Background: an optimization exercise with open tools, aiming at small area. Do not read the settings as production practice. Only simulation tests tie the RTL to the original design; equivalence was not proved. Some runs may be left out. An edit can pass the tests and still lose a function that they never use. Power is estimated from default activity; no workload was simulated.

==> run_1/routed.png <==
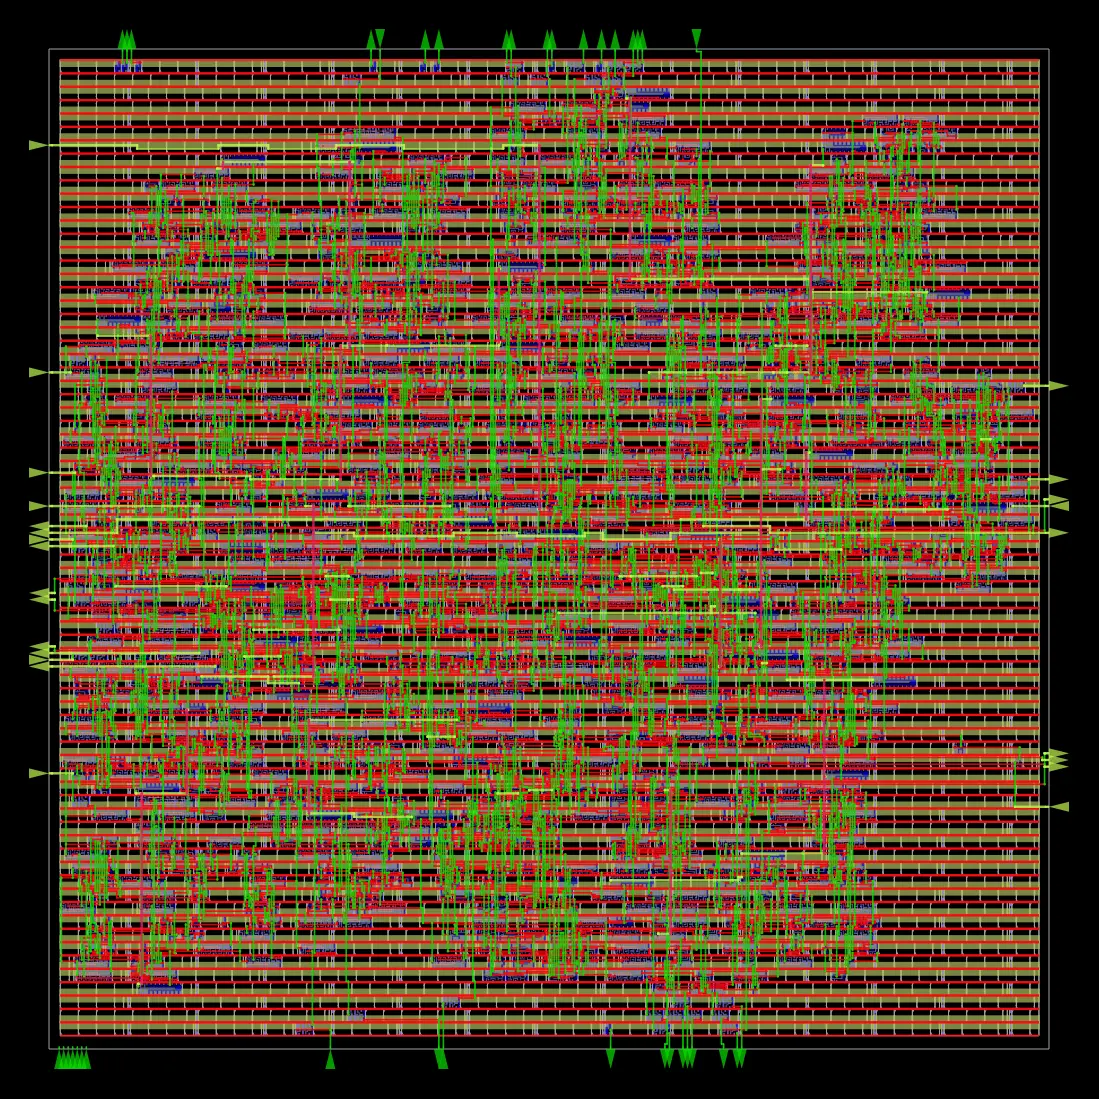
==> run_1/util_map.png <==
Bar = 50 um. 20 x 20 tiles, from white (low) to dark blue (high), 0 to 100% covered.
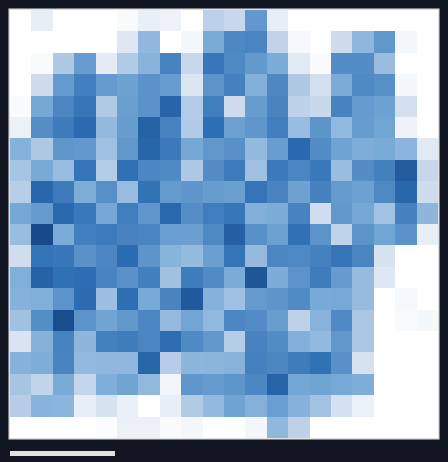
==> run_1/port_trees.png <==
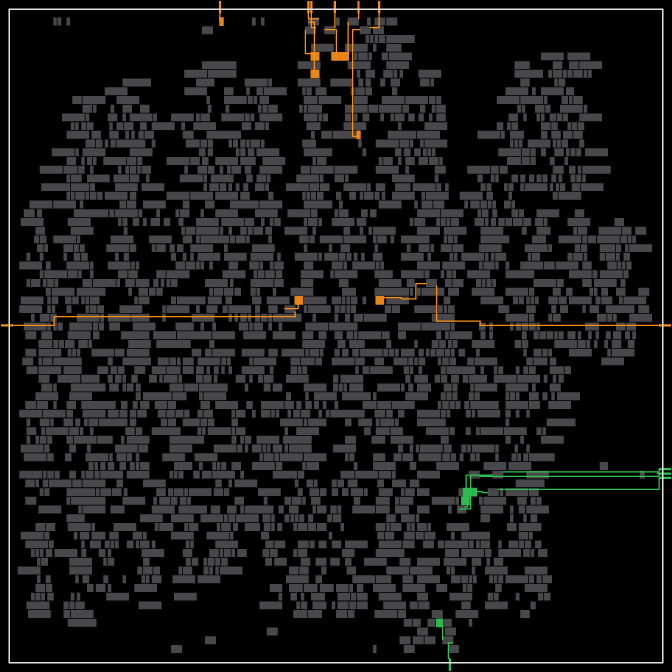
`flow/design.v`:
```
module sync_debounce #(
	parameter COUNTER_WIDTH = 15
) (
	input  logic clk, 
	input  logic d, 
	output logic q
);
	logic ff1, ff2;
	logic [COUNTER_WIDTH : 0] counter;
	always_ff @(posedge clk) begin
		ff1 <= d;  
		ff2 <= ff1;  
		if (~(ff1 ^ ff2)) begin  
		  if (~counter[COUNTER_WIDTH]) begin
		      counter <= counter + 1'b1;  
		  end else begin
		      q <= ff2;  
		  end
	    end else begin
	       counter <= '0;  
	    end
	end
endmodule
module load_reg #(
    parameter WIDTH = 8
)(
    input logic clk,
    input logic reset,
    input logic [WIDTH-1:0] data_in,
    input logic ld,
    output logic [WIDTH-1:0] data
);
    always_ff @ (posedge clk)
    begin
        if(reset == 1'b1)
        begin
            data <= {WIDTH{1'b0}};
        end
        else if(ld == 1'b1)
        begin
            data <= data_in;
        end
    end
endmodule
module sequence_checker(
    input logic [7:0] generated,
    input logic [7:0] input_sequence,
    output logic correct
);
assign correct = (input_sequence == generated);
endmodule
module sequence_generator(
    input logic [2:0] index,
    output logic [7:0] seq_out
);
logic [7:0] sequences[0:7];
assign sequences[0] = 8'b11110111;
assign sequences[1] = 8'b00000001;
assign sequences[2] = 8'b10010101;
assign sequences[3] = 8'b01010101;
assign sequences[4] = 8'b10101011;
assign sequences[5] = 8'b10111000;
assign sequences[6] = 8'b10111011;
assign sequences[7] = 8'b10111110;
assign seq_out = sequences[index];
endmodule
module HexDriver (
    input   logic           clk,
    input   logic           reset,
    input   logic   [15:0]  in,  
    output  logic   [7:0]   hex_seg,
    output  logic   [3:0]   hex_grid
);
    logic [7:0] hex [4];
    genvar i;
    generate
        for(i = 0; i < 4; i++) begin
            nibble_to_hex nibble_to_hex_(
                .nibble(in[4*(3-i) +: 4]),  
                .hex(hex[i])
            );
        end
    endgenerate
    logic [16:0] counter;
    always_ff @( posedge clk ) begin
        if (reset) begin
            counter <= '0;
        end else begin
            counter <= counter + 1;
        end
    end
    always_comb begin
        if (reset) begin
            hex_grid = '1;
            hex_seg = '1;
        end else begin
            case (counter [16:15])
            2'b00: begin
                hex_seg = ~hex[0];
                hex_grid = 4'b1110;
            end
            2'b01: begin
                hex_seg = ~hex[1];
                hex_grid = 4'b1101;
            end
            2'b10: begin
                hex_seg = ~hex[2];
                hex_grid = 4'b1011;
            end
            2'b11: begin
                hex_seg = ~hex[3];
                hex_grid = 4'b0111;
            end
            endcase
        end
    end
endmodule
module nibble_to_hex(
    input   logic   [3:0]   nibble,
    output  logic   [7:0]   hex
);
    always_comb begin
    case(nibble)
        4'b0000 : hex = 8'b00111111;  
        4'b0001 : hex = 8'b00000110;  
        4'b0010 : hex = 8'b01011011;  
        4'b0011 : hex = 8'b01001111;  
        4'b0100 : hex = 8'b01100110;  
        4'b0101 : hex = 8'b01101101;  
        4'b0110 : hex = 8'b01111101;  
        4'b0111 : hex = 8'b00000111;  
        4'b1000 : hex = 8'b01111111;  
        4'b1001 : hex = 8'b01101111;  
        4'b1010 : hex = 8'b01110111;  
        4'b1011 : hex = 8'b01111100;  
        4'b1100 : hex = 8'b00111001;  
        4'b1101 : hex = 8'b01011110;  
        4'b1110 : hex = 8'b01111001;  
        4'b1111 : hex = 8'b01110001;  
    endcase
    end
endmodule
module control_with_uart (
    input logic clk,
    input logic reset,
    input logic enter,
    input logic sequence_check,
    input logic [1:0] mistakes,
    output logic score_ld,
    output logic mistakes_ld,
    output logic sequence_ld,
    output logic [4:0] state_out,
    input logic uart_mode_enable,        
    input logic uart_rx_valid,           
    input logic [7:0] uart_rx_byte,      
    output logic uart_rx_ack,            
    output logic uart_tx_send,           
    output logic [7:0] uart_tx_byte,     
    input logic uart_tx_ready            
);
    logic enter_prev;
    logic enter_edge;
    enum logic [4:0] {
		halted = 5'h0,
        generate_sequence = 5'h1,
        pause = 5'h2,
        check_sequence = 5'h3,
        update_score = 5'h4,
        done = 5'h5
    } state, state_nxt;    
    assign state_out = state;
    always_ff @(posedge clk) begin
        if (reset)
            enter_prev <= 1'b0;
        else
            enter_prev <= enter;
    end
    assign enter_edge = enter & ~enter_prev;   
    logic uart_enter_received;      
    logic [7:0] uart_user_input;    
    logic sending_message;           
    logic [3:0] msg_char_index;      
    function automatic logic [7:0] prompt_msg(input logic [3:0] i);
        case (i)
            4'd0: prompt_msg = 8'h45;  
            4'd1: prompt_msg = 8'h6E;  
            4'd2: prompt_msg = 8'h74;  
            4'd3: prompt_msg = 8'h65;  
            4'd4: prompt_msg = 8'h72;  
            4'd5: prompt_msg = 8'h3A;  
            4'd6: prompt_msg = 8'h20;  
            4'd7: prompt_msg = 8'h0A;  
            default: prompt_msg = 8'h00;
        endcase
    endfunction
    function automatic logic [7:0] correct_msg(input logic [3:0] i);
        case (i)
            4'd0: correct_msg = 8'h4F;  
            4'd1: correct_msg = 8'h4B;  
            4'd2: correct_msg = 8'h21;  
            4'd3: correct_msg = 8'h0A;  
            default: correct_msg = 8'h00;
        endcase
    endfunction
    function automatic logic [7:0] wrong_msg(input logic [3:0] i);
        case (i)
            4'd0: wrong_msg = 8'h4E;  
            4'd1: wrong_msg = 8'h4F;  
            4'd2: wrong_msg = 8'h21;  
            4'd3: wrong_msg = 8'h0A;  
            default: wrong_msg = 8'h00;
        endcase
    endfunction
    always_ff @(posedge clk) begin
        if (reset) begin
            uart_enter_received <= 1'b0;
            uart_user_input <= 8'h00;
            uart_rx_ack <= 1'b0;
        end else begin
            uart_enter_received <= 1'b0;   
            uart_rx_ack <= 1'b0;
            if (uart_rx_valid && !uart_rx_ack) begin
                uart_rx_ack <= 1'b1;   
                if (uart_rx_byte == 8'h65 || uart_rx_byte == 8'h45) begin   
                    uart_enter_received <= 1'b1;
                end else begin
                    uart_user_input <= uart_rx_byte;   
                end
            end
        end
    end
    logic start_prompt_msg;
    logic start_correct_msg; 
    logic start_wrong_msg;
    typedef enum logic [1:0] {
        MSG_NONE = 2'b00,
        MSG_PROMPT = 2'b01,
        MSG_CORRECT = 2'b10,
        MSG_WRONG = 2'b11
    } msg_type_t;
    msg_type_t current_msg_type;
    always_ff @(posedge clk) begin
        if (reset) begin
            sending_message <= 1'b0;
            msg_char_index <= 4'd0;
            uart_tx_send <= 1'b0;
            uart_tx_byte <= 8'h00;
            current_msg_type <= MSG_NONE;
        end else begin
            uart_tx_send <= 1'b0;
            if (!sending_message) begin
                if (start_prompt_msg) begin
                    sending_message <= 1'b1;
                    msg_char_index <= 4'd0;
                    current_msg_type <= MSG_PROMPT;
                end else if (start_correct_msg) begin
                    sending_message <= 1'b1;
                    msg_char_index <= 4'd0;
                    current_msg_type <= MSG_CORRECT;
                end else if (start_wrong_msg) begin
                    sending_message <= 1'b1;
                    msg_char_index <= 4'd0;
                    current_msg_type <= MSG_WRONG;
                end
            end
            if (sending_message && uart_tx_ready && !uart_tx_send) begin
                case (current_msg_type)
                    MSG_PROMPT: begin
                        if (msg_char_index < 8) begin
                            uart_tx_byte <= prompt_msg(msg_char_index);
                            uart_tx_send <= 1'b1;
                            msg_char_index <= msg_char_index + 4'd1;
                        end else begin
                            sending_message <= 1'b0;
                            current_msg_type <= MSG_NONE;
                        end
                    end
                    MSG_CORRECT: begin
                        if (msg_char_index < 4 && correct_msg(msg_char_index) != 8'h00) begin
                            uart_tx_byte <= correct_msg(msg_char_index);
                            uart_tx_send <= 1'b1;
                            msg_char_index <= msg_char_index + 4'd1;
                        end else begin
                            sending_message <= 1'b0;
                            current_msg_type <= MSG_NONE;
                        end
                    end
                    MSG_WRONG: begin
                        if (msg_char_index < 4 && wrong_msg(msg_char_index) != 8'h00) begin
                            uart_tx_byte <= wrong_msg(msg_char_index);
                            uart_tx_send <= 1'b1;
                            msg_char_index <= msg_char_index + 4'd1;
                        end else begin
                            sending_message <= 1'b0;
                            current_msg_type <= MSG_NONE;
                        end
                    end
                    default: begin
                        sending_message <= 1'b0;
                        current_msg_type <= MSG_NONE;
                    end
                endcase
            end
        end
    end
    always_comb
    begin
        score_ld = 1'b0;
        mistakes_ld = 1'b0;
        sequence_ld = 1'b0;
        case (state)
            halted: ;
            generate_sequence:
                sequence_ld = 1'b1;
            pause:;
            check_sequence: ;
            update_score: 
                if(sequence_check == 1'b1)
                    score_ld = 1'b1;
                else
                    mistakes_ld = 1'b1;
       endcase
    end
    always_ff @ (posedge clk)  
	begin
		if (reset) 
			state <= halted;
		else 
			state <= state_nxt;
	end
    always_comb  
    begin
        if (reset)
            state_nxt = halted;
        state_nxt = state;
        start_prompt_msg = 1'b0;
        start_correct_msg = 1'b0;
        start_wrong_msg = 1'b0;
        case(state)
            halted: 
                state_nxt = generate_sequence;
            generate_sequence: begin
                state_nxt = pause;
                if (uart_mode_enable && uart_tx_ready && !sending_message) begin
                    start_prompt_msg = 1'b1;
                end
            end
            pause: begin
                if (uart_mode_enable) begin
                    if (uart_enter_received) begin
                        state_nxt = check_sequence;
                    end else begin
                        state_nxt = pause;
                    end
                end else begin
                    if (enter_edge) begin
                        state_nxt = check_sequence;
                    end else begin
                        state_nxt = pause;
                    end
                end
            end
            check_sequence:
                state_nxt = update_score;
            update_score: begin
                if (uart_mode_enable && uart_tx_ready && !sending_message) begin
                    if (sequence_check)
                        start_correct_msg = 1'b1;
                    else
                        start_wrong_msg = 1'b1;
                end
                if(mistakes == 2'h3)
                    state_nxt = done;
                else
                    state_nxt = generate_sequence;
            end
            done: begin
                if (uart_mode_enable) begin
                    if (uart_rx_valid && (uart_rx_byte == 8'h72 || uart_rx_byte == 8'h52))  
                        state_nxt = halted;
                    else
                        state_nxt = done;
                end else begin
                    if (enter_edge)
                        state_nxt = halted;
                    else
                        state_nxt = done;
                end
            end
            default: ;
        endcase
    end
endmodule
module sequence_game_top(
    input logic clk,
    input logic reset,
    input logic enter,
    input logic [15:0] sw,   
    input  logic UART_rxd,   
    output logic UART_txd,   
    output logic [7:0] hex_segA,
    output logic [3:0] hex_gridA,
    output logic [7:0] hex_segB,
    output logic [3:0] hex_gridB,
    output logic [15:0] led
);
    parameter CLK_FREQ = 100_000_000;   
    parameter BAUD = 115_200;           
    localparam CLKS_PER_BIT = CLK_FREQ / BAUD;
    localparam HALF_BIT_CLKS = CLKS_PER_BIT / 2;
    logic [7:0] uart_rx_byte;
    logic uart_rx_valid;
    logic uart_rx_ack;
    logic [7:0] uart_tx_byte;
    logic uart_tx_send;
    logic uart_tx_ready;
    logic [7:0] computer_sequence;
    logic sequence_check;
    logic [4:0] state;
    logic reset_db;
    logic enter_db;
    logic [7:0] user_sequence_db;
    logic [7:0] score;
    logic [7:0] score_next;
    logic score_ld;
    assign score_next = score + 8'b1;
    logic [1:0] mistakes;
    logic [1:0] mistakes_next;
    logic mistakes_ld;
    assign mistakes_next = mistakes + 2'b1;
    logic [2:0] index;
    logic [2:0] index_next;
    logic sequence_ld;
    assign index_next = index + 3'b1;
    assign led = {sw[15],7'b0,computer_sequence};
    logic uart_mode;
    assign uart_mode = sw[15];   
    typedef enum logic [2:0] {
        TX_IDLE,
        TX_START_BIT,
        TX_DATA_BITS,
        TX_STOP_BIT,
        TX_CLEANUP
    } tx_state_t;
    tx_state_t tx_state;
    logic [15:0] tx_clk_cnt;
    logic [2:0] tx_bit_idx;
    logic [7:0] tx_data_latch;
    assign uart_tx_ready = (tx_state == TX_IDLE);
    always_ff @(posedge clk) begin
        if (reset) begin
            tx_state <= TX_IDLE;
            tx_clk_cnt <= '0;
            tx_bit_idx <= 3'd0;
            tx_data_latch <= 8'h00;
        end else begin
            case (tx_state)
                TX_IDLE: begin
                    if (uart_tx_send) begin
                        tx_data_latch <= uart_tx_byte;
                        tx_state <= TX_START_BIT;
                        tx_clk_cnt <= CLKS_PER_BIT - 1;
                        tx_bit_idx <= 3'd0;
                    end
                end
                TX_START_BIT: begin
                    if (tx_clk_cnt == 0) begin
                        tx_state <= TX_DATA_BITS;
                        tx_clk_cnt <= CLKS_PER_BIT - 1;
                    end else begin
                        tx_clk_cnt <= tx_clk_cnt - 1;
                    end
                end
                TX_DATA_BITS: begin
                    if (tx_clk_cnt == 0) begin
                        if (tx_bit_idx == 7) begin
                            tx_state <= TX_STOP_BIT;
                            tx_clk_cnt <= CLKS_PER_BIT - 1;
                        end else begin
                            tx_bit_idx <= tx_bit_idx + 3'd1;
                            tx_clk_cnt <= CLKS_PER_BIT - 1;
                        end
                    end else begin
                        tx_clk_cnt <= tx_clk_cnt - 1;
                    end
                end
                TX_STOP_BIT: begin
                    if (tx_clk_cnt == 0) begin
                        tx_state <= TX_CLEANUP;
                    end else begin
                        tx_clk_cnt <= tx_clk_cnt - 1;
                    end
                end
                TX_CLEANUP: begin
                    tx_state <= TX_IDLE;
                end
            endcase
        end
    end
    always_comb begin
        case (tx_state)
            TX_START_BIT: UART_txd = 1'b0;
            TX_DATA_BITS: UART_txd = tx_data_latch[tx_bit_idx];
            default:      UART_txd = 1'b1;
        endcase
    end
    typedef enum logic [2:0] {
        RX_IDLE,
        RX_START_HALF,
        RX_SAMPLE_BITS,
        RX_STOP_BIT,
        RX_DONE
    } rx_state_t;
    rx_state_t rx_state;
    logic [15:0] rx_clk_cnt;
    logic [2:0] rx_bit_idx;
    logic [7:0] rx_shift_reg;
    always_ff @(posedge clk) begin
        if (reset) begin
            rx_state <= RX_IDLE;
            rx_clk_cnt <= '0;
            rx_bit_idx <= 3'd0;
            rx_shift_reg <= 8'h00;
            uart_rx_byte <= 8'h00;
            uart_rx_valid <= 1'b0;
        end else begin
            if (uart_rx_ack) begin
                uart_rx_valid <= 1'b0;
            end
            case (rx_state)
                RX_IDLE: begin
                    if (UART_rxd == 1'b0) begin
                        rx_state <= RX_START_HALF;
                        rx_clk_cnt <= HALF_BIT_CLKS;
                    end
                end
                RX_START_HALF: begin
                    if (rx_clk_cnt == 0) begin
                        rx_state <= RX_SAMPLE_BITS;
                        rx_clk_cnt <= CLKS_PER_BIT - 1;
                        rx_bit_idx <= 3'd0;
                    end else begin
                        rx_clk_cnt <= rx_clk_cnt - 1;
                    end
                end
                RX_SAMPLE_BITS: begin
                    if (rx_clk_cnt == 0) begin
                        rx_shift_reg <= {UART_rxd, rx_shift_reg[7:1]};
                        if (rx_bit_idx == 3'd7) begin
                            rx_state <= RX_STOP_BIT;
                            rx_clk_cnt <= CLKS_PER_BIT - 1;
                        end else begin
                            rx_bit_idx <= rx_bit_idx + 3'd1;
                            rx_clk_cnt <= CLKS_PER_BIT - 1;
                        end
                    end else begin
                        rx_clk_cnt <= rx_clk_cnt - 1;
                    end
                end
                RX_STOP_BIT: begin
                    if (rx_clk_cnt == 0) begin
                        rx_state <= RX_DONE;
                        uart_rx_byte <= rx_shift_reg;
                        uart_rx_valid <= 1'b1;
                    end else begin
                        rx_clk_cnt <= rx_clk_cnt - 1;
                    end
                end
                RX_DONE: begin
                    rx_state <= RX_IDLE;
                end
            endcase
        end
    end
    logic [7:0] uart_user_sequence;
    always_ff @(posedge clk) begin
        if (reset) begin
            uart_user_sequence <= 8'h00;
        end else begin
            if (uart_rx_valid && uart_mode) begin
                if (uart_rx_byte >= 8'h30 && uart_rx_byte <= 8'h37) begin
                    uart_user_sequence[uart_rx_byte[2:0]] <= ~uart_user_sequence[uart_rx_byte[2:0]];
                end
                else if (uart_rx_byte != 8'h65 && uart_rx_byte != 8'h45 &&   
                         uart_rx_byte != 8'h72 && uart_rx_byte != 8'h52) begin   
                    uart_user_sequence <= uart_rx_byte;
                end
            end
        end
    end
    sync_debounce reset_debounce(
        .clk(clk),
        .d(reset),
        .q(reset_db)
    );
    sync_debounce enter_debounce(
        .clk(clk),
        .d(enter),
        .q(enter_db)
    );
    generate
        genvar i;
        for (i = 0; i < 8; i++) begin : user_seq_debounce
            sync_debounce switch_debounce(
                .clk(clk),
                .d(sw[i]),
                .q(user_sequence_db[i])
            );
        end
    endgenerate
    logic [7:0] final_user_sequence;
    assign final_user_sequence = user_sequence_db;   
    control_with_uart control_unit(
        .clk(clk),
        .reset(reset_db),
        .enter(enter_db),
        .sequence_check(sequence_check),
        .mistakes(mistakes),
        .score_ld(score_ld),
        .mistakes_ld(mistakes_ld),
        .sequence_ld(sequence_ld),
        .state_out(state),
        .uart_mode_enable(uart_mode),
        .uart_rx_valid(uart_rx_valid),
        .uart_rx_byte(uart_rx_byte),
        .uart_rx_ack(uart_rx_ack),
        .uart_tx_send(uart_tx_send),
        .uart_tx_byte(uart_tx_byte),
        .uart_tx_ready(uart_tx_ready)
    );
    sequence_generator seq_gen(
        .index(index),
        .seq_out(computer_sequence)
    );
    sequence_checker check(
        .generated(computer_sequence),
        .input_sequence(final_user_sequence),
        .correct(sequence_check)
    );
    load_reg #(.WIDTH(8)) score_reg(
        .clk(clk),
        .reset(reset_db),
        .data_in(score_next),
        .ld(score_ld),
        .data(score)
    );
    load_reg #(.WIDTH(2)) mistakes_reg(
        .clk(clk),
        .reset(reset_db),
        .data_in(mistakes_next),
        .ld(mistakes_ld),
        .data(mistakes)
    );
    load_reg #(.WIDTH(3)) index_reg(
        .clk(clk),
        .reset(reset_db),
        .data_in(index_next),
        .ld(sequence_ld),
        .data(index)
    );
    HexDriver hexA(
        .clk(clk),
        .reset(reset_db),
        .in({4'h0, 4'h0, score[7:4], score[3:0]}),
        .hex_seg(hex_segA),
        .hex_grid(hex_gridA)
    );
    HexDriver hexB(
        .clk(clk),
        .reset(reset_db),
        .in({4'h0, 4'h0, 4'h0, state[3:0]}),
        .hex_seg(hex_segB),
        .hex_grid(hex_gridB)
    );
endmodule
```
`flow/run.sh`:
```
#!/bin/bash
# synth_recipe.tcl (not shown) runs the flow's synth.tcl, then flattens the netlist and writes it again
# the make line also repeats each setting of config.mk as NAME=value (left out here)
make -C /OpenROAD-flow-scripts/flow DESIGN_CONFIG=/design/flow/config.mk WORK_HOME=/design/flow/orfs CLKGATE_MAP_FILE= SYNTH_SCRIPT=/design/flow/synth_recipe.tcl finish
```
`flow/config.mk`:
```
export PLATFORM = sky130hd
export DESIGN_NAME = sequence_game_top
export DESIGN_NICKNAME = sequence_game_top
export VERILOG_FILES = /design/flow/design.v
export SDC_FILE = /design/flow/constraint.sdc
export NUM_CORES = 4
export LEC_CHECK = 0
export CAP_MARGIN = 20
export CORE_MARGIN = 2
export CORE_UTILIZATION = 40
export SLEW_MARGIN = 20
```
`flow/constraint.sdc`:
```
create_clock -name core_clock -period 10.0 [get_ports {clk}]
set_input_delay 2.0000 -clock core_clock [delete_from_list [all_inputs] [get_ports {clk}]]
set_output_delay 2.0000 -clock core_clock [all_outputs]
set_load 0.01 [all_outputs]
```
==> results.cfg, run 1 <==
[hold_path]
min_to = user_seq_debounce[7].switch_debounce.ff2
worstHoldPathCells = 0
worstHoldStart = user_seq_debounce[7].switch_debounce.ff1
hold_class = flop to flop

[clocking]
cts_buffer_depth = 3
clock_latency_ns = 0.53
ctsResizeCount = 0
h-tree-depth = 2
post_cts_buffers = 0
clock-sinks = 353
numCtsBuffers = 39
postCtsHoldBufs = 0
path_clk_slew_ns = 0.05
cts_tree = yes
clock-root-buffer = clkbuf_16

[worst_setup_path]
crit_path_top_delay_cell = clkdlybuf4s50_1
crit_type = input pin to output port
r2r-end = hexA.hex[2][6]
worst-path-buf-inv = 2
cp-startpoint = sw[15]
r2r-start = index_reg.data[2]
crit_path_end = led[15]
cp-end-kind = output port
worst-path-stages = 2
path_cells = clkdlybuf4s50_1 -> clkdlybuf4s50_1
worst_setup_path_start_kind = input pin
required_ns = 8.00
r2r_setup_slack_ns = 5.48
worstPathArrival_ns = 3.24
cpMostUsedCell = clkdlybuf4s50_1
worst-path-max-fanout = 5
reg2regPathDepth = 16
slowest_delay_ns = 0.64

[synth]
synth_top_family_by_area = simple AND/OR/NAND/NOR gates
synth-xor-area-share = 0.107
avgSynthCellArea_sq_um = 8.81
ys_top_cells_by_count = dfxtp_1 (343), nor2_1 (297), nand2_1 (146)
synth_most_common_cell = dfxtp_1
ys_ff_latch = 353
async_flop_share = 0
synth_top_area_frac = 0.431
yosysTopAreaCell = dfxtp_1
yosys-top-cells-area = dfxtp_1 (43%), xor2_1 (7.6%), nor2_1 (7.0%)
synth-compound-area-share = 0.0831
syn_area_sq_um = 15900
yosysWarnings = 11
netlist_instances = 1808
synth_seq_area_share = 0.450
muxShareOfSynthArea = 0.0343
synth_fa_ha_area_frac = 0.0440
synth.distinct_cells = 72

[detailed_routing]
drt_iter0_drc = 554
drt-total-wl_um = 29700
drtPass1Iterations = 4
dr_total_vias = 11746
viasPerCell = 4.94
ant_nets = 0
routedWlPerCell_um = 12.5
wl_met2_um = 13900
highest_layer = met4
remaining_drc_errors = 0

[timing]
slew_viol_final = 0
whs_ns = 0.382
timing.fmax_mhz = 191
worst_slew_pin_slew_ns = 0.874
rsz0062_at_grt = false
relSlewSlack = 0.402
finalCritPeriodShare = 0.524
skew_ns = 0.0220
fin_tns_setup_ns = 0
fin_ws_ns = 4.76
setup_violations = 0
hold_violations = 0

[cells_and_area]
regMostFlops = user_seq_debounce.switch_debounce.counter
multi_input_area_share = 0.459
num-multi-input-gates = 1327
final_common_cell = dfxtp_1
buf_share = 0.0262
seq_cells = 353
layout.area.seq_sq_um = 7170
instances_no_fill = 2378
nFillCells = 3813
num-nets-final = 1900
final_cell_mix = dfxtp_1 (343), nor2_1 (297), nand2_1 (146)
final_area_sq_um = 18100
num_antenna_cells = 0
layout.clock_buffers = 65
clk_share = 0.0709
nonClockBufferCount = 49
multi_input_area_sq_um = 8290
dominant-cell-class = multi-input combinational cells
drive_gt1_frac = 0.0588
inv_count = 54
seq-cell-share = 0.397

[floorplanning]
core_area_sq_um = 39500
die-area_sq_um = 41400
rows = 73
die_height_um = 204
tap_cells = 525
die_w_um = 204

[global_route]
grtUsageMet1 = 0.185
overflow = 0
grt_pass1_vias = 11395
grt_max_degree = 84
grt_pass1_wl_um = 51600
grt_antenna_before_repair = 0
grt.busiest_layer = met2
grtUsageMet2 = 0.250
met3_usage = 0.0313

[placement]
place_area_sq_um = 16800
dp_hpwl_um = 20200
place_ws_ns = 4.78
dp.cells = 2308
gp_congestion = 0.771
port_buffers = 44

[pwr]
finalPower_uw = 3050
pg_comb_uw = 154
p_clk_uw = 1410
p_seq_frac = 0.486
switching_share = 0.224
pwr-share-comb = 0.051
ir_drop_mv = 0.122
p_per_area_nw_per_um2 = 169
power-top-group = registers
p_switching_uw = 684
clkPwrFrac = 0.463
total_leakage_power_uw = 0.00677
powerSeq_uw = 1480

[job]
maxCapViolCount = 0

[run_status]
status = no timing/DRC/antenna violations
Back to the opening pictures, routed.png:
GRT Total Usage: 0.146
met3 routed WL: 1150 um
wl on met1: 14200 um

Back to the opening pictures, util_map.png:
mean over tiles	42%
emptiest ninth of the die	lower right
tiles over 75% full	5.8%
final core occ: 0.457
initial core utilization: 0.403

Back to the opening pictures, port_trees.png:
colour	port	direction	edge	end cells	wire
green	hex_gridA	output	3 right, 1 bottom	4	212 um
orange	hex_segB	output	6 top, 1 right, 1 left	8	319 um

==> run 2: a larger rewrite; changed files in full <==
==> flow/design.v <==
module sync_debounce (
	input  logic clk,
	input  logic d,
	output logic q
);
	localparam logic [15:0] CLR  = 16'h05a7;
	localparam logic [15:0] MASK = 16'heabe;
	localparam logic [15:0] VAL  = 16'haaaa;
	logic ff1;
	logic [15:0] y;
	always_ff @(posedge clk) begin
		ff1 <= d;
		if (d ^ ff1)
			y <= CLR;
		else
			y <= {~y[14:0], ~(y[15] ^ y[13] ^ y[11] ^ y[0])};
		if ((y & MASK) == VAL)
			q <= ff1;
	end
endmodule
module sequence_game_top(
    input  logic        clk,
    input  logic        reset,
    input  logic        enter,
    input  logic [15:0] sw,
    input  logic        UART_rxd,
    output logic        UART_txd,
    output logic [7:0]  hex_segA,
    output logic [3:0]  hex_gridA,
    output logic [7:0]  hex_segB,
    output logic [3:0]  hex_gridB,
    output logic [15:0] led
);
    logic       reset_db, enter_db;
    logic [7:0] sw_db;
    sync_debounce reset_debounce (.clk(clk), .d(reset), .q(reset_db));
    sync_debounce enter_debounce (.clk(clk), .d(enter), .q(enter_db));
    generate
        genvar i;
        for (i = 0; i < 8; i++) begin : user_seq_debounce
            sync_debounce switch_debounce (.clk(clk), .d(sw[i]), .q(sw_db[i]));
        end
    endgenerate
    logic uart_mode;
    assign uart_mode = sw[15];
    localparam logic [9:0] BCLR       = 10'h0fb;
    localparam logic [9:0] BFULL_MASK = 10'h3d7;
    localparam logic [9:0] BFULL_VAL  = 10'h3d3;
    localparam logic [9:0] BHALF_MASK = 10'h03f;
    localparam logic [9:0] BHALF_VAL  = 10'h00f;
    function automatic logic [9:0] bstep(input logic [9:0] x);
        bstep = {~x[8:0], ~(x[9] ^ x[2])};
    endfunction
    localparam logic [2:0] S_HALT  = 3'd0;
    localparam logic [2:0] S_GEN   = 3'd1;
    localparam logic [2:0] S_PAUSE = 3'd2;
    localparam logic [2:0] S_CHECK = 3'd3;
    localparam logic [2:0] S_UPD   = 3'd4;
    localparam logic [2:0] S_DONE  = 3'd5;
    logic [2:0] state;
    logic [7:0] score;
    logic [1:0] mistakes;
    logic [2:0] index;
    logic       enter_prev;
    logic [7:0] pattern;
    logic       sequence_check;
    localparam logic [63:0] PATTERNS = {8'b10111110, 8'b10111011, 8'b10111000, 8'b10101011,
                                        8'b01010101, 8'b10010101, 8'b00000001, 8'b11110111};
    assign pattern = PATTERNS[{index, 3'b000} +: 8];
    assign sequence_check = (sw_db == pattern);
    assign led = {sw[15], 7'b0, pattern};
    localparam logic [3:0] T_IDLE  = 4'd0;
    localparam logic [3:0] T_SEND  = 4'd1;    
    localparam logic [3:0] T_START = 4'd2;
    localparam logic [3:0] T_STOP  = 4'd3;
    localparam logic [3:0] T_CLEAN = 4'd4;
    logic [3:0] tx_ph;
    logic [9:0] tx_cnt;
    logic       tx_term;
    logic       tx_ready;
    assign tx_term  = ((tx_cnt & BFULL_MASK) == BFULL_VAL);
    assign tx_ready = (tx_ph == T_IDLE);
    logic [1:0] mtype;    
    logic [3:0] midx;
    logic       sending;
    logic       msg_more;
    logic       ctl_send;
    logic       start_msg;
    assign sending  = (mtype != 2'd0);
    assign msg_more = (mtype == 2'd1) ? (midx < 4'd8) : (midx < 4'd4);
    assign ctl_send = !reset_db && sending && tx_ready && msg_more;
    assign start_msg = uart_mode && tx_ready && !sending &&
                       (state == S_GEN || state == S_UPD);
    always_ff @(posedge clk) begin
        if (reset_db) begin
            mtype <= 2'd0;
        end else if (!sending) begin
            if (start_msg)
                mtype <= (state == S_GEN) ? 2'd1 : (sequence_check ? 2'd2 : 2'd3);
        end else if (tx_ready && !msg_more) begin
            mtype <= 2'd0;
        end
        if (reset_db || !sending)
            midx <= 4'd0;
        else if (ctl_send)
            midx <= midx + 4'd1;
    end
    localparam logic [511:0] TX_TABLE = 512'h00000000000000000000000a214f4e0000000000000000000000000a214b4f00000000000000000a203a7265746e450000000000000000000000000000000000;
    logic [7:0] tx_byte;
    assign tx_byte = TX_TABLE[{mtype, midx, 3'b000} +: 8];
    always_ff @(posedge clk) begin
        if (ctl_send)
            tx_ph <= T_SEND;
        else if (reset)
            tx_ph <= T_IDLE;
        else begin
            case (tx_ph)
                T_IDLE:  ;
                T_SEND:  tx_ph <= T_START;
                T_START: if (tx_term) tx_ph <= 4'd8;
                T_STOP:  if (tx_term) tx_ph <= T_CLEAN;
                T_CLEAN: tx_ph <= T_IDLE;
                default: if (tx_term) tx_ph <= (tx_ph == 4'd15) ? T_STOP : tx_ph + 4'd1;
            endcase
        end
        if (tx_ph == T_IDLE || tx_ph == T_SEND || tx_term)
            tx_cnt <= BCLR;
        else
            tx_cnt <= bstep(tx_cnt);
    end
    always_comb begin
        if (tx_ph[3])
            UART_txd = tx_byte[tx_ph[2:0]];
        else
            UART_txd = (tx_ph != T_START);
    end
    localparam logic [3:0] R_IDLE = 4'd0;
    localparam logic [3:0] R_HALF = 4'd1;
    localparam logic [3:0] R_STOP = 4'd2;
    localparam logic [3:0] R_DONE = 4'd3;
    localparam logic [7:0] PAT_E = 8'h65;
    localparam logic [7:0] PAT_R = 8'h72;
    logic [3:0] rx_ph;
    logic [9:0] rx_cnt;
    logic       rx_term;
    logic       m_e, m_r;       
    logic       rx_is_e, rx_is_r;
    logic       rx_valid;
    logic       rx_ack;
    logic       enter_rcvd;
    assign rx_term = (rx_ph == R_HALF) ? ((rx_cnt & BHALF_MASK) == BHALF_VAL)
                                       : ((rx_cnt & BFULL_MASK) == BFULL_VAL);
    always_ff @(posedge clk) begin
        if (reset) begin
            rx_ph    <= R_IDLE;
            rx_is_e  <= 1'b0;
            rx_is_r  <= 1'b0;
            rx_valid <= 1'b0;
        end else begin
            if (rx_ack)
                rx_valid <= 1'b0;
            case (rx_ph)
                R_IDLE: if (!UART_rxd) rx_ph <= R_HALF;
                R_HALF: if (rx_term) rx_ph <= 4'd8;
                R_STOP: if (rx_term) begin
                    rx_ph    <= R_DONE;
                    rx_is_e  <= m_e;
                    rx_is_r  <= m_r;
                    rx_valid <= 1'b1;
                end
                R_DONE: rx_ph <= R_IDLE;
                default: if (rx_term) rx_ph <= (rx_ph == 4'd15) ? R_STOP : rx_ph + 4'd1;
            endcase
        end
        if (rx_ph == R_HALF) begin
            m_e <= 1'b1;
            m_r <= 1'b1;
        end else if (rx_ph[3] && rx_term && rx_ph[2:0] != 3'd5) begin
            if (UART_rxd != PAT_E[rx_ph[2:0]]) m_e <= 1'b0;
            if (UART_rxd != PAT_R[rx_ph[2:0]]) m_r <= 1'b0;
        end
        if (rx_ph == R_IDLE || rx_term)
            rx_cnt <= BCLR;
        else
            rx_cnt <= bstep(rx_cnt);
    end
    always_ff @(posedge clk) begin
        if (reset_db) begin
            enter_rcvd <= 1'b0;
            rx_ack     <= 1'b0;
        end else begin
            enter_rcvd <= rx_valid && !rx_ack && rx_is_e;
            rx_ack     <= rx_valid && !rx_ack;
        end
    end
    logic enter_edge;
    assign enter_edge = enter_db & ~enter_prev;
    logic [2:0] state_nxt;
    always_comb begin
        state_nxt = state;
        case (state)
            S_HALT:  state_nxt = S_GEN;
            S_GEN:   state_nxt = S_PAUSE;
            S_PAUSE: if (uart_mode ? enter_rcvd : enter_edge) state_nxt = S_CHECK;
            S_CHECK: state_nxt = S_UPD;
            S_UPD:   state_nxt = (mistakes == 2'd3) ? S_DONE : S_GEN;
            S_DONE:  if (uart_mode ? (rx_valid && rx_is_r) : enter_edge) state_nxt = S_HALT;
            default: ;
        endcase
    end
    always_ff @(posedge clk) begin
        if (reset_db) begin
            state      <= S_HALT;
            enter_prev <= 1'b0;
            score      <= 8'd0;
            mistakes   <= 2'd0;
            index      <= 3'd0;
        end else begin
            state      <= state_nxt;
            enter_prev <= enter_db;
            if (state == S_UPD && sequence_check)
                score <= score + 8'd1;
            if (state == S_UPD && !sequence_check)
                mistakes <= mistakes + 2'd1;
            if (state == S_GEN)
                index <= index + 3'd1;
        end
    end
    localparam logic [15:0] HCLR  = 16'h5251;
    localparam logic [15:0] HMASK = 16'heeae;
    localparam logic [15:0] HVAL  = 16'haeaa;
    logic [15:0] hcnt;
    logic [1:0]  digit;
    logic        hterm;
    assign hterm = ((hcnt & HMASK) == HVAL);
    always_ff @(posedge clk) begin
        if (reset_db || hterm)
            hcnt <= HCLR;
        else
            hcnt <= {~hcnt[14:0], ~(hcnt[15] ^ hcnt[13] ^ hcnt[11] ^ hcnt[0])};
        if (reset_db)
            digit <= 2'd0;
        else if (hterm)
            digit <= digit + 2'd1;
    end
    localparam logic [111:0] SEG7 = {
        7'b1110001, 7'b1111001, 7'b1011110, 7'b0111001,    
        7'b1111100, 7'b1110111, 7'b1101111, 7'b1111111,    
        7'b0000111, 7'b1111101, 7'b1101101, 7'b1100110,    
        7'b1001111, 7'b1011011, 7'b0000110, 7'b0111111};   
    function automatic logic [6:0] seg7(input logic [3:0] n);
        seg7 = SEG7[7*n +: 7];
    endfunction
    logic [3:0] nibA;
    assign nibA = digit[0] ? score[3:0] : score[7:4];
    always_comb begin
        if (reset_db) begin
            hex_gridA = 4'hF;
            hex_segA  = 8'hFF;
            hex_segB  = 8'hFF;
        end else begin
            hex_gridA = ~(4'b0001 << digit);
            hex_segA  = {1'b1, ~(digit[1] ? seg7(nibA) : seg7(4'h0))};
            hex_segB  = {1'b1, ~((digit == 2'd3) ? seg7({1'b0, state}) : seg7(4'h0))};
        end
    end
    assign hex_gridB = hex_gridA;
endmodule
==> run_2/port_trees.png <==
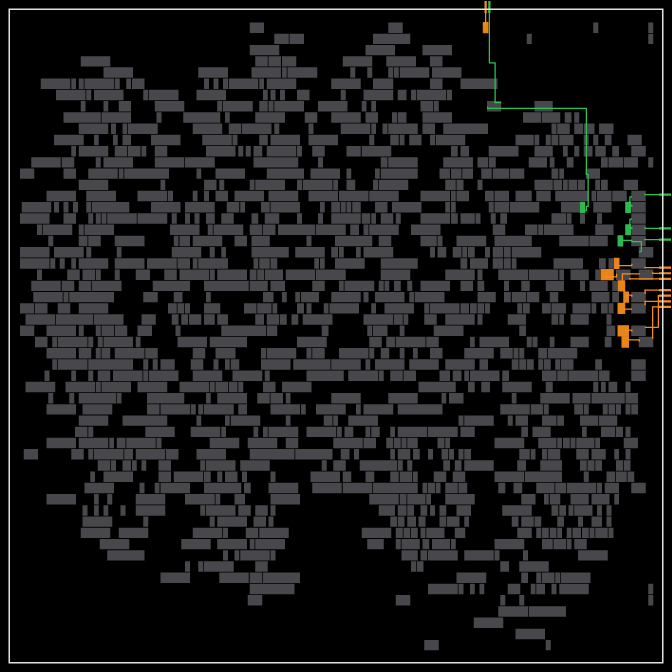
PortBufs: 44
io pins: 61

==> run_2/routed.png <==
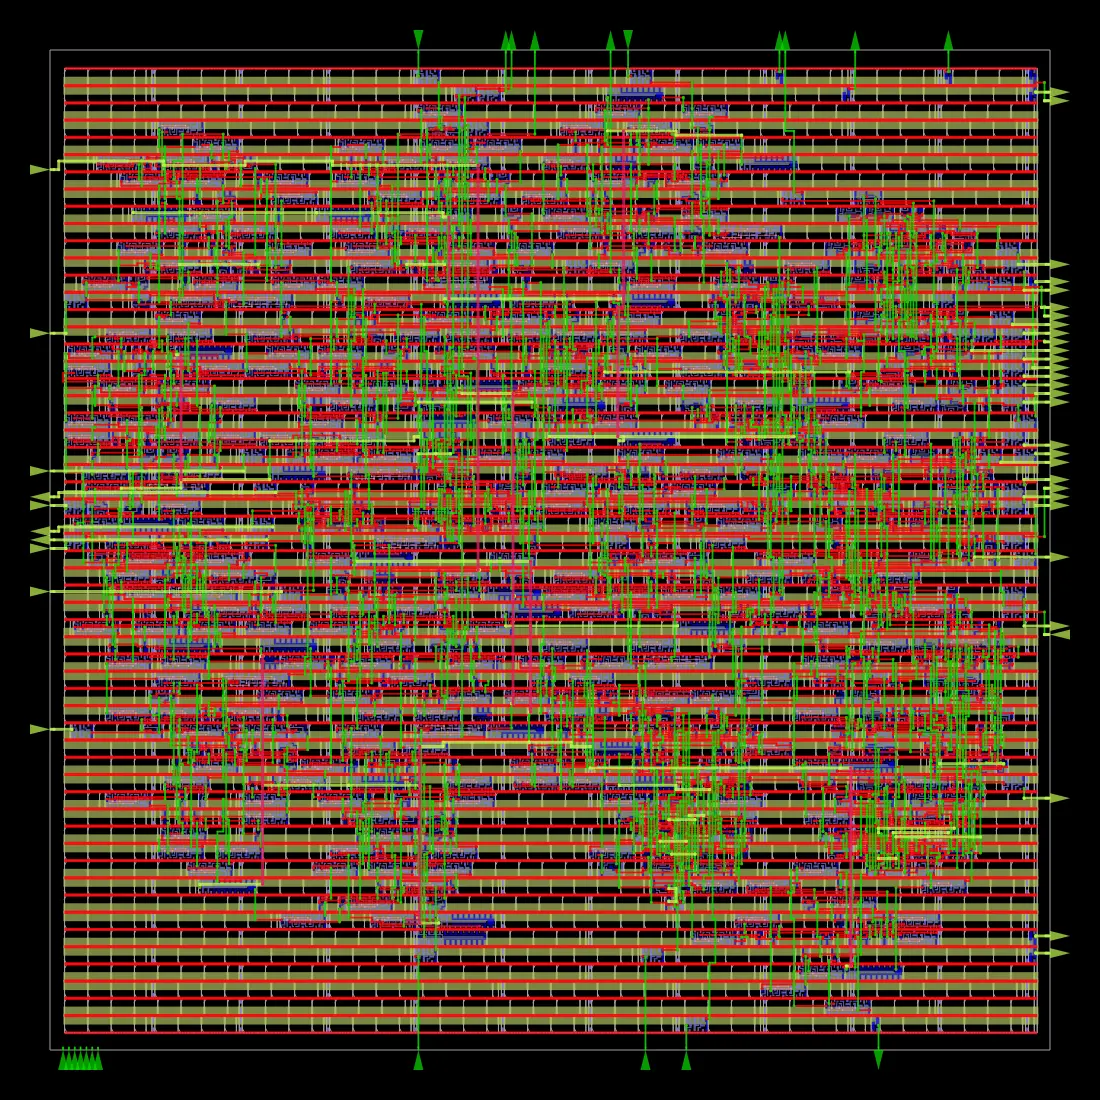
GRT Total Usage: 0.131
DR top layer: met4
DR WL/cell: 11.9 um

==> run_2/closeup.png <==
Window x 106 to 131, y 106 to 131 um. Cells in grey, sequential cells in the stronger grey; small squares are vias.
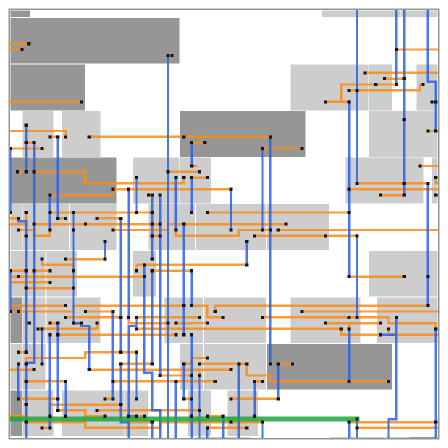
colour	layer
green	M3
blue	M2
orange	M1
sequential cells in the window	5
netlist names of flops here include	score (3)
most frequent	a21oi_1 (5)
cells with their middle in the window	38

==> run 2 against run 1 <==
Compared with the run above: still clean on timing, DRC and antenna; clock skew shrank 0.0098 ns; area after synthesis fell by 40%; register-to-register slack improved by 1.7 ns; count of clock-buffer cells in the layout down 30; synthesized cell count decreased by 46%; first-iteration DRC count down 26%; critical path type is now flop to output port; highest routed layer unchanged.
==> results.cfg, run 2 <==
[timing]
timing.fmax_mhz = 193
rsz0062_at_grt = false
hold_violations = 0
setup_violations = 0
whs_ns = 0.361
fin_ws_ns = 4.81
fin_tns_setup_ns = 0
worst_slew_pin_slew_ns = 0.992
relSlewSlack = 0.320
slew_viol_final = 0
skew_ns = 0.0122
period_minus_slack_ns = 5.19
finalCritPeriodShare = 0.519

[worst_setup_path]
crit_path_end = hex_segA[3]
r2r-end = score[3]
worst_setup_path_start_kind = flop
cp-startpoint = digit[0]
worst-path-buf-inv = 1
crit_type = flop to output port
cpMostUsedCell = nand2_1
r2r-start = index[0]
reg2regPathDepth = 8
worst-path-max-fanout = 12
worst-path-stages = 5
crit_family = multiplexers
cp-end-kind = output port
r2r_setup_slack_ns = 7.16
required_ns = 8.00
path_cells = mux2i_1 -> mux4_2 -> nand2_1 -> nand2_1 -> clkdlybuf4s50_1
worstPathArrival_ns = 3.19
slowest_delay_ns = 0.88
crit_path_top_delay_cell = mux2i_1

[clocking]
cts_buffer_depth = 3
clock-sinks = 256
clock_latency_ns = 0.53
path_clk_slew_ns = 0.06
numCtsBuffers = 27
post_cts_buffers = 0
clock-root-buffer = clkbuf_16
cts_tree = yes
h-tree-depth = 1
postCtsHoldBufs = 0
ctsResizeCount = 0

[global_route]
grt_max_degree = 31
grt_pass1_vias = 5947
met3_usage = 0.0301
overflow = 0
grt_antenna_before_repair = 0
grtUsageMet2 = 0.206
grt_pass1_wl_um = 27600
grtUsageMet1 = 0.179
grt.busiest_layer = met2

[pwr]
pwr-share-comb = 0.100
p_switching_uw = 589
p_seq_frac = 0.506
p_int_uw = 1830
switching_share = 0.244
ir_drop_mv = 0.147
powerSeq_uw = 1220
power-top-group = registers
pg_comb_uw = 242
total_leakage_power_uw = 0.00427
p_per_area_nw_per_um2 = 220
clkPwrFrac = 0.394
p_clk_uw = 952
finalPower_uw = 2420

[cells_and_area]
instances_no_fill = 1359
final_common_cell = dfxtp_1
num-nets-final = 1078
final_cell_mix = dfxtp_1 (246), nor2_1 (155), nand2_1 (138)
seq_cells = 256
dominant-cell-class = registers
nonClockBufferCount = 45
drive_gt1_frac = 0.0587
final_core_util = 0.470
num_antenna_cells = 0
multi_input_area_share = 0.360
regMostFlops = user_seq_debounce.switch_debounce.y
final_area_sq_um = 11000
buf_share = 0.0407
largest_reg_flops = 128
num-multi-input-gates = 660
clk_share = 0.0779
multi_input_area_sq_um = 3960
nFillCells = 2250
seq-cell-share = 0.475
layout.area.seq_sq_um = 5230
inv_count = 30
layout.clock_buffers = 35
syn2layout_area_growth_pct = 16.0

[detailed_routing]
drt_iter0_drc = 412
drtPass1Iterations = 4
ant_nets = 0
route.met3.wl_um = 880
wl_met1_um = 8060
dr_total_vias = 6411
viasPerCell = 4.72
drt-total-wl_um = 16200
wl_met2_um = 6970
remaining_drc_errors = 0

[floorplanning]
die_height_um = 158
initial_utilization = 0.405
core_area_sq_um = 23400
tap_cells = 319
die_w_um = 158
die-area_sq_um = 25000
rows = 56

[hold_path]
worstHoldPathCells = 1
hold_class = flop to flop
worstHoldStart = user_seq_debounce[6].switch_debounce.y[6]
min_to = user_seq_debounce[6].switch_debounce.y[7]

[synth]
yosys-top-cells-area = dfxtp_1 (52%), nor2_1 (6.1%), nand2_1 (5.5%)
muxShareOfSynthArea = 0.0309
synth_fa_ha_area_frac = 0.0501
async_flop_share = 0
syn_area_sq_um = 9480
yosysWarnings = 2
synth-compound-area-share = 0.0765
ys_top_cells_by_count = dfxtp_1 (246), nor2_1 (155), nand2_1 (138)
synth_most_common_cell = dfxtp_1
netlist_instances = 978
synth_top_family_by_area = simple AND/OR/NAND/NOR gates
synth-xor-area-share = 0.0591
synth.distinct_cells = 64
synth_flop_cell = dfxtp_1
synth_edf_count = 10
synth_top_area_frac = 0.519
avgSynthCellArea_sq_um = 9.69
yosysTopAreaCell = dfxtp_1
synth_seq_area_share = 0.551
yosys.area_share.simple = 0.197
ys_ff_latch = 256

[run_status]
status = no timing/DRC/antenna violations

[placement]
dp_hpwl_um = 11100
place_area_sq_um = 10100
dp.cells = 1310
place_ws_ns = 4.87
gp_congestion = 0.827

[job]
maxCapViolCount = 0
==> run 3: changes to the inputs <==
--- a/flow/design.v
+++ b/flow/design.v
@@ -145,5 +145,4 @@
     logic       rx_term;
     logic       m_e, m_r;       
-    logic       rx_is_e, rx_is_r;
     logic       rx_valid;
     logic       rx_ack;
@@ -154,6 +153,4 @@
         if (reset) begin
             rx_ph    <= R_IDLE;
-            rx_is_e  <= 1'b0;
-            rx_is_r  <= 1'b0;
             rx_valid <= 1'b0;
         end else begin
@@ -165,6 +162,4 @@
                 R_STOP: if (rx_term) begin
                     rx_ph    <= R_DONE;
-                    rx_is_e  <= m_e;
-                    rx_is_r  <= m_r;
                     rx_valid <= 1'b1;
                 end
@@ -186,12 +181,10 @@
     end
     always_ff @(posedge clk) begin
-        if (reset_db) begin
-            enter_rcvd <= 1'b0;
-            rx_ack     <= 1'b0;
-        end else begin
-            enter_rcvd <= rx_valid && !rx_ack && rx_is_e;
-            rx_ack     <= rx_valid && !rx_ack;
-        end
-    end
+        if (reset_db)
+            rx_ack <= 1'b0;
+        else
+            rx_ack <= rx_valid && !rx_ack;
+    end
+    assign enter_rcvd = rx_ack && m_e;
     logic enter_edge;
     assign enter_edge = enter_db & ~enter_prev;
@@ -205,5 +198,5 @@
             S_CHECK: state_nxt = S_UPD;
             S_UPD:   state_nxt = (mistakes == 2'd3) ? S_DONE : S_GEN;
-            S_DONE:  if (uart_mode ? (rx_valid && rx_is_r) : enter_edge) state_nxt = S_HALT;
+            S_DONE:  if (uart_mode ? (rx_valid && m_r) : enter_edge) state_nxt = S_HALT;
             default: ;
         endcase
==> flow/flow/run.sh (new file) <==
#!/bin/bash
# Layout flow: the standard ORFS flow, with
#  - synthesis: the standard script, but without full/half-adder extraction
#    and with an area-oriented ABC mapping script (flow/area.abc)
#  - port buffers: sky130_fd_sc_hd__buf_1
#  - CTS: small clock buffers, no dummy loads
set -uo pipefail
HERE=$(pwd)
sed "s#log_cmd abc {\*}\$abc_args#log_cmd abc -script $HERE/flow/area.abc {*}[lrange \$abc_args 2 end]#" \
    "$FLOW_HOME/scripts/synth.tcl" > "$HERE/my_orfs_synth.tcl"
grep -q "flow/area.abc" "$HERE/my_orfs_synth.tcl" || { echo "abc hook not found"; exit 1; }
sed "s#source \$::env(SCRIPTS_DIR)/synth.tcl#source $HERE/my_orfs_synth.tcl#" synth_recipe.tcl > "$HERE/my_synth.tcl"
grep -q "my_orfs_synth.tcl" "$HERE/my_synth.tcl" || { echo "synth hook not found"; exit 1; }
source "$HERE/flow/settings.sh"
bash standard.sh SYNTH_SCRIPT="$HERE/my_synth.tcl" ADDER_MAP_FILE= \
    BUFFER_PORTS_ARGS="$PORT_BUF_ARGS" CTS_ARGS="$CTS_ARGS_SET" $EXTRA finish > "$HERE/standard.log" 2>&1
==> flow/flow/area.abc (new file) <==
strash
&get -n
&fraig -x
&put
scorr
dc2
dretime
strash
&get -n
&dch -f
&nf -a -R 1000
&put
==> flow/flow/settings.sh (new file) <==
PORT_BUF_ARGS="-buffer_cell sky130_fd_sc_hd__buf_1"
CTS_ARGS_SET="-sink_clustering_enable -repair_clock_nets -dont_use_dummy_load -buf_list sky130_fd_sc_hd__clkbuf_8 -root_buf sky130_fd_sc_hd__clkbuf_8 -sink_clustering_size 20 -sink_clustering_max_diameter 80"
EXTRA=""
==> flow/standard.sh (new file) <==
#!/bin/bash
# synth_recipe.tcl (not shown) runs the flow's synth.tcl, then flattens the netlist and writes it again
# the make line also repeats each setting of config.mk as NAME=value (left out here)
make -C /OpenROAD-flow-scripts/flow DESIGN_CONFIG=/design/flow/config.mk WORK_HOME=/design/flow/orfs CLKGATE_MAP_FILE= SYNTH_SCRIPT=/design/flow/synth_recipe.tcl "${@:-finish}"
removed: flow/run.sh
==> run_3/routed.png <==
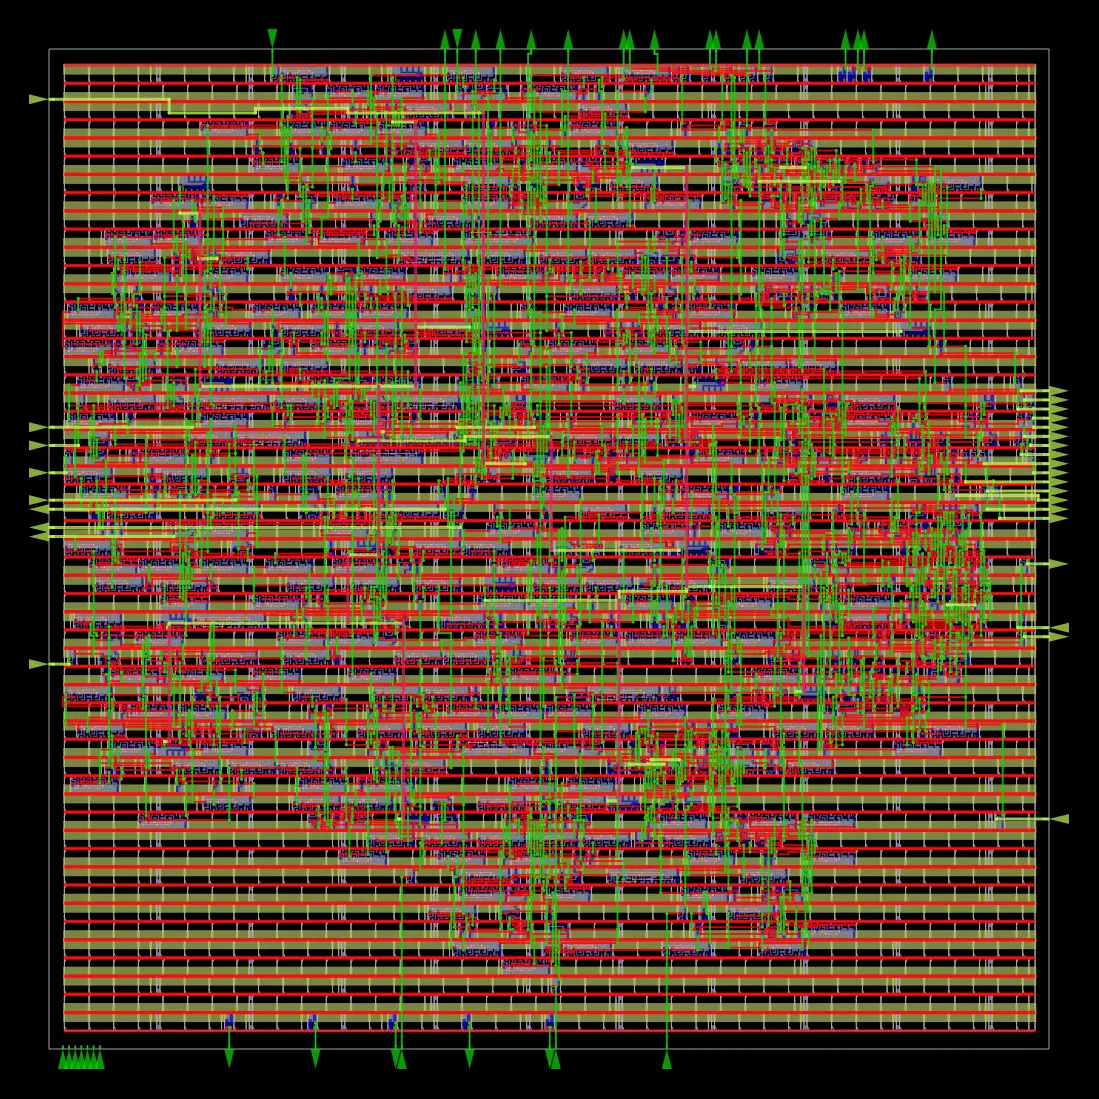
DR WL/cell: 12.0 um
WL met2: 6170 um

==> run_3/util_map.png <==
Bar = 50 um. 15 x 15 tiles, from white (low) to dark blue (high), 0 to 100% covered.
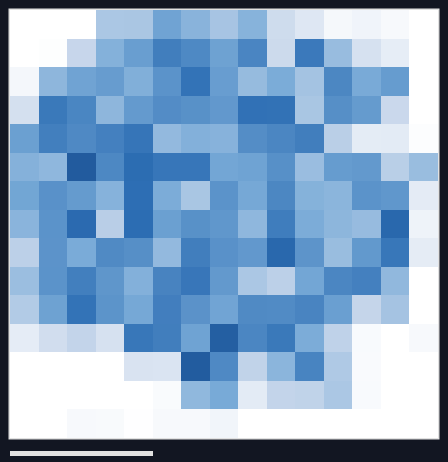
tiles over 75% full	4.0%
fullest tile	83%
nearly empty tiles	16%
mean over tiles	39%

==> run_3/port_trees.png <==
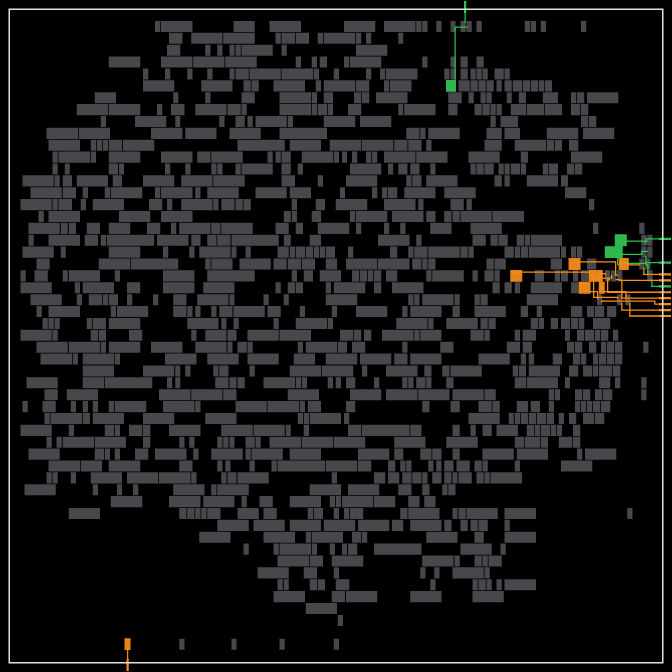
colour	port	direction	edge	end cells	wire
orange	hex_segB	output	7 right, 1 bottom	8	142 um
green	hex_gridA	output	3 right, 1 top	4	55.4 um

==> run 3 against run 2 <==
Compared with the run above: sequential cell count fell by 3; die area fell by 11%; synthesized cell count fell by 10%; wire length fell by 10%; cell area fell by 17%; worst hold slack got worse by 0.050 ns; total power fell by 21%; register-to-register slack got worse by 0.44 ns; via count fell by 9.6%; global-route usage rose by 0.17 points; sequential share of layout area rose by 9.2 points; core utilization fell by 3.4 points.
==> results.cfg, run 3 <==
[detailed_routing]
viasPerCell = 4.80
dr_total_vias = 5795
highest_layer = met4
drt-total-wl_um = 14600
wl_met1_um = 7420
ant_nets = 0
drtPass1Iterations = 4
drt_iter0_drc = 299
remaining_drc_errors = 0
route.met3.wl_um = 641

[placement]
port_buffers = 44
dp_hpwl_um = 10200
dp.cells = 1191
gp_congestion = 0.785
place_area_sq_um = 8880
place_ws_ns = 5.60

[worst_setup_path]
reg2regPathDepth = 12
worstPathArrival_ns = 2.64
crit_family = flip-flops
required_ns = 8.00
worst-path-max-fanout = 15
slowest_delay_ns = 0.77
r2r-end = score[7]
cpMostUsedCell = o21ai_0
worst-path-stages = 6
path_cells = mux2i_1 -> nor2_1 -> o21ai_0 -> nand2_1 -> o21ai_0 -> buf_1
cp-startpoint = digit[0]
crit_type = flop to output port
r2r_setup_slack_ns = 6.72
r2r-start = index[0]
worst-path-buf-inv = 1
cp-end-kind = output port
crit_path_end = hex_segA[5]
worst_setup_path_start_kind = flop
crit_path_top_delay_cell = dfxtp_1

[synth]
muxShareOfSynthArea = 0.0113
yosysWarnings = 2
synth_top_area_frac = 0.576
synth_most_common_cell = dfxtp_1
netlist_instances = 878
ys_top_cells_by_count = dfxtp_1 (243), nor2_1 (157), nand2_1 (129)
yosysTopAreaCell = dfxtp_1
synth.distinct_cells = 44
syn_area_sq_um = 8440
synth-compound-area-share = 0.0802
synth_flop_cell = dfxtp_1
synth_seq_area_share = 0.612
synth-xor-area-share = 0.0550
yosys-top-cells-area = dfxtp_1 (58%), nor2_1 (7.0%), nand2_1 (5.7%)
async_flop_share = 0
avgSynthCellArea_sq_um = 9.62
ys_ff_latch = 253
synth_fa_ha_area_frac = 0
synth_top_family_by_area = simple AND/OR/NAND/NOR gates
synth_edf_count = 10
yosys.area_share.simple = 0.223

[floorplanning]
tap_cells = 275
initial_utilization = 0.404
die_height_um = 149
die_w_um = 149
core_area_sq_um = 20900
rows = 53
ios = 61
die-area_sq_um = 22300

[clocking]
cts_tree = yes
path_clk_slew_ns = 0.12
numCtsBuffers = 17
cts_buffer_depth = 3
h-tree-depth = 1
postCtsHoldBufs = 0
clock_latency_ns = 0.53
ctsResizeCount = 0
post_cts_buffers = 0
clock-sinks = 253
clock-root-buffer = clkbuf_8

[cells_and_area]
multi_input_area_share = 0.346
dominant-cell-class = registers
num-multi-input-gates = 606
layout.clock_buffers = 17
final_core_util = 0.436
nFillCells = 2068
instances_no_fill = 1208
clk_share = 0.0257
seq_cells = 253
buf_share = 0.0198
final_cell_mix = dfxtp_1 (243), nor2_1 (157), nand2_1 (129)
layout.area.seq_sq_um = 5160
num-nets-final = 955
syn2layout_area_growth_pct = 7.96
multi_input_area_sq_um = 3150
num_antenna_cells = 0
largest_reg_flops = 128
final_common_cell = dfxtp_1
seq-cell-share = 0.567
regMostFlops = user_seq_debounce.switch_debounce.y
drive_gt1_frac = 0.0204
nonClockBufferCount = 46
inv_count = 11
final_area_sq_um = 9110

[hold_path]
worstHoldPathCells = 1
min_to = user_seq_debounce[4].switch_debounce.y[13]
hold_class = flop to flop
worstHoldStart = user_seq_debounce[4].switch_debounce.y[12]

[pwr]
p_int_uw = 1400
powerSeq_uw = 1230
ir_drop_mv = 0.114
pwr-share-comb = 0.128
pg_comb_uw = 247
power-top-group = registers
total_leakage_power_uw = 0.00338
p_switching_uw = 521
switching_share = 0.271
clkPwrFrac = 0.232
finalPower_uw = 1920
p_clk_uw = 447
p_per_area_nw_per_um2 = 211
p_seq_frac = 0.639

[job]
maxCapViolCount = 0

[timing]
period_minus_slack_ns = 4.64
slew_viol_final = 0
finalCritPeriodShare = 0.464
fin_tns_setup_ns = 0
whs_ns = 0.310
worst_slew_pin_slew_ns = 0.738
fin_ws_ns = 5.36
relSlewSlack = 0.506
hold_violations = 0
rsz0062_at_grt = false
skew_ns = 0.0703
timing.fmax_mhz = 215
setup_violations = 0

[global_route]
grt.busiest_layer = met2
grt_use_total = 0.133
grt_pass1_wl_um = 24700
overflow = 0
grt_antenna_before_repair = 0
grtUsageMet2 = 0.202
grt_pass1_vias = 5261
met3_usage = 0.0318
grt_max_degree = 28
grtUsageMet1 = 0.189

[run_status]
status = no timing/DRC/antenna violations
==> run 4: changes to the inputs <==
==> flow/flow/settings.sh (replaced) <==
PORT_BUF_ARGS="-buffer_cell sky130_fd_sc_hd__buf_1"
CTS_ARGS_SET="-sink_clustering_enable -repair_clock_nets -dont_use_dummy_load -buf_list sky130_fd_sc_hd__clkbuf_4 -root_buf sky130_fd_sc_hd__clkbuf_8 -sink_clustering_size 10 -sink_clustering_max_diameter 50"
EXTRA=""
==> run_4/port_trees.png <==
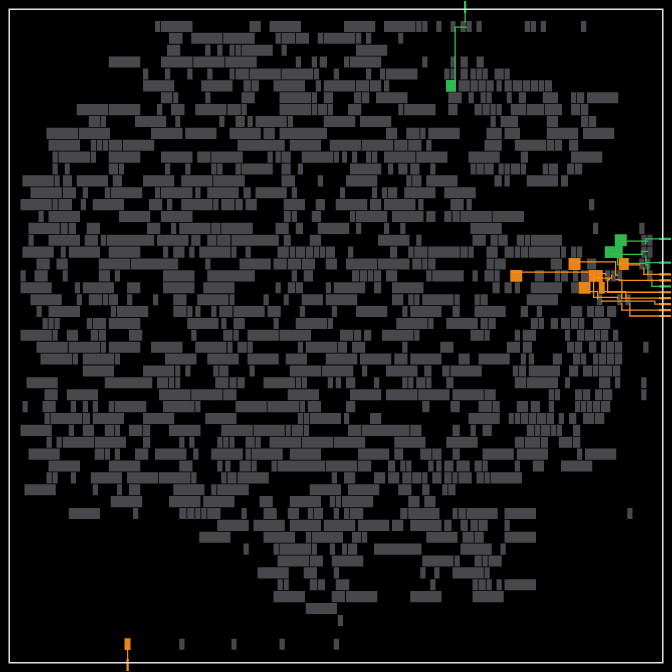
colour	port	direction	edge	end cells	wire
orange	hex_segB	output	7 right, 1 bottom	8	142 um
green	hex_gridA	output	3 right, 1 top	4	55.4 um

==> run_4/routed.png <==
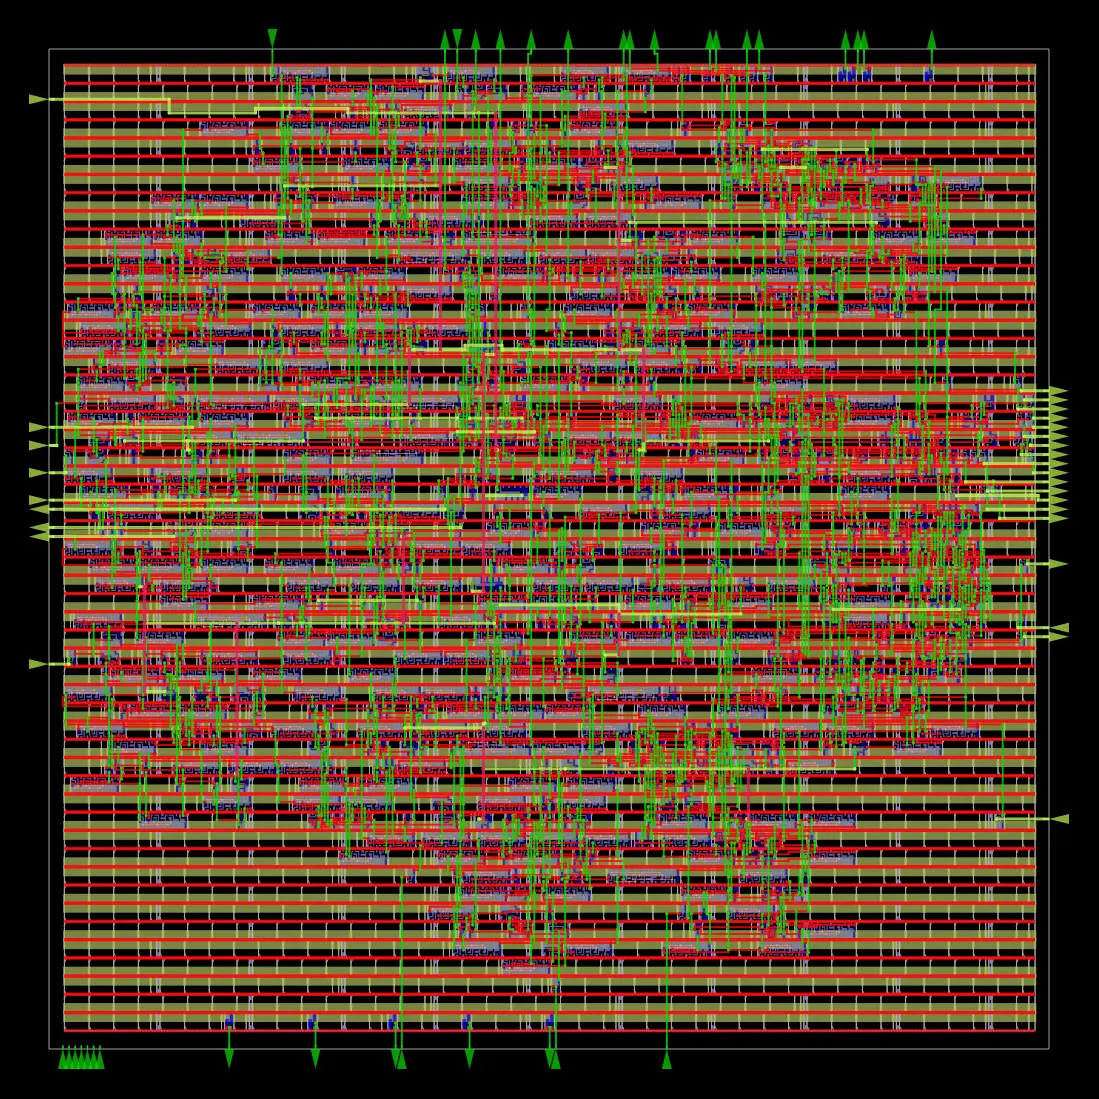
DR WL/cell: 12.0 um
wl on met1: 7390 um
WL met2: 6150 um
WL final: 14600 um
via count of the routed design: 5828

==> run_4/gates.png <==
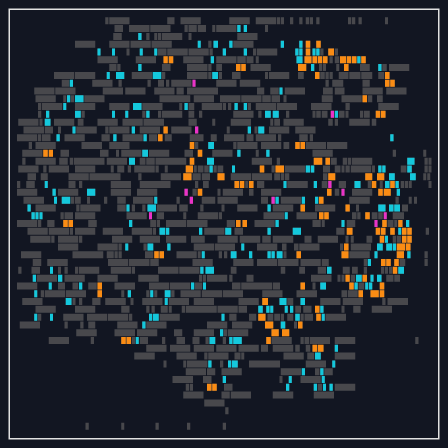
colour	family	cells
orange	aoi and oai cells	111
magenta	inv cells	11
cyan	nand cells	185
commonest non-fill, non-tap cell in the layout: dfxtp_1
multi-input combinational area share: 0.345
Post-Layout Cell Count: 1221

==> run 4 against run 3 <==
Compared with the run above: still clean on timing, DRC and antenna; combinational power barely moved; count of clock-buffer cells in the layout rose by 13; sequential cell count stayed put; area after synthesis unchanged; worst setup slack worse by 0.016 ns; final cell count rose by 1.1%; die area stayed put; largest cell class unchanged; highest routed layer unchanged.
==> results.cfg, run 4 <==
[run_status]
status = no timing/DRC/antenna violations

[global_route]
met3_usage = 0.0321
grt_max_degree = 28
grtUsageMet1 = 0.191
grtUsageMet2 = 0.203
grt_antenna_before_repair = 0
grt.busiest_layer = met2
grt_use_total = 0.134
grt_pass1_vias = 5407
overflow = 0

[synth]
async_flop_share = 0
synth.distinct_cells = 44
synth_edf_count = 10
ys_ff_latch = 253
synth_seq_area_share = 0.612
yosys-top-cells-area = dfxtp_1 (58%), nor2_1 (7.0%), nand2_1 (5.7%)
synth_flop_cell = dfxtp_1
yosys.area_share.simple = 0.223
netlist_instances = 878
avgSynthCellArea_sq_um = 9.62
syn_area_sq_um = 8440
synth-xor-area-share = 0.0550
synth_top_family_by_area = simple AND/OR/NAND/NOR gates
muxShareOfSynthArea = 0.0113
synth_top_area_frac = 0.576
yosysTopAreaCell = dfxtp_1
ys_top_cells_by_count = dfxtp_1 (243), nor2_1 (157), nand2_1 (129)
synth_fa_ha_area_frac = 0
yosysWarnings = 2

[timing]
relSlewSlack = 0.505
skew_ns = 0.0314
slew_viol_final = 0
timing.fmax_mhz = 215
setup_violations = 0
finalCritPeriodShare = 0.466
whs_ns = 0.340
fin_tns_setup_ns = 0
worst_slew_pin_slew_ns = 0.739
fin_ws_ns = 5.34
period_minus_slack_ns = 4.66
rsz0062_at_grt = false

[worst_setup_path]
cpMostUsedCell = nand2_1
slowest_delay_ns = 0.76
crit_family = flip-flops
crit_path_top_delay_cell = dfxtp_1
worst_setup_path_start_kind = flop
r2r-end = score[7]
worst-path-stages = 7
reg2regPathDepth = 12
crit_type = flop to output port
crit_path_end = hex_segA[3]
r2r-start = index[0]
worstPathArrival_ns = 2.66
cp-end-kind = output port
path_cells = mux2_1 -> nor2_1 -> o21ai_0 -> o22ai_1 -> nand2_1 -> nand2_1 -> buf_1
cp-startpoint = digit[0]
required_ns = 8.00
worst-path-buf-inv = 1
worst-path-max-fanout = 15

[hold_path]
worstHoldPathCells = 1
worstHoldStart = hcnt[8]
hold_class = flop to flop

[cells_and_area]
buf_share = 0.0197
inv_count = 11
largest_reg_flops = 128
num_antenna_cells = 0
layout.area.seq_sq_um = 5160
layout.clock_buffers = 30
syn2layout_area_growth_pct = 8.08
final_area_sq_um = 9130
seq_cells = 253
clk_share = 0.0267
nonClockBufferCount = 46
multi_input_area_sq_um = 3150
dominant-cell-class = registers
drive_gt1_frac = 0.0338
final_core_util = 0.437
seq-cell-share = 0.566
nFillCells = 2065
num-multi-input-gates = 606
regMostFlops = user_seq_debounce.switch_debounce.y

[placement]
dp_hpwl_um = 10200
dp.cells = 1191
port_buffers = 44
gp_congestion = 0.785
place_ws_ns = 5.60

[clocking]
cts_tree = yes
clock_latency_ns = 0.53
clock-root-buffer = clkbuf_8
postCtsHoldBufs = 0
path_clk_slew_ns = 0.11
post_cts_buffers = 0
h-tree-depth = 1
ctsResizeCount = 0
numCtsBuffers = 30
cts_buffer_depth = 3
clock-sinks = 253

[pwr]
p_int_uw = 1400
p_per_area_nw_per_um2 = 211
power-top-group = registers
p_clk_uw = 450
switching_share = 0.273
total_leakage_power_uw = 0.00340
p_seq_frac = 0.638
p_switching_uw = 526
ir_drop_mv = 0.124
pwr-share-comb = 0.128
clkPwrFrac = 0.234
powerSeq_uw = 1230
pg_comb_uw = 247

[floorplanning]
initial_utilization = 0.404
die_w_um = 149
die_height_um = 149
rows = 53
core_area_sq_um = 20900
ios = 61

[detailed_routing]
ant_nets = 0
route.met3.wl_um = 810
drt_iter0_drc = 283
viasPerCell = 4.77
drtPass1Iterations = 4

[job]
maxCapViolCount = 0
==> run 5: changes to the inputs <==
==> flow/flow/area.abc (replaced) <==
strash
&get -n
&fraig -x
&put
scorr
dc2
dretime
strash
&get -n
&deepsyn -T 120
&dch -f
&nf -a -R 1000
&put
==> flow/flow/settings.sh (replaced) <==
PORT_BUF_ARGS="-buffer_cell sky130_fd_sc_hd__buf_1"
CTS_ARGS_SET="-sink_clustering_enable -repair_clock_nets -dont_use_dummy_load -buf_list sky130_fd_sc_hd__clkbuf_4 -root_buf sky130_fd_sc_hd__clkbuf_8 -sink_clustering_size 10 -sink_clustering_max_diameter 50"
EXTRA="SKIP_REPAIR_TIE_FANOUT=1"
==> run_5/closeup.png <==
Window x 98 to 123, y 98 to 123 um. Cells in grey, sequential cells in the stronger grey; small squares are vias.
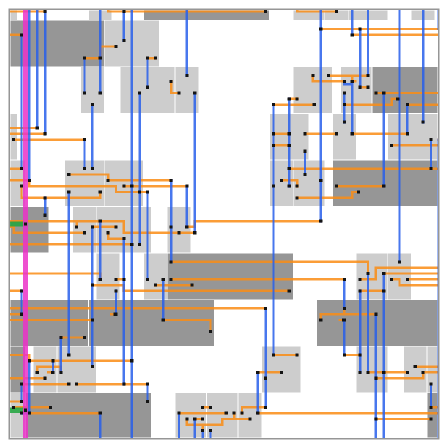
colour	layer
green	M3
magenta	M4
orange	M1
blue	M2
sequential cells in the window	8
most frequent	nor2_1 (8), dfxtp_1 (8), nand2_1 (6)
cells with their middle in the window	38
netlist names of flops here include	hcnt (5), score (2)

==> run_5/routed.png <==
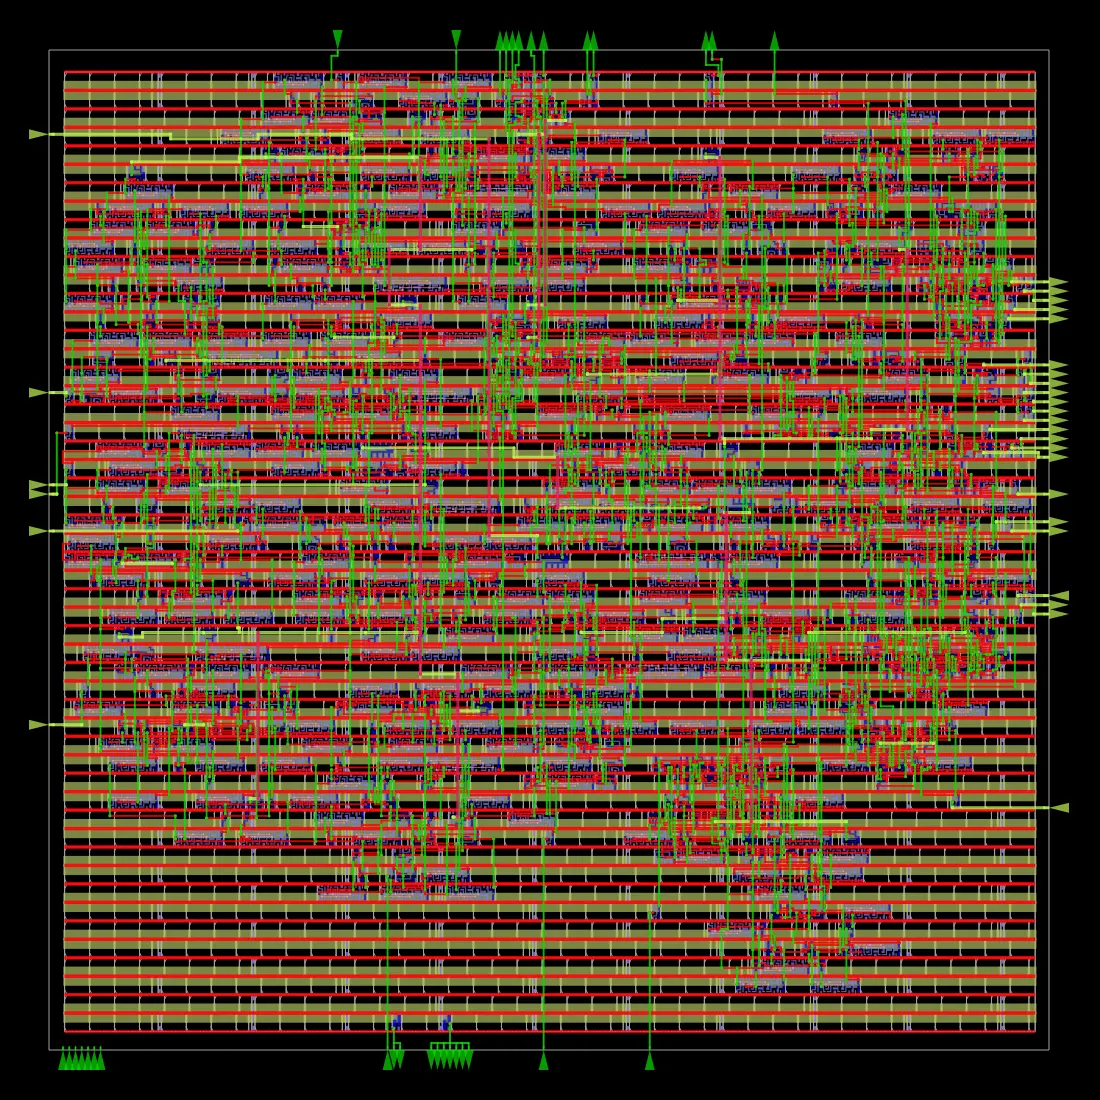
DR WL/cell: 11.8 um
wl on met1: 6890 um
met3 routed WL: 634 um
via count of the routed design: 5623
GRT Total Usage: 0.130

==> run_5/util_map.png <==
Bar = 50 um. 15 x 15 tiles, from white (low) to dark blue (high), 0 to 100% covered.
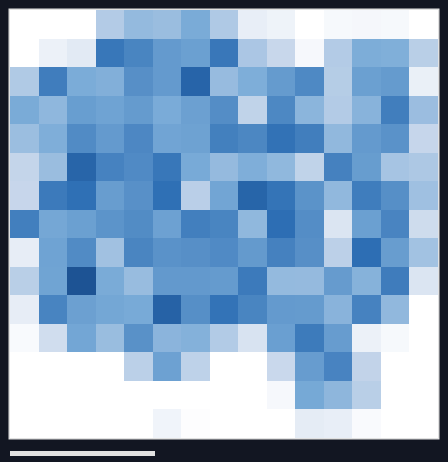
nearly empty tiles	17%
fullest tile	86%
densest ninth of the die	centre

==> run 5 against run 4 <==
Compared with the run above: total power decreased by 11%; wire length decreased by 5.0%; critical path depth increased by 2; register-to-register slack improved by 0.10 ns; highest routed layer unchanged; count of clock-buffer cells in the layout increased by 1; first-iteration DRC count decreased by 22%; via count decreased by 3.5%; clock power increased by 0.9%.
==> results.cfg, run 5 <==
[worst_setup_path]
worstPathArrival_ns = 2.59
crit_path_end = hex_segA[0]
crit_type = flop to output port
crit_family = simple AND/OR/NAND/NOR gates
cp-end-kind = output port
worst-path-stages = 9
worst-path-buf-inv = 1
required_ns = 8.00
path_cells = mux2_1 -> nor2_1 -> nor3_1 -> nand2_1 -> nand2_1 -> nand2_1 -> o21ai_0 -> o21ai_0 -> buf_1
cp-startpoint = digit[0]
cpMostUsedCell = nand2_1
worst-path-max-fanout = 13
r2r_setup_slack_ns = 6.86
r2r-end = score[7]
crit_path_top_delay_cell = dfxtp_1
reg2regPathDepth = 11
worst_setup_path_start_kind = flop
slowest_delay_ns = 0.61
r2r-start = index[0]

[global_route]
met3_usage = 0.0324
grt_max_degree = 32
grtUsageMet2 = 0.208
grt.busiest_layer = met2
grt_pass1_wl_um = 24100
overflow = 0
grt_antenna_before_repair = 0
grt_pass1_vias = 5329
grtUsageMet1 = 0.173

[timing]
whs_ns = 0.347
skew_ns = 0.0472
fin_tns_setup_ns = 0
setup_violations = 0
timing.fmax_mhz = 218
hold_violations = 0
slew_viol_final = 0
fin_ws_ns = 5.41
worst_slew_pin_slew_ns = 0.761
relSlewSlack = 0.491
period_minus_slack_ns = 4.59
rsz0062_at_grt = false
finalCritPeriodShare = 0.459

[placement]
dp_hpwl_um = 9600
place_ws_ns = 5.62
dp.cells = 1146
port_buffers = 44
place_area_sq_um = 8620
gp_congestion = 0.762

[detailed_routing]
highest_layer = met4
drtPass1Iterations = 4
drt_iter0_drc = 220
wl_met2_um = 6000
viasPerCell = 4.78
remaining_drc_errors = 0
drt-total-wl_um = 13900
ant_nets = 0

[cells_and_area]
drive_gt1_frac = 0.0353
final_area_sq_um = 8870
clk_share = 0.0283
num-nets-final = 929
instances_no_fill = 1177
buf_share = 0.0195
seq_cells = 253
final_cell_mix = dfxtp_1 (243), nor2_1 (154), nand2_1 (131)
layout.area.seq_sq_um = 5160
inv_count = 12
syn2layout_area_growth_pct = 7.89
multi_input_area_sq_um = 2900
multi_input_area_share = 0.327
final_core_util = 0.439
nFillCells = 2040
num_antenna_cells = 0
largest_reg_flops = 128
nonClockBufferCount = 45
dominant-cell-class = registers
regMostFlops = user_seq_debounce.switch_debounce.y
seq-cell-share = 0.582
num-multi-input-gates = 566
layout.clock_buffers = 31
final_common_cell = dfxtp_1

[synth]
synth_top_family_by_area = simple AND/OR/NAND/NOR gates
synth_seq_area_share = 0.628
yosys.area_share.simple = 0.210
synth_edf_count = 10
synth_top_area_frac = 0.591
ys_top_cells_by_count = dfxtp_1 (243), nor2_1 (154), nand2_1 (131)
yosysWarnings = 2
synth-xor-area-share = 0.0543
ys_ff_latch = 253
async_flop_share = 0
muxShareOfSynthArea = 0.00806
synth-compound-area-share = 0.0797
synth_most_common_cell = dfxtp_1
avgSynthCellArea_sq_um = 9.72
synth_fa_ha_area_frac = 0
syn_area_sq_um = 8230
synth_flop_cell = dfxtp_1
synth.distinct_cells = 41
netlist_instances = 846
yosys-top-cells-area = dfxtp_1 (59%), nor2_1 (7.0%), nand2_1 (6.0%)
yosysTopAreaCell = dfxtp_1

[clocking]
clock-root-buffer = clkbuf_8
post_cts_buffers = 0
h-tree-depth = 1
ctsResizeCount = 0
numCtsBuffers = 31
path_clk_slew_ns = 0.10
cts_tree = yes
postCtsHoldBufs = 0
clock_latency_ns = 0.55
clock-sinks = 253
cts_buffer_depth = 3

[pwr]
pwr-share-comb = 0.061
powerSeq_uw = 1160
p_int_uw = 1310
p_seq_frac = 0.675
finalPower_uw = 1720
p_clk_uw = 454
total_leakage_power_uw = 0.00340
switching_share = 0.238
pg_comb_uw = 105
p_per_area_nw_per_um2 = 194
p_switching_uw = 410
ir_drop_mv = 0.103
clkPwrFrac = 0.264
power-top-group = registers

[floorplanning]
ios = 61
tap_cells = 270
core_area_sq_um = 20200
initial_utilization = 0.407
die_w_um = 147
die-area_sq_um = 21700
rows = 52
die_height_um = 147

[hold_path]
worstHoldStart = user_seq_debounce[3].switch_debounce.y[7]
min_to = user_seq_debounce[3].switch_debounce.y[8]
worstHoldPathCells = 1
hold_class = flop to flop

[run_status]
status = no timing/DRC/antenna violations

[job]
maxCapViolCount = 0
==> run 6: changes to the inputs <==
==> flow/flow/area.abc (replaced) <==
strash
&get -n
&fraig -x
&put
scorr
dc2
dretime
strash
&get -n
&dch -f
&nf -a -R 1000
&put
==> flow/flow/settings.sh (replaced) <==
PORT_BUF_ARGS="-buffer_cell sky130_fd_sc_hd__buf_1"
CTS_ARGS_SET="-sink_clustering_enable -repair_clock_nets -dont_use_dummy_load -buf_list sky130_fd_sc_hd__clkbuf_4 -root_buf sky130_fd_sc_hd__clkbuf_16 -sink_clustering_size 12 -sink_clustering_max_diameter 60"
EXTRA="SKIP_REPAIR_TIE_FANOUT=1"
==> run_6/gates.png <==
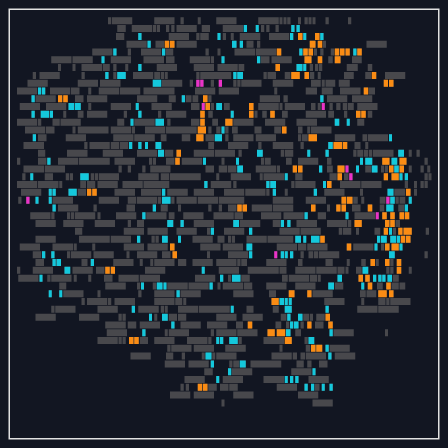
Post-Layout Cell Count: 1209
multi-input combinational area share: 0.344

==> run_6/routed.png <==
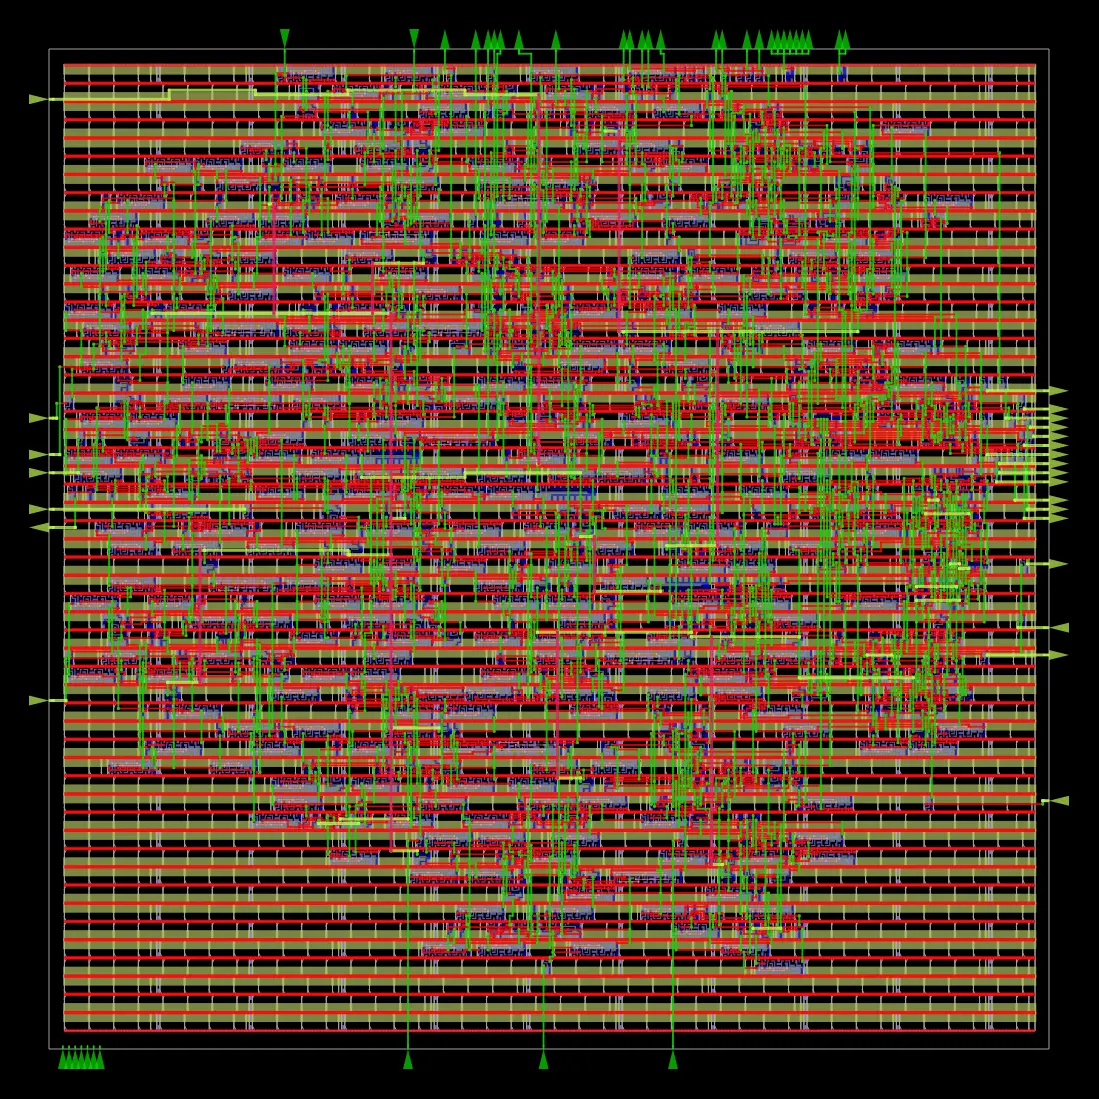
WL final: 14700 um
via count of the routed design: 5880
wl on met1: 7550 um
met3 routed WL: 484 um

==> run_6/closeup.png <==
Window x 99 to 124, y 99 to 124 um. Cells in grey, sequential cells in the stronger grey; small squares are vias.
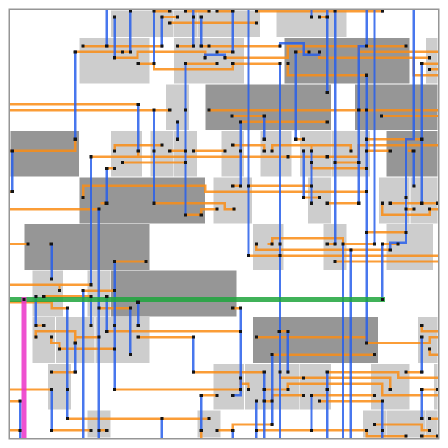
colour	layer
magenta	M4
green	M3
blue	M2
orange	M1
cells with their middle in the window	44
netlist names of flops here include	score (5), mistakes (2)
most frequent	nor2_1 (8), dfxtp_1 (8), nor3_1 (5)
sequential cells in the window	8

==> run 6 against run 5 <==
Compared with the run above: register-to-register slack worse by 0.25 ns; maximum frequency is 0.56% lower; count of clock-buffer cells in the layout is 6 lower; first-iteration DRC count is 45% higher; highest routed layer unchanged; still clean; clock power is 1% lower; largest cell class unchanged; cell area is 2.5% higher; sequential power is 6% higher.
==> results.cfg, run 6 <==
[worst_setup_path]
cp-end-kind = output port
crit_path_top_delay_cell = dfxtp_1
worst-path-stages = 6
crit_family = flip-flops
cp-startpoint = digit[0]
r2r-end = score[7]
path_cells = mux2i_1 -> nor2_1 -> o21ai_0 -> nand2_1 -> o21ai_0 -> buf_1
reg2regPathDepth = 11
worstPathArrival_ns = 2.62
worst-path-max-fanout = 15
cpMostUsedCell = o21ai_0
worst_setup_path_start_kind = flop

[detailed_routing]
remaining_drc_errors = 0
drtPass1Iterations = 4
ant_nets = 0
highest_layer = met4
viasPerCell = 4.86
wl_met2_um = 6380
routedWlPerCell_um = 12.2

[floorplanning]
die_w_um = 149
rows = 53
initial_utilization = 0.404
die_height_um = 149
die-area_sq_um = 22300
core_area_sq_um = 20900

[synth]
ys_top_cells_by_count = dfxtp_1 (243), nor2_1 (157), nand2_1 (129)
async_flop_share = 0
synth_top_family_by_area = simple AND/OR/NAND/NOR gates
synth-xor-area-share = 0.0550
syn_area_sq_um = 8440
ys_ff_latch = 253
netlist_instances = 878
muxShareOfSynthArea = 0.0113
synth_fa_ha_area_frac = 0
synth-compound-area-share = 0.0802
synth.distinct_cells = 44
synth_seq_area_share = 0.612
yosys-top-cells-area = dfxtp_1 (58%), nor2_1 (7.0%), nand2_1 (5.7%)
yosysWarnings = 2
synth_edf_count = 10
yosys.area_share.simple = 0.223

[cells_and_area]
final_area_sq_um = 9090
num_antenna_cells = 0
final_common_cell = dfxtp_1
final_core_util = 0.435
seq-cell-share = 0.568
num-multi-input-gates = 599
seq_cells = 253
nFillCells = 2040
regMostFlops = user_seq_debounce.switch_debounce.y
inv_count = 11
layout.clock_buffers = 25
largest_reg_flops = 128
drive_gt1_frac = 0.0289
multi_input_area_sq_um = 3120
layout.area.seq_sq_um = 5160
num-nets-final = 956
dominant-cell-class = registers

[placement]
place_ws_ns = 5.58
dp.cells = 1184
gp_congestion = 0.801
place_area_sq_um = 8850

[pwr]
total_leakage_power_uw = 0.00337
pg_comb_uw = 247
p_clk_uw = 449
powerSeq_uw = 1230
p_per_area_nw_per_um2 = 211
pwr-share-comb = 0.128
p_seq_frac = 0.639
finalPower_uw = 1920
p_switching_uw = 520
clkPwrFrac = 0.233
switching_share = 0.270

[timing]
timing.fmax_mhz = 216
fin_ws_ns = 5.38
setup_violations = 0
period_minus_slack_ns = 4.62
whs_ns = 0.373
skew_ns = 0.0761
relSlewSlack = 0.506
rsz0062_at_grt = false

[clocking]
cts_tree = yes
post_cts_buffers = 0
cts_buffer_depth = 3
numCtsBuffers = 25
h-tree-depth = 1
clock-sinks = 253
path_clk_slew_ns = 0.12
clock_latency_ns = 0.49

[hold_path]
min_to = user_seq_debounce[2].switch_debounce.y[7]

[global_route]
grt_max_degree = 27
grtUsageMet1 = 0.187
grt_pass1_vias = 5379
overflow = 0

[job]
maxCapViolCount = 0

[run_status]
status = no timing/DRC/antenna violations
==> run 7: changes to the inputs <==
==> flow/flow/settings.sh (replaced) <==
PORT_BUF_ARGS="-buffer_cell sky130_fd_sc_hd__buf_1"
CTS_ARGS_SET="-sink_clustering_enable -repair_clock_nets -dont_use_dummy_load -buf_list sky130_fd_sc_hd__clkbuf_4 -root_buf sky130_fd_sc_hd__clkbuf_8 -sink_clustering_size 12 -sink_clustering_max_diameter 35"
EXTRA="SKIP_REPAIR_TIE_FANOUT=1 SYNTH_INSBUF=0 CORE_UTILIZATION=55 PLACE_DENSITY=0.7"
==> run_7/gates.png <==
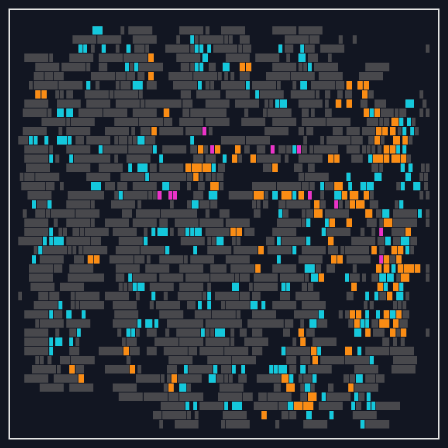
multi-input combinational area share: 0.348
Post-Layout Cell Count: 1123

==> run_7/port_trees.png <==
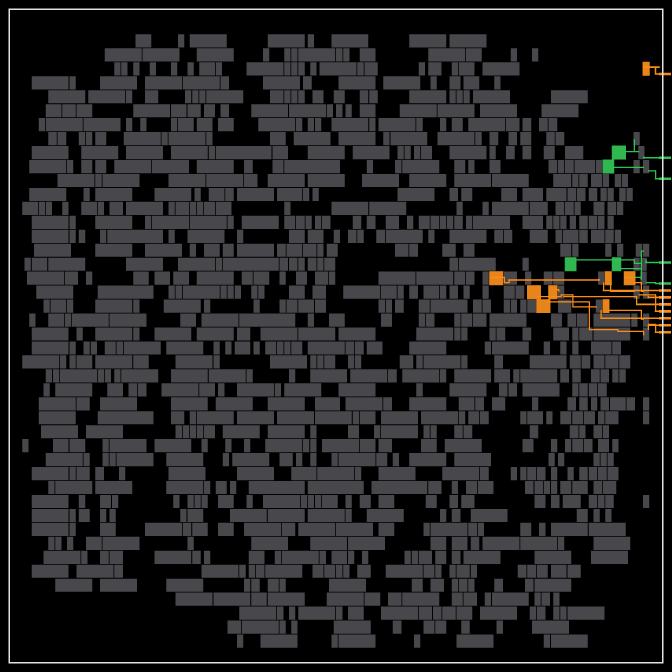

==> run_7/routed.png <==
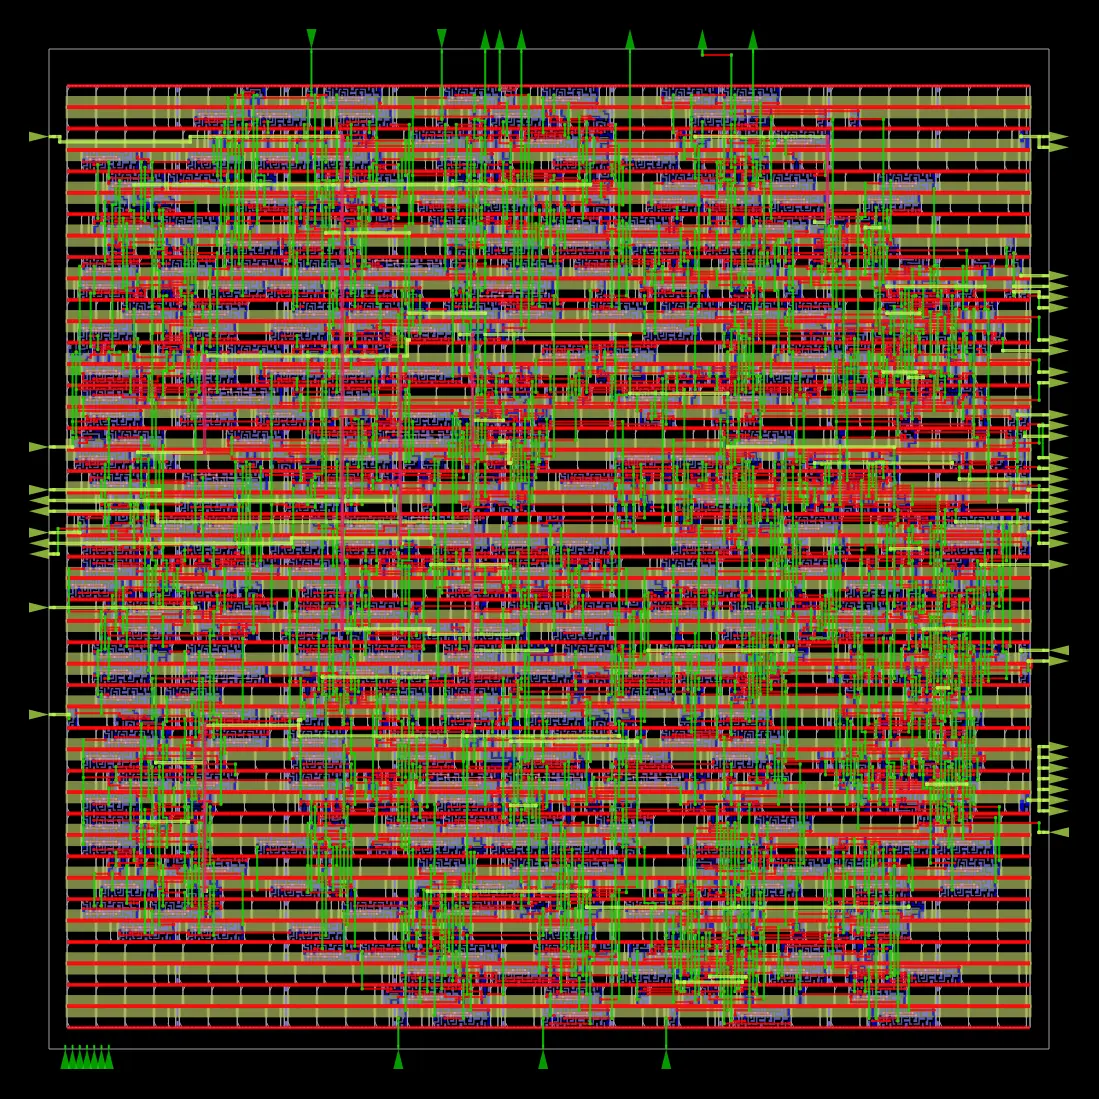
WL final: 14900 um
GRT Total Usage: 0.186

==> run 7 against run 6 <==
Compared with the run above: critical path depth grew 5; largest power group unchanged; global-route usage increased by 5.3 points; total power about the same; still clean on timing, DRC and antenna.
==> results.cfg, run 7 <==
[worst_setup_path]
crit_path_top_delay_cell = dfxtp_1
worst_setup_path_start_kind = flop
r2r-end = score[7]
worstPathArrival_ns = 2.56
worst-path-stages = 11
reg2regPathDepth = 12
cpMostUsedCell = a21oi_1
cp-startpoint = midx[0]
crit_family = compound AO/OA/AOI/OAI gates
worst-path-max-fanout = 10
path_cells = or2_0 -> a21oi_1 -> a2111o_1 -> nand3_1 -> nand2_1 -> nand4_1 -> a21oi_1 -> o21ai_0 -> a21oi_1 -> a21oi_1 -> buf_1
cp-end-kind = output port

[floorplanning]
die_w_um = 127
die_height_um = 127
die-area_sq_um = 16100
rows = 44

[detailed_routing]
wl_met2_um = 6990
viasPerCell = 5.28
routedWlPerCell_um = 13.2
ant_nets = 0
wl_met1_um = 6880
remaining_drc_errors = 0
highest_layer = met4
route.met3.wl_um = 810
drtPass1Iterations = 6

[placement]
place_ws_ns = 5.60
place_area_sq_um = 8730
dp.cells = 1092
gp_congestion = 0.887

[timing]
relSlewSlack = 0.360
timing.fmax_mhz = 219
setup_violations = 0
whs_ns = 0.331
fin_ws_ns = 5.44
rsz0062_at_grt = false
skew_ns = 0.0568
worst_slew_pin_slew_ns = 0.951
period_minus_slack_ns = 4.56

[cells_and_area]
final_common_cell = dfxtp_1
seq_cells = 253
layout.area.seq_sq_um = 5160
inv_count = 11
final_area_sq_um = 8980
largest_reg_flops = 128
nFillCells = 1282
dominant-cell-class = registers
num-nets-final = 961
multi_input_area_sq_um = 3120
seq-cell-share = 0.575
regMostFlops = user_seq_debounce.switch_debounce.y
num_antenna_cells = 0

[synth]
synth-compound-area-share = 0.0813
synth_fa_ha_area_frac = 0
ys_ff_latch = 253
synth-xor-area-share = 0.0557
async_flop_share = 0
yosys-top-cells-area = dfxtp_1 (58%), nor2_1 (7.1%), nand2_1 (5.8%)
yosysWarnings = 2
muxShareOfSynthArea = 0.0114
synth.distinct_cells = 43
synth_top_family_by_area = simple AND/OR/NAND/NOR gates
synth_seq_area_share = 0.620
synth_edf_count = 10
yosys.area_share.simple = 0.226

[hold_path]
min_to = user_seq_debounce[5].switch_debounce.y[13]

[global_route]
grtUsageMet1 = 0.235
grt_max_degree = 28
grt_pass1_vias = 5735
overflow = 0

[pwr]
clkPwrFrac = 0.231
finalPower_uw = 1920
total_leakage_power_uw = 0.00338
p_seq_frac = 0.640
powerSeq_uw = 1230
p_per_area_nw_per_um2 = 214
p_clk_uw = 445
pg_comb_uw = 249
pwr-share-comb = 0.129
p_switching_uw = 524

[run_status]
status = no timing/DRC/antenna violations

[clocking]
clock_latency_ns = 0.55
path_clk_slew_ns = 0.12
numCtsBuffers = 31
clock-sinks = 253
h-tree-depth = 1
cts_tree = yes
post_cts_buffers = 0
==> run 8: changes to the inputs <==
==> flow/flow/settings.sh (replaced) <==
PORT_BUF_ARGS="-buffer_cell sky130_fd_sc_hd__buf_1"
CTS_ARGS_SET="-sink_clustering_enable -repair_clock_nets -dont_use_dummy_load -buf_list sky130_fd_sc_hd__clkbuf_4 -root_buf sky130_fd_sc_hd__clkbuf_8 -sink_clustering_size 11 -sink_clustering_max_diameter 50"
EXTRA="SKIP_REPAIR_TIE_FANOUT=1 SYNTH_INSBUF=0"
==> run_8/closeup.png <==
Window x 99 to 124, y 99 to 124 um. Cells in grey, sequential cells in the stronger grey; small squares are vias.
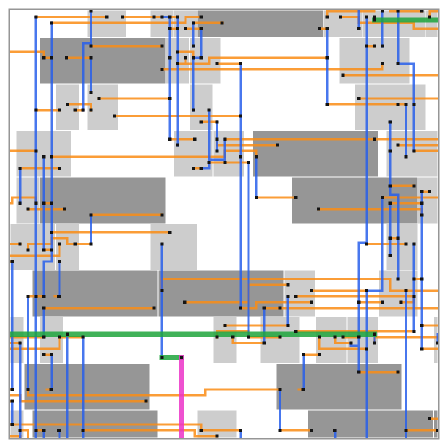
colour	layer
blue	M2
orange	M1
green	M3
magenta	M4
sequential cells in the window	11
netlist names of flops here include	score (6), hcnt (4)
cells with their middle in the window	42
most frequent	dfxtp_1 (11), nor2_1 (7), nor3_1 (5)

==> run_8/util_map.png <==
Bar = 50 um. 15 x 15 tiles, from white (low) to dark blue (high), 0 to 100% covered.
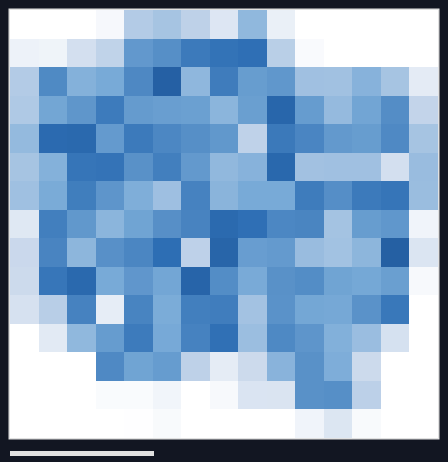
Core Area: 20400 sq um
final core occ: 0.446

==> run_8/gates.png <==
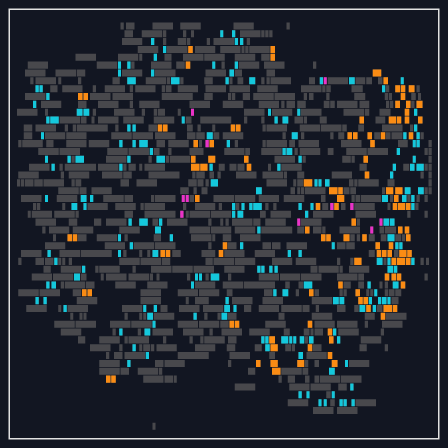
colour	family	cells
cyan	nand cells	185
magenta	inv cells	11
orange	aoi and oai cells	111

==> run 8 against run 7 <==
Compared with the run above: die area rose by 36%; global-route usage is 5.1 points lower; non-clock buffer count increased by 1; still clean on timing, DRC and antenna; sequential share of layout area fell by 0.59 points; combinational power hardly changed; first-iteration DRC count rose by 49%; maximum frequency down 0.54%; critical path type unchanged; clock power decreased by 2%.
==> results.cfg, run 8 <==
[synth]
avgSynthCellArea_sq_um = 9.65
synth-compound-area-share = 0.0813
synth-xor-area-share = 0.0557
async_flop_share = 0
ys_ff_latch = 253
yosysTopAreaCell = dfxtp_1
syn_area_sq_um = 8330
synth_most_common_cell = dfxtp_1
muxShareOfSynthArea = 0.0114
synth_edf_count = 10
yosys-top-cells-area = dfxtp_1 (58%), nor2_1 (7.1%), nand2_1 (5.8%)
synth_top_family_by_area = simple AND/OR/NAND/NOR gates
synth.distinct_cells = 43
netlist_instances = 863
yosysWarnings = 2
ys_top_cells_by_count = dfxtp_1 (243), nor2_1 (157), nand2_1 (129)
synth_flop_cell = dfxtp_1
yosys.area_share.simple = 0.226
synth_fa_ha_area_frac = 0
synth_top_area_frac = 0.584
synth_seq_area_share = 0.620

[pwr]
switching_share = 0.274
ir_drop_mv = 0.117
p_switching_uw = 524
pg_comb_uw = 249
finalPower_uw = 1910
powerSeq_uw = 1230
p_seq_frac = 0.642
p_clk_uw = 436
p_int_uw = 1390
total_leakage_power_uw = 0.00337
clkPwrFrac = 0.228
p_per_area_nw_per_um2 = 211
power-top-group = registers
pwr-share-comb = 0.130

[worst_setup_path]
cp-startpoint = digit[0]
crit_family = flip-flops
cpMostUsedCell = nand2_1
r2r_setup_slack_ns = 6.69
r2r-end = score[7]
crit_type = flop to output port
worst-path-stages = 6
crit_path_end = hex_segA[4]
worst_setup_path_start_kind = flop
reg2regPathDepth = 12
crit_path_top_delay_cell = dfxtp_1
slowest_delay_ns = 0.71
r2r-start = index[0]
worst-path-max-fanout = 15
worstPathArrival_ns = 2.59
path_cells = mux2i_1 -> nand2_1 -> a211oi_1 -> nand2_1 -> nand2_1 -> buf_1
worst-path-buf-inv = 1
required_ns = 8.00
cp-end-kind = output port

[global_route]
grt_use_total = 0.135
grtUsageMet1 = 0.185
grt_max_degree = 27
grt.busiest_layer = met2
overflow = 0
met3_usage = 0.0285
grt_antenna_before_repair = 0
grt_pass1_wl_um = 25100
grtUsageMet2 = 0.214
grt_pass1_vias = 5475

[clocking]
numCtsBuffers = 28
cts_buffer_depth = 3
clock_latency_ns = 0.53
h-tree-depth = 1
postCtsHoldBufs = 0
cts_tree = yes
clock-sinks = 253
path_clk_slew_ns = 0.11
ctsResizeCount = 0
post_cts_buffers = 0
clock-root-buffer = clkbuf_8

[placement]
port_buffers = 44
place_ws_ns = 5.58
gp_congestion = 0.786
dp.cells = 1179
place_area_sq_um = 8850
dp_hpwl_um = 10200

[timing]
setup_violations = 0
skew_ns = 0.0422
whs_ns = 0.331
fin_ws_ns = 5.41
rsz0062_at_grt = false
fin_tns_setup_ns = 0
hold_violations = 0
finalCritPeriodShare = 0.459
period_minus_slack_ns = 4.59
slew_viol_final = 0
worst_slew_pin_slew_ns = 0.744
relSlewSlack = 0.502
timing.fmax_mhz = 218

[detailed_routing]
remaining_drc_errors = 0
highest_layer = met4
wl_met1_um = 7400
drt-total-wl_um = 14700
drtPass1Iterations = 4
dr_total_vias = 5902
wl_met2_um = 6270
drt_iter0_drc = 297
routedWlPerCell_um = 12.2
route.met3.wl_um = 716
ant_nets = 0
viasPerCell = 4.89

[cells_and_area]
largest_reg_flops = 128
inv_count = 11
final_cell_mix = dfxtp_1 (243), nor2_1 (157), nand2_1 (129)
multi_input_area_share = 0.344
layout.area.seq_sq_um = 5160
final_common_cell = dfxtp_1
final_area_sq_um = 9080
syn2layout_area_growth_pct = 8.97
clk_share = 0.0252
dominant-cell-class = registers
nFillCells = 2045
seq_cells = 253
nonClockBufferCount = 46
num-multi-input-gates = 599
multi_input_area_sq_um = 3120
num-nets-final = 959
instances_no_fill = 1207
seq-cell-share = 0.569
layout.clock_buffers = 28
buf_share = 0.0198
regMostFlops = user_seq_debounce.switch_debounce.y
num_antenna_cells = 0
drive_gt1_frac = 0.0320

[job]
maxCapViolCount = 0

[floorplanning]
die_height_um = 148
rows = 52
tap_cells = 270
initial_utilization = 0.409
ios = 61
die-area_sq_um = 22000
die_w_um = 148

[hold_path]
worstHoldStart = user_seq_debounce[4].switch_debounce.y[12]
min_to = user_seq_debounce[4].switch_debounce.y[13]
hold_class = flop to flop
worstHoldPathCells = 1

[run_status]
status = no timing/DRC/antenna violations
==> run 9: changes to the inputs <==
==> flow/flow/area.abc (replaced) <==
strash
&get -n
&fraig -x
&put
scorr
dc2
dretime
strash
&get -n
&deepsyn -T 300
&dch -f
&nf -a -R 1000
&put
==> run_9/routed.png <==
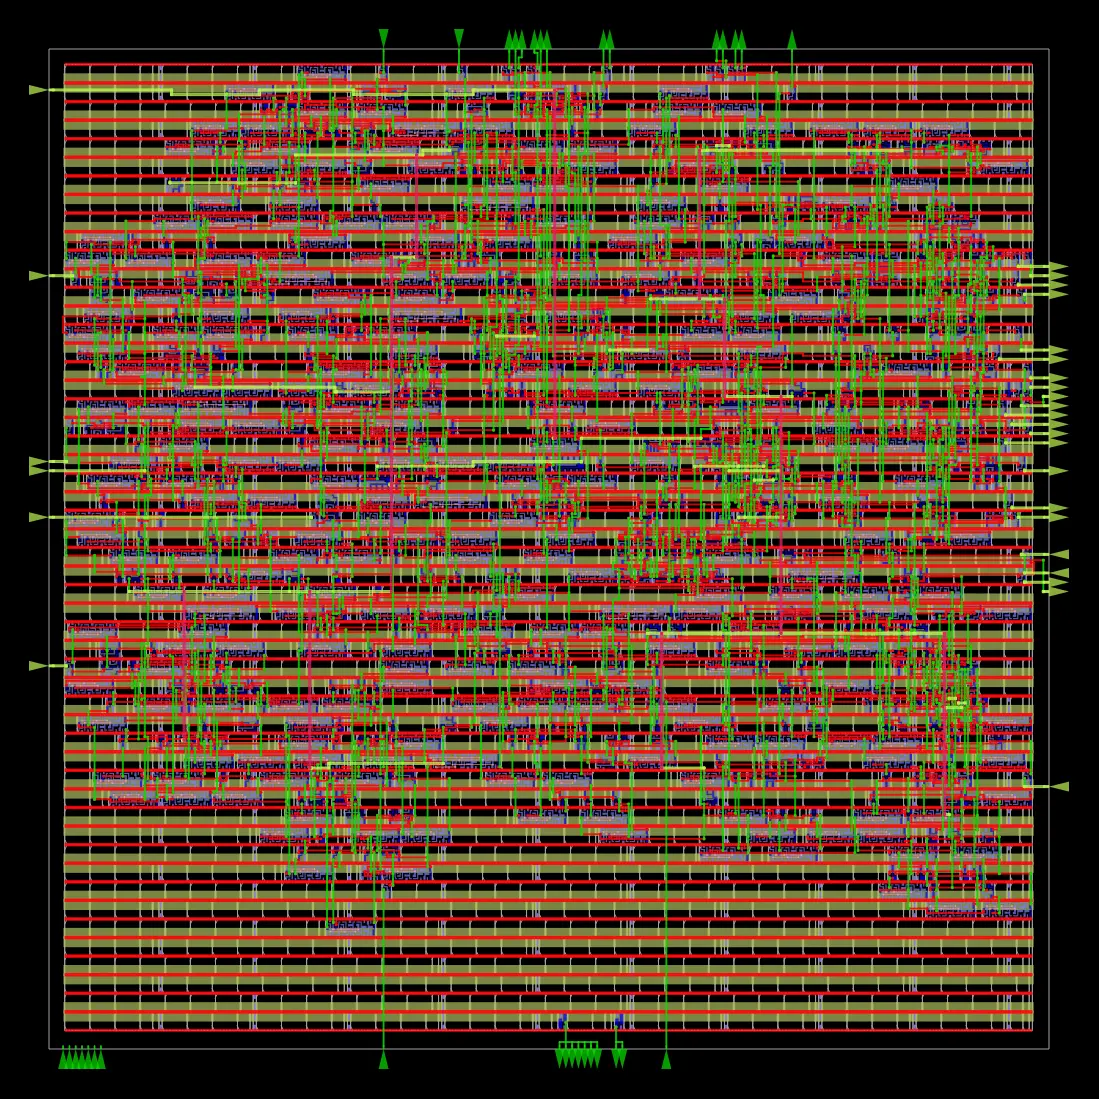
DR WL/cell: 11.5 um
via count of the routed design: 5626
GRT Total Usage: 0.129
wl on met1: 6850 um

==> run_9/port_trees.png <==
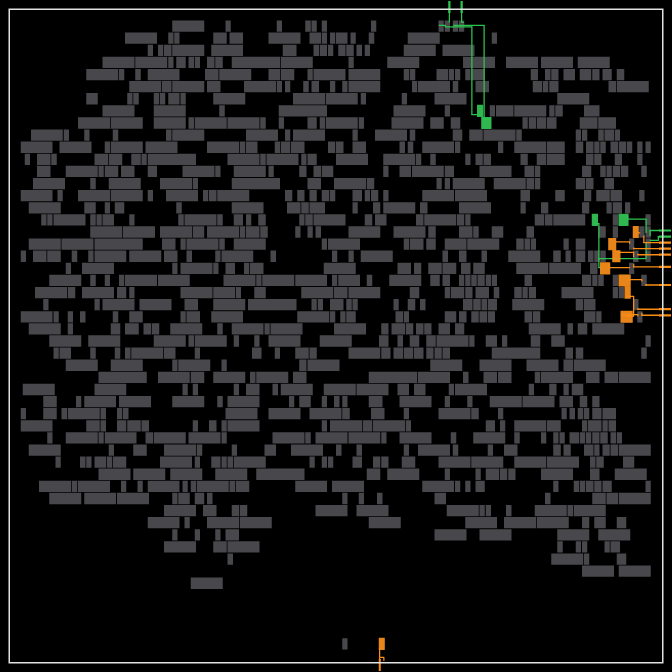
colour	port	direction	edge	end cells	wire
green	hex_gridA	output	2 right, 2 top	4	104 um
orange	hex_segB	output	7 right, 1 bottom	8	68.5 um

==> run_9/gates.png <==
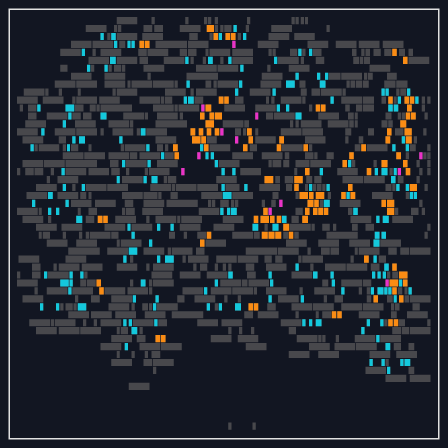
multi-input combinational area share: 0.328
Post-Layout Cell Count: 1174

==> run 9 against run 8 <==
Compared with the run above: still clean; final cell count down 2.7%; sequential cell count unchanged; first-iteration DRC count down 24%; die area down 2.5%; cell area down 2.5%; non-clock buffer count unchanged; core utilization down 0.40 points; synthesized cell count down 3.7%; clock skew up 0.015 ns; count of clock-buffer cells in the layout down 1; area after synthesis down 2.6%; clock power down 2%; critical path type unchanged.
==> results.cfg, run 9 <==
[global_route]
overflow = 0
grtUsageMet2 = 0.205
grt_pass1_wl_um = 23700
grtUsageMet1 = 0.177
met3_usage = 0.0313
grt.busiest_layer = met2
grt_max_degree = 32
grt_pass1_vias = 5288
grt_antenna_before_repair = 0

[worst_setup_path]
worst-path-buf-inv = 1
cpMostUsedCell = nand2_1
crit_path_end = hex_segA[0]
r2r-start = index[0]
crit_family = flip-flops
worst-path-stages = 9
slowest_delay_ns = 0.63
worstPathArrival_ns = 2.58
crit_type = flop to output port
reg2regPathDepth = 11
path_cells = mux2_1 -> nor2_1 -> nor3_1 -> nand2_1 -> nand2_1 -> nand2_1 -> o21ai_0 -> o21ai_0 -> buf_1
crit_path_top_delay_cell = dfxtp_1
worst-path-max-fanout = 13
required_ns = 8.00
cp-end-kind = output port
r2r_setup_slack_ns = 6.87
cp-startpoint = digit[0]
r2r-end = score[7]
worst_setup_path_start_kind = flop

[pwr]
switching_share = 0.237
p_clk_uw = 429
ir_drop_mv = 0.110
p_int_uw = 1290
clkPwrFrac = 0.254
total_leakage_power_uw = 0.00339
powerSeq_uw = 1160
p_switching_uw = 400
finalPower_uw = 1690
pg_comb_uw = 104
p_per_area_nw_per_um2 = 191
pwr-share-comb = 0.061
p_seq_frac = 0.685
power-top-group = registers

[cells_and_area]
largest_reg_flops = 128
layout.clock_buffers = 27
num_antenna_cells = 0
nFillCells = 2030
drive_gt1_frac = 0.0321
nonClockBufferCount = 46
layout.area.seq_sq_um = 5160
buf_share = 0.0204
dominant-cell-class = registers
regMostFlops = user_seq_debounce.switch_debounce.y
final_area_sq_um = 8850
final_common_cell = dfxtp_1
seq_cells = 253
final_core_util = 0.442
seq-cell-share = 0.583
num-multi-input-gates = 566
num-nets-final = 926
clk_share = 0.0250
inv_count = 12
multi_input_area_sq_um = 2900
final_cell_mix = dfxtp_1 (243), nor2_1 (154), nand2_1 (131)
syn2layout_area_growth_pct = 9.11

[synth]
netlist_instances = 831
synth_top_area_frac = 0.600
ys_top_cells_by_count = dfxtp_1 (243), nor2_1 (154), nand2_1 (131)
synth_top_family_by_area = simple AND/OR/NAND/NOR gates
yosys-top-cells-area = dfxtp_1 (60%), nor2_1 (7.1%), nand2_1 (6.1%)
synth_fa_ha_area_frac = 0
ys_ff_latch = 253
syn_area_sq_um = 8110
muxShareOfSynthArea = 0.00817
synth-xor-area-share = 0.0551
synth_flop_cell = dfxtp_1
synth_most_common_cell = dfxtp_1
yosysTopAreaCell = dfxtp_1
yosys.area_share.simple = 0.213
synth_seq_area_share = 0.637
synth.distinct_cells = 40
synth_edf_count = 10
avgSynthCellArea_sq_um = 9.76
synth-compound-area-share = 0.0808
yosysWarnings = 2
async_flop_share = 0

[floorplanning]
die_w_um = 146
die-area_sq_um = 21400
die_height_um = 146
core_area_sq_um = 20000
ios = 61
rows = 52
initial_utilization = 0.405
tap_cells = 270

[clocking]
cts_tree = yes
ctsResizeCount = 0
h-tree-depth = 1
numCtsBuffers = 27
clock-sinks = 253
post_cts_buffers = 0
clock_latency_ns = 0.53
cts_buffer_depth = 3
clock-root-buffer = clkbuf_8
postCtsHoldBufs = 0
path_clk_slew_ns = 0.11

[hold_path]
worstHoldStart = user_seq_debounce[4].switch_debounce.y[6]
hold_class = flop to flop
worstHoldPathCells = 1
min_to = user_seq_debounce[4].switch_debounce.y[7]

[detailed_routing]
drt_iter0_drc = 226
route.met3.wl_um = 535
wl_met2_um = 5800
ant_nets = 0
drtPass1Iterations = 4
viasPerCell = 4.79
drt-total-wl_um = 13500
highest_layer = met4
remaining_drc_errors = 0

[timing]
slew_viol_final = 0
fin_tns_setup_ns = 0
setup_violations = 0
finalCritPeriodShare = 0.458
rsz0062_at_grt = false
relSlewSlack = 0.503
worst_slew_pin_slew_ns = 0.743
hold_violations = 0
fin_ws_ns = 5.42
timing.fmax_mhz = 218
period_minus_slack_ns = 4.58
skew_ns = 0.0572
whs_ns = 0.372

[placement]
gp_congestion = 0.774
port_buffers = 44
dp_hpwl_um = 9320
place_area_sq_um = 8630
dp.cells = 1147
place_ws_ns = 5.64

[run_status]
status = no timing/DRC/antenna violations

[job]
maxCapViolCount = 0

==> layout pictures side by side <==
Gate-type map.
shot_01.png
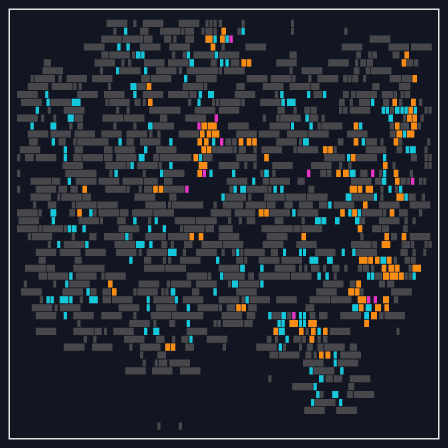
shot_02.png
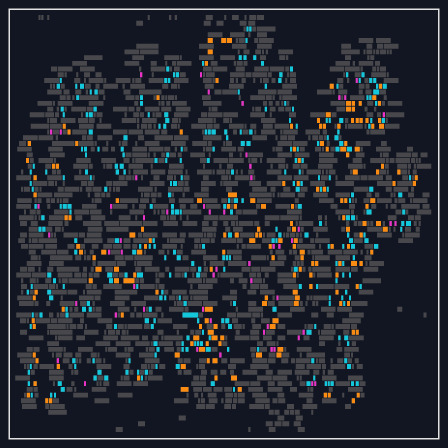
shot_03.png
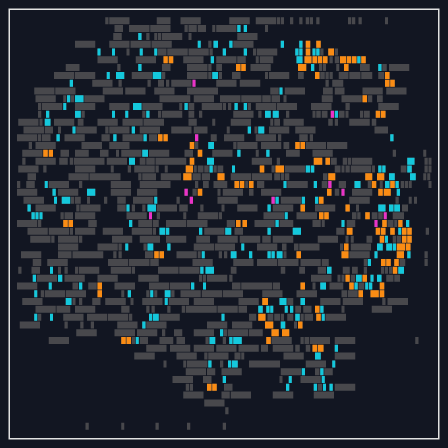
shot_04.png
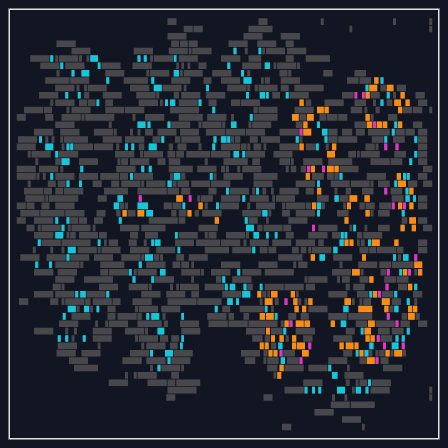
| from | picture |
|---|---|
| run 3 | shot_03.png |
| run 2 | shot_04.png |
| run 5 | shot_01.png |
| run 1 | shot_02.png |

Key to shot_02.png:
colour	family	cells
magenta	inv cells	54
cyan	nand cells	295
orange	aoi and oai cells	178


==> layout pictures side by side <==
A small window of the routed layout.
(a)
Window x 140 to 165, y 140 to 165 um. Cells in grey, sequential cells in the stronger grey; small squares are vias.
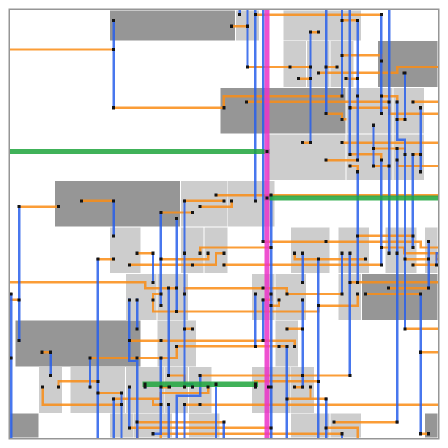
(b)
Window x 83 to 108, y 83 to 108 um. Cells in grey, sequential cells in the stronger grey; small squares are vias.
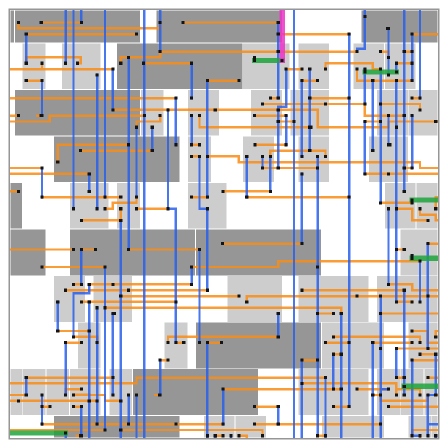
(c)
Window x 99 to 124, y 99 to 124 um. Cells in grey, sequential cells in the stronger grey; small squares are vias.
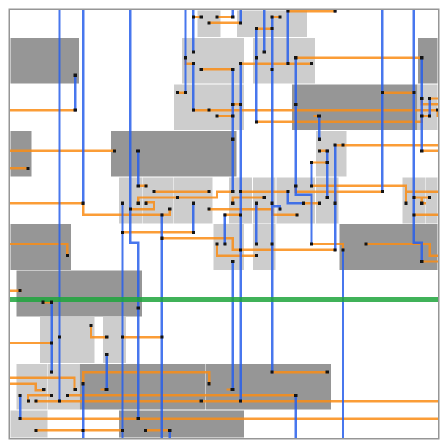
(d)
Window x 97 to 122, y 97 to 122 um. Cells in grey, sequential cells in the stronger grey; small squares are vias.
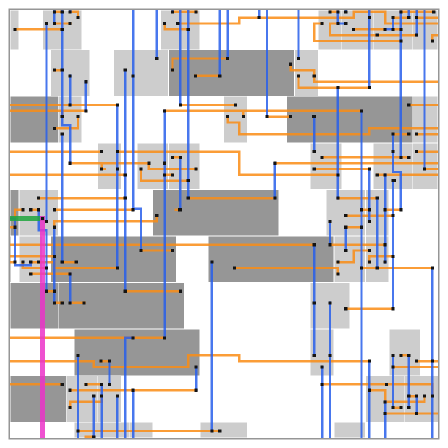
(a) -> run 1
(b) -> run 7
(c) -> run 3
(d) -> run 9

Key to (c):
colour	layer
green	M3
orange	M1
blue	M2
most frequent	dfxtp_1 (8), nor2_1 (6)
sequential cells in the window	8
netlist names of flops here include	score (4), digit (2)
cells with their middle in the window	29

## static timing again, ports no longer ideal
The flow's constraints put no driver on any port. The routed layouts listed below were extracted and timed again, unchanged, in two steps.
Step 1: set_driving_cell puts a clkbuf_16 on clk and a buf_2 on each other input, an assumption about the parent block.
Step 2, shift: input delay + t, output delay - t, t = (earliest + latest rising clock arrival at the registers) / 2. This alone moves slack from input paths to output paths.
Three values: ideal, step 1, step 2; two values: the first two.
| run | t, ns | slack for setup (ns) | worst setup path after step 2 | worst slew at a driven data input, ns |
|---|---|---|---|---|
| run 1 | 0.573 | 4.761 / 4.737 / 4.737 | input to output | 0.05 |
| run 2 | 0.566 | 4.811 / 4.765 / 4.837 | input to output | 0.05 |
| run 3 | 0.537 | 5.356 / 5.315 / 5.581 | input to output | 0.05 |
| run 4 | 0.556 | 5.339 / 5.302 / 5.576 | input to output | 0.05 |
| run 5 | 0.553 | 5.406 / 5.367 / 5.613 | input to output | 0.04 |
| run 6 | 0.497 | 5.381 / 5.336 / 5.555 | input to output | 0.04 |
| run 7 | 0.556 | 5.438 / 5.398 / 5.583 | input to output | 0.04 |
| run 8 | 0.552 | 5.413 / 5.372 / 5.559 | input to output | 0.04 |
| run 9 | 0.540 | 5.422 / 5.382 / 5.631 | input to output | 0.07 |
After both steps setup and hold are still met in every run listed. For run 1, which loses most, drivers alone change the setup slack by -0.024 ns; drivers and shift together by -0.024 ns.
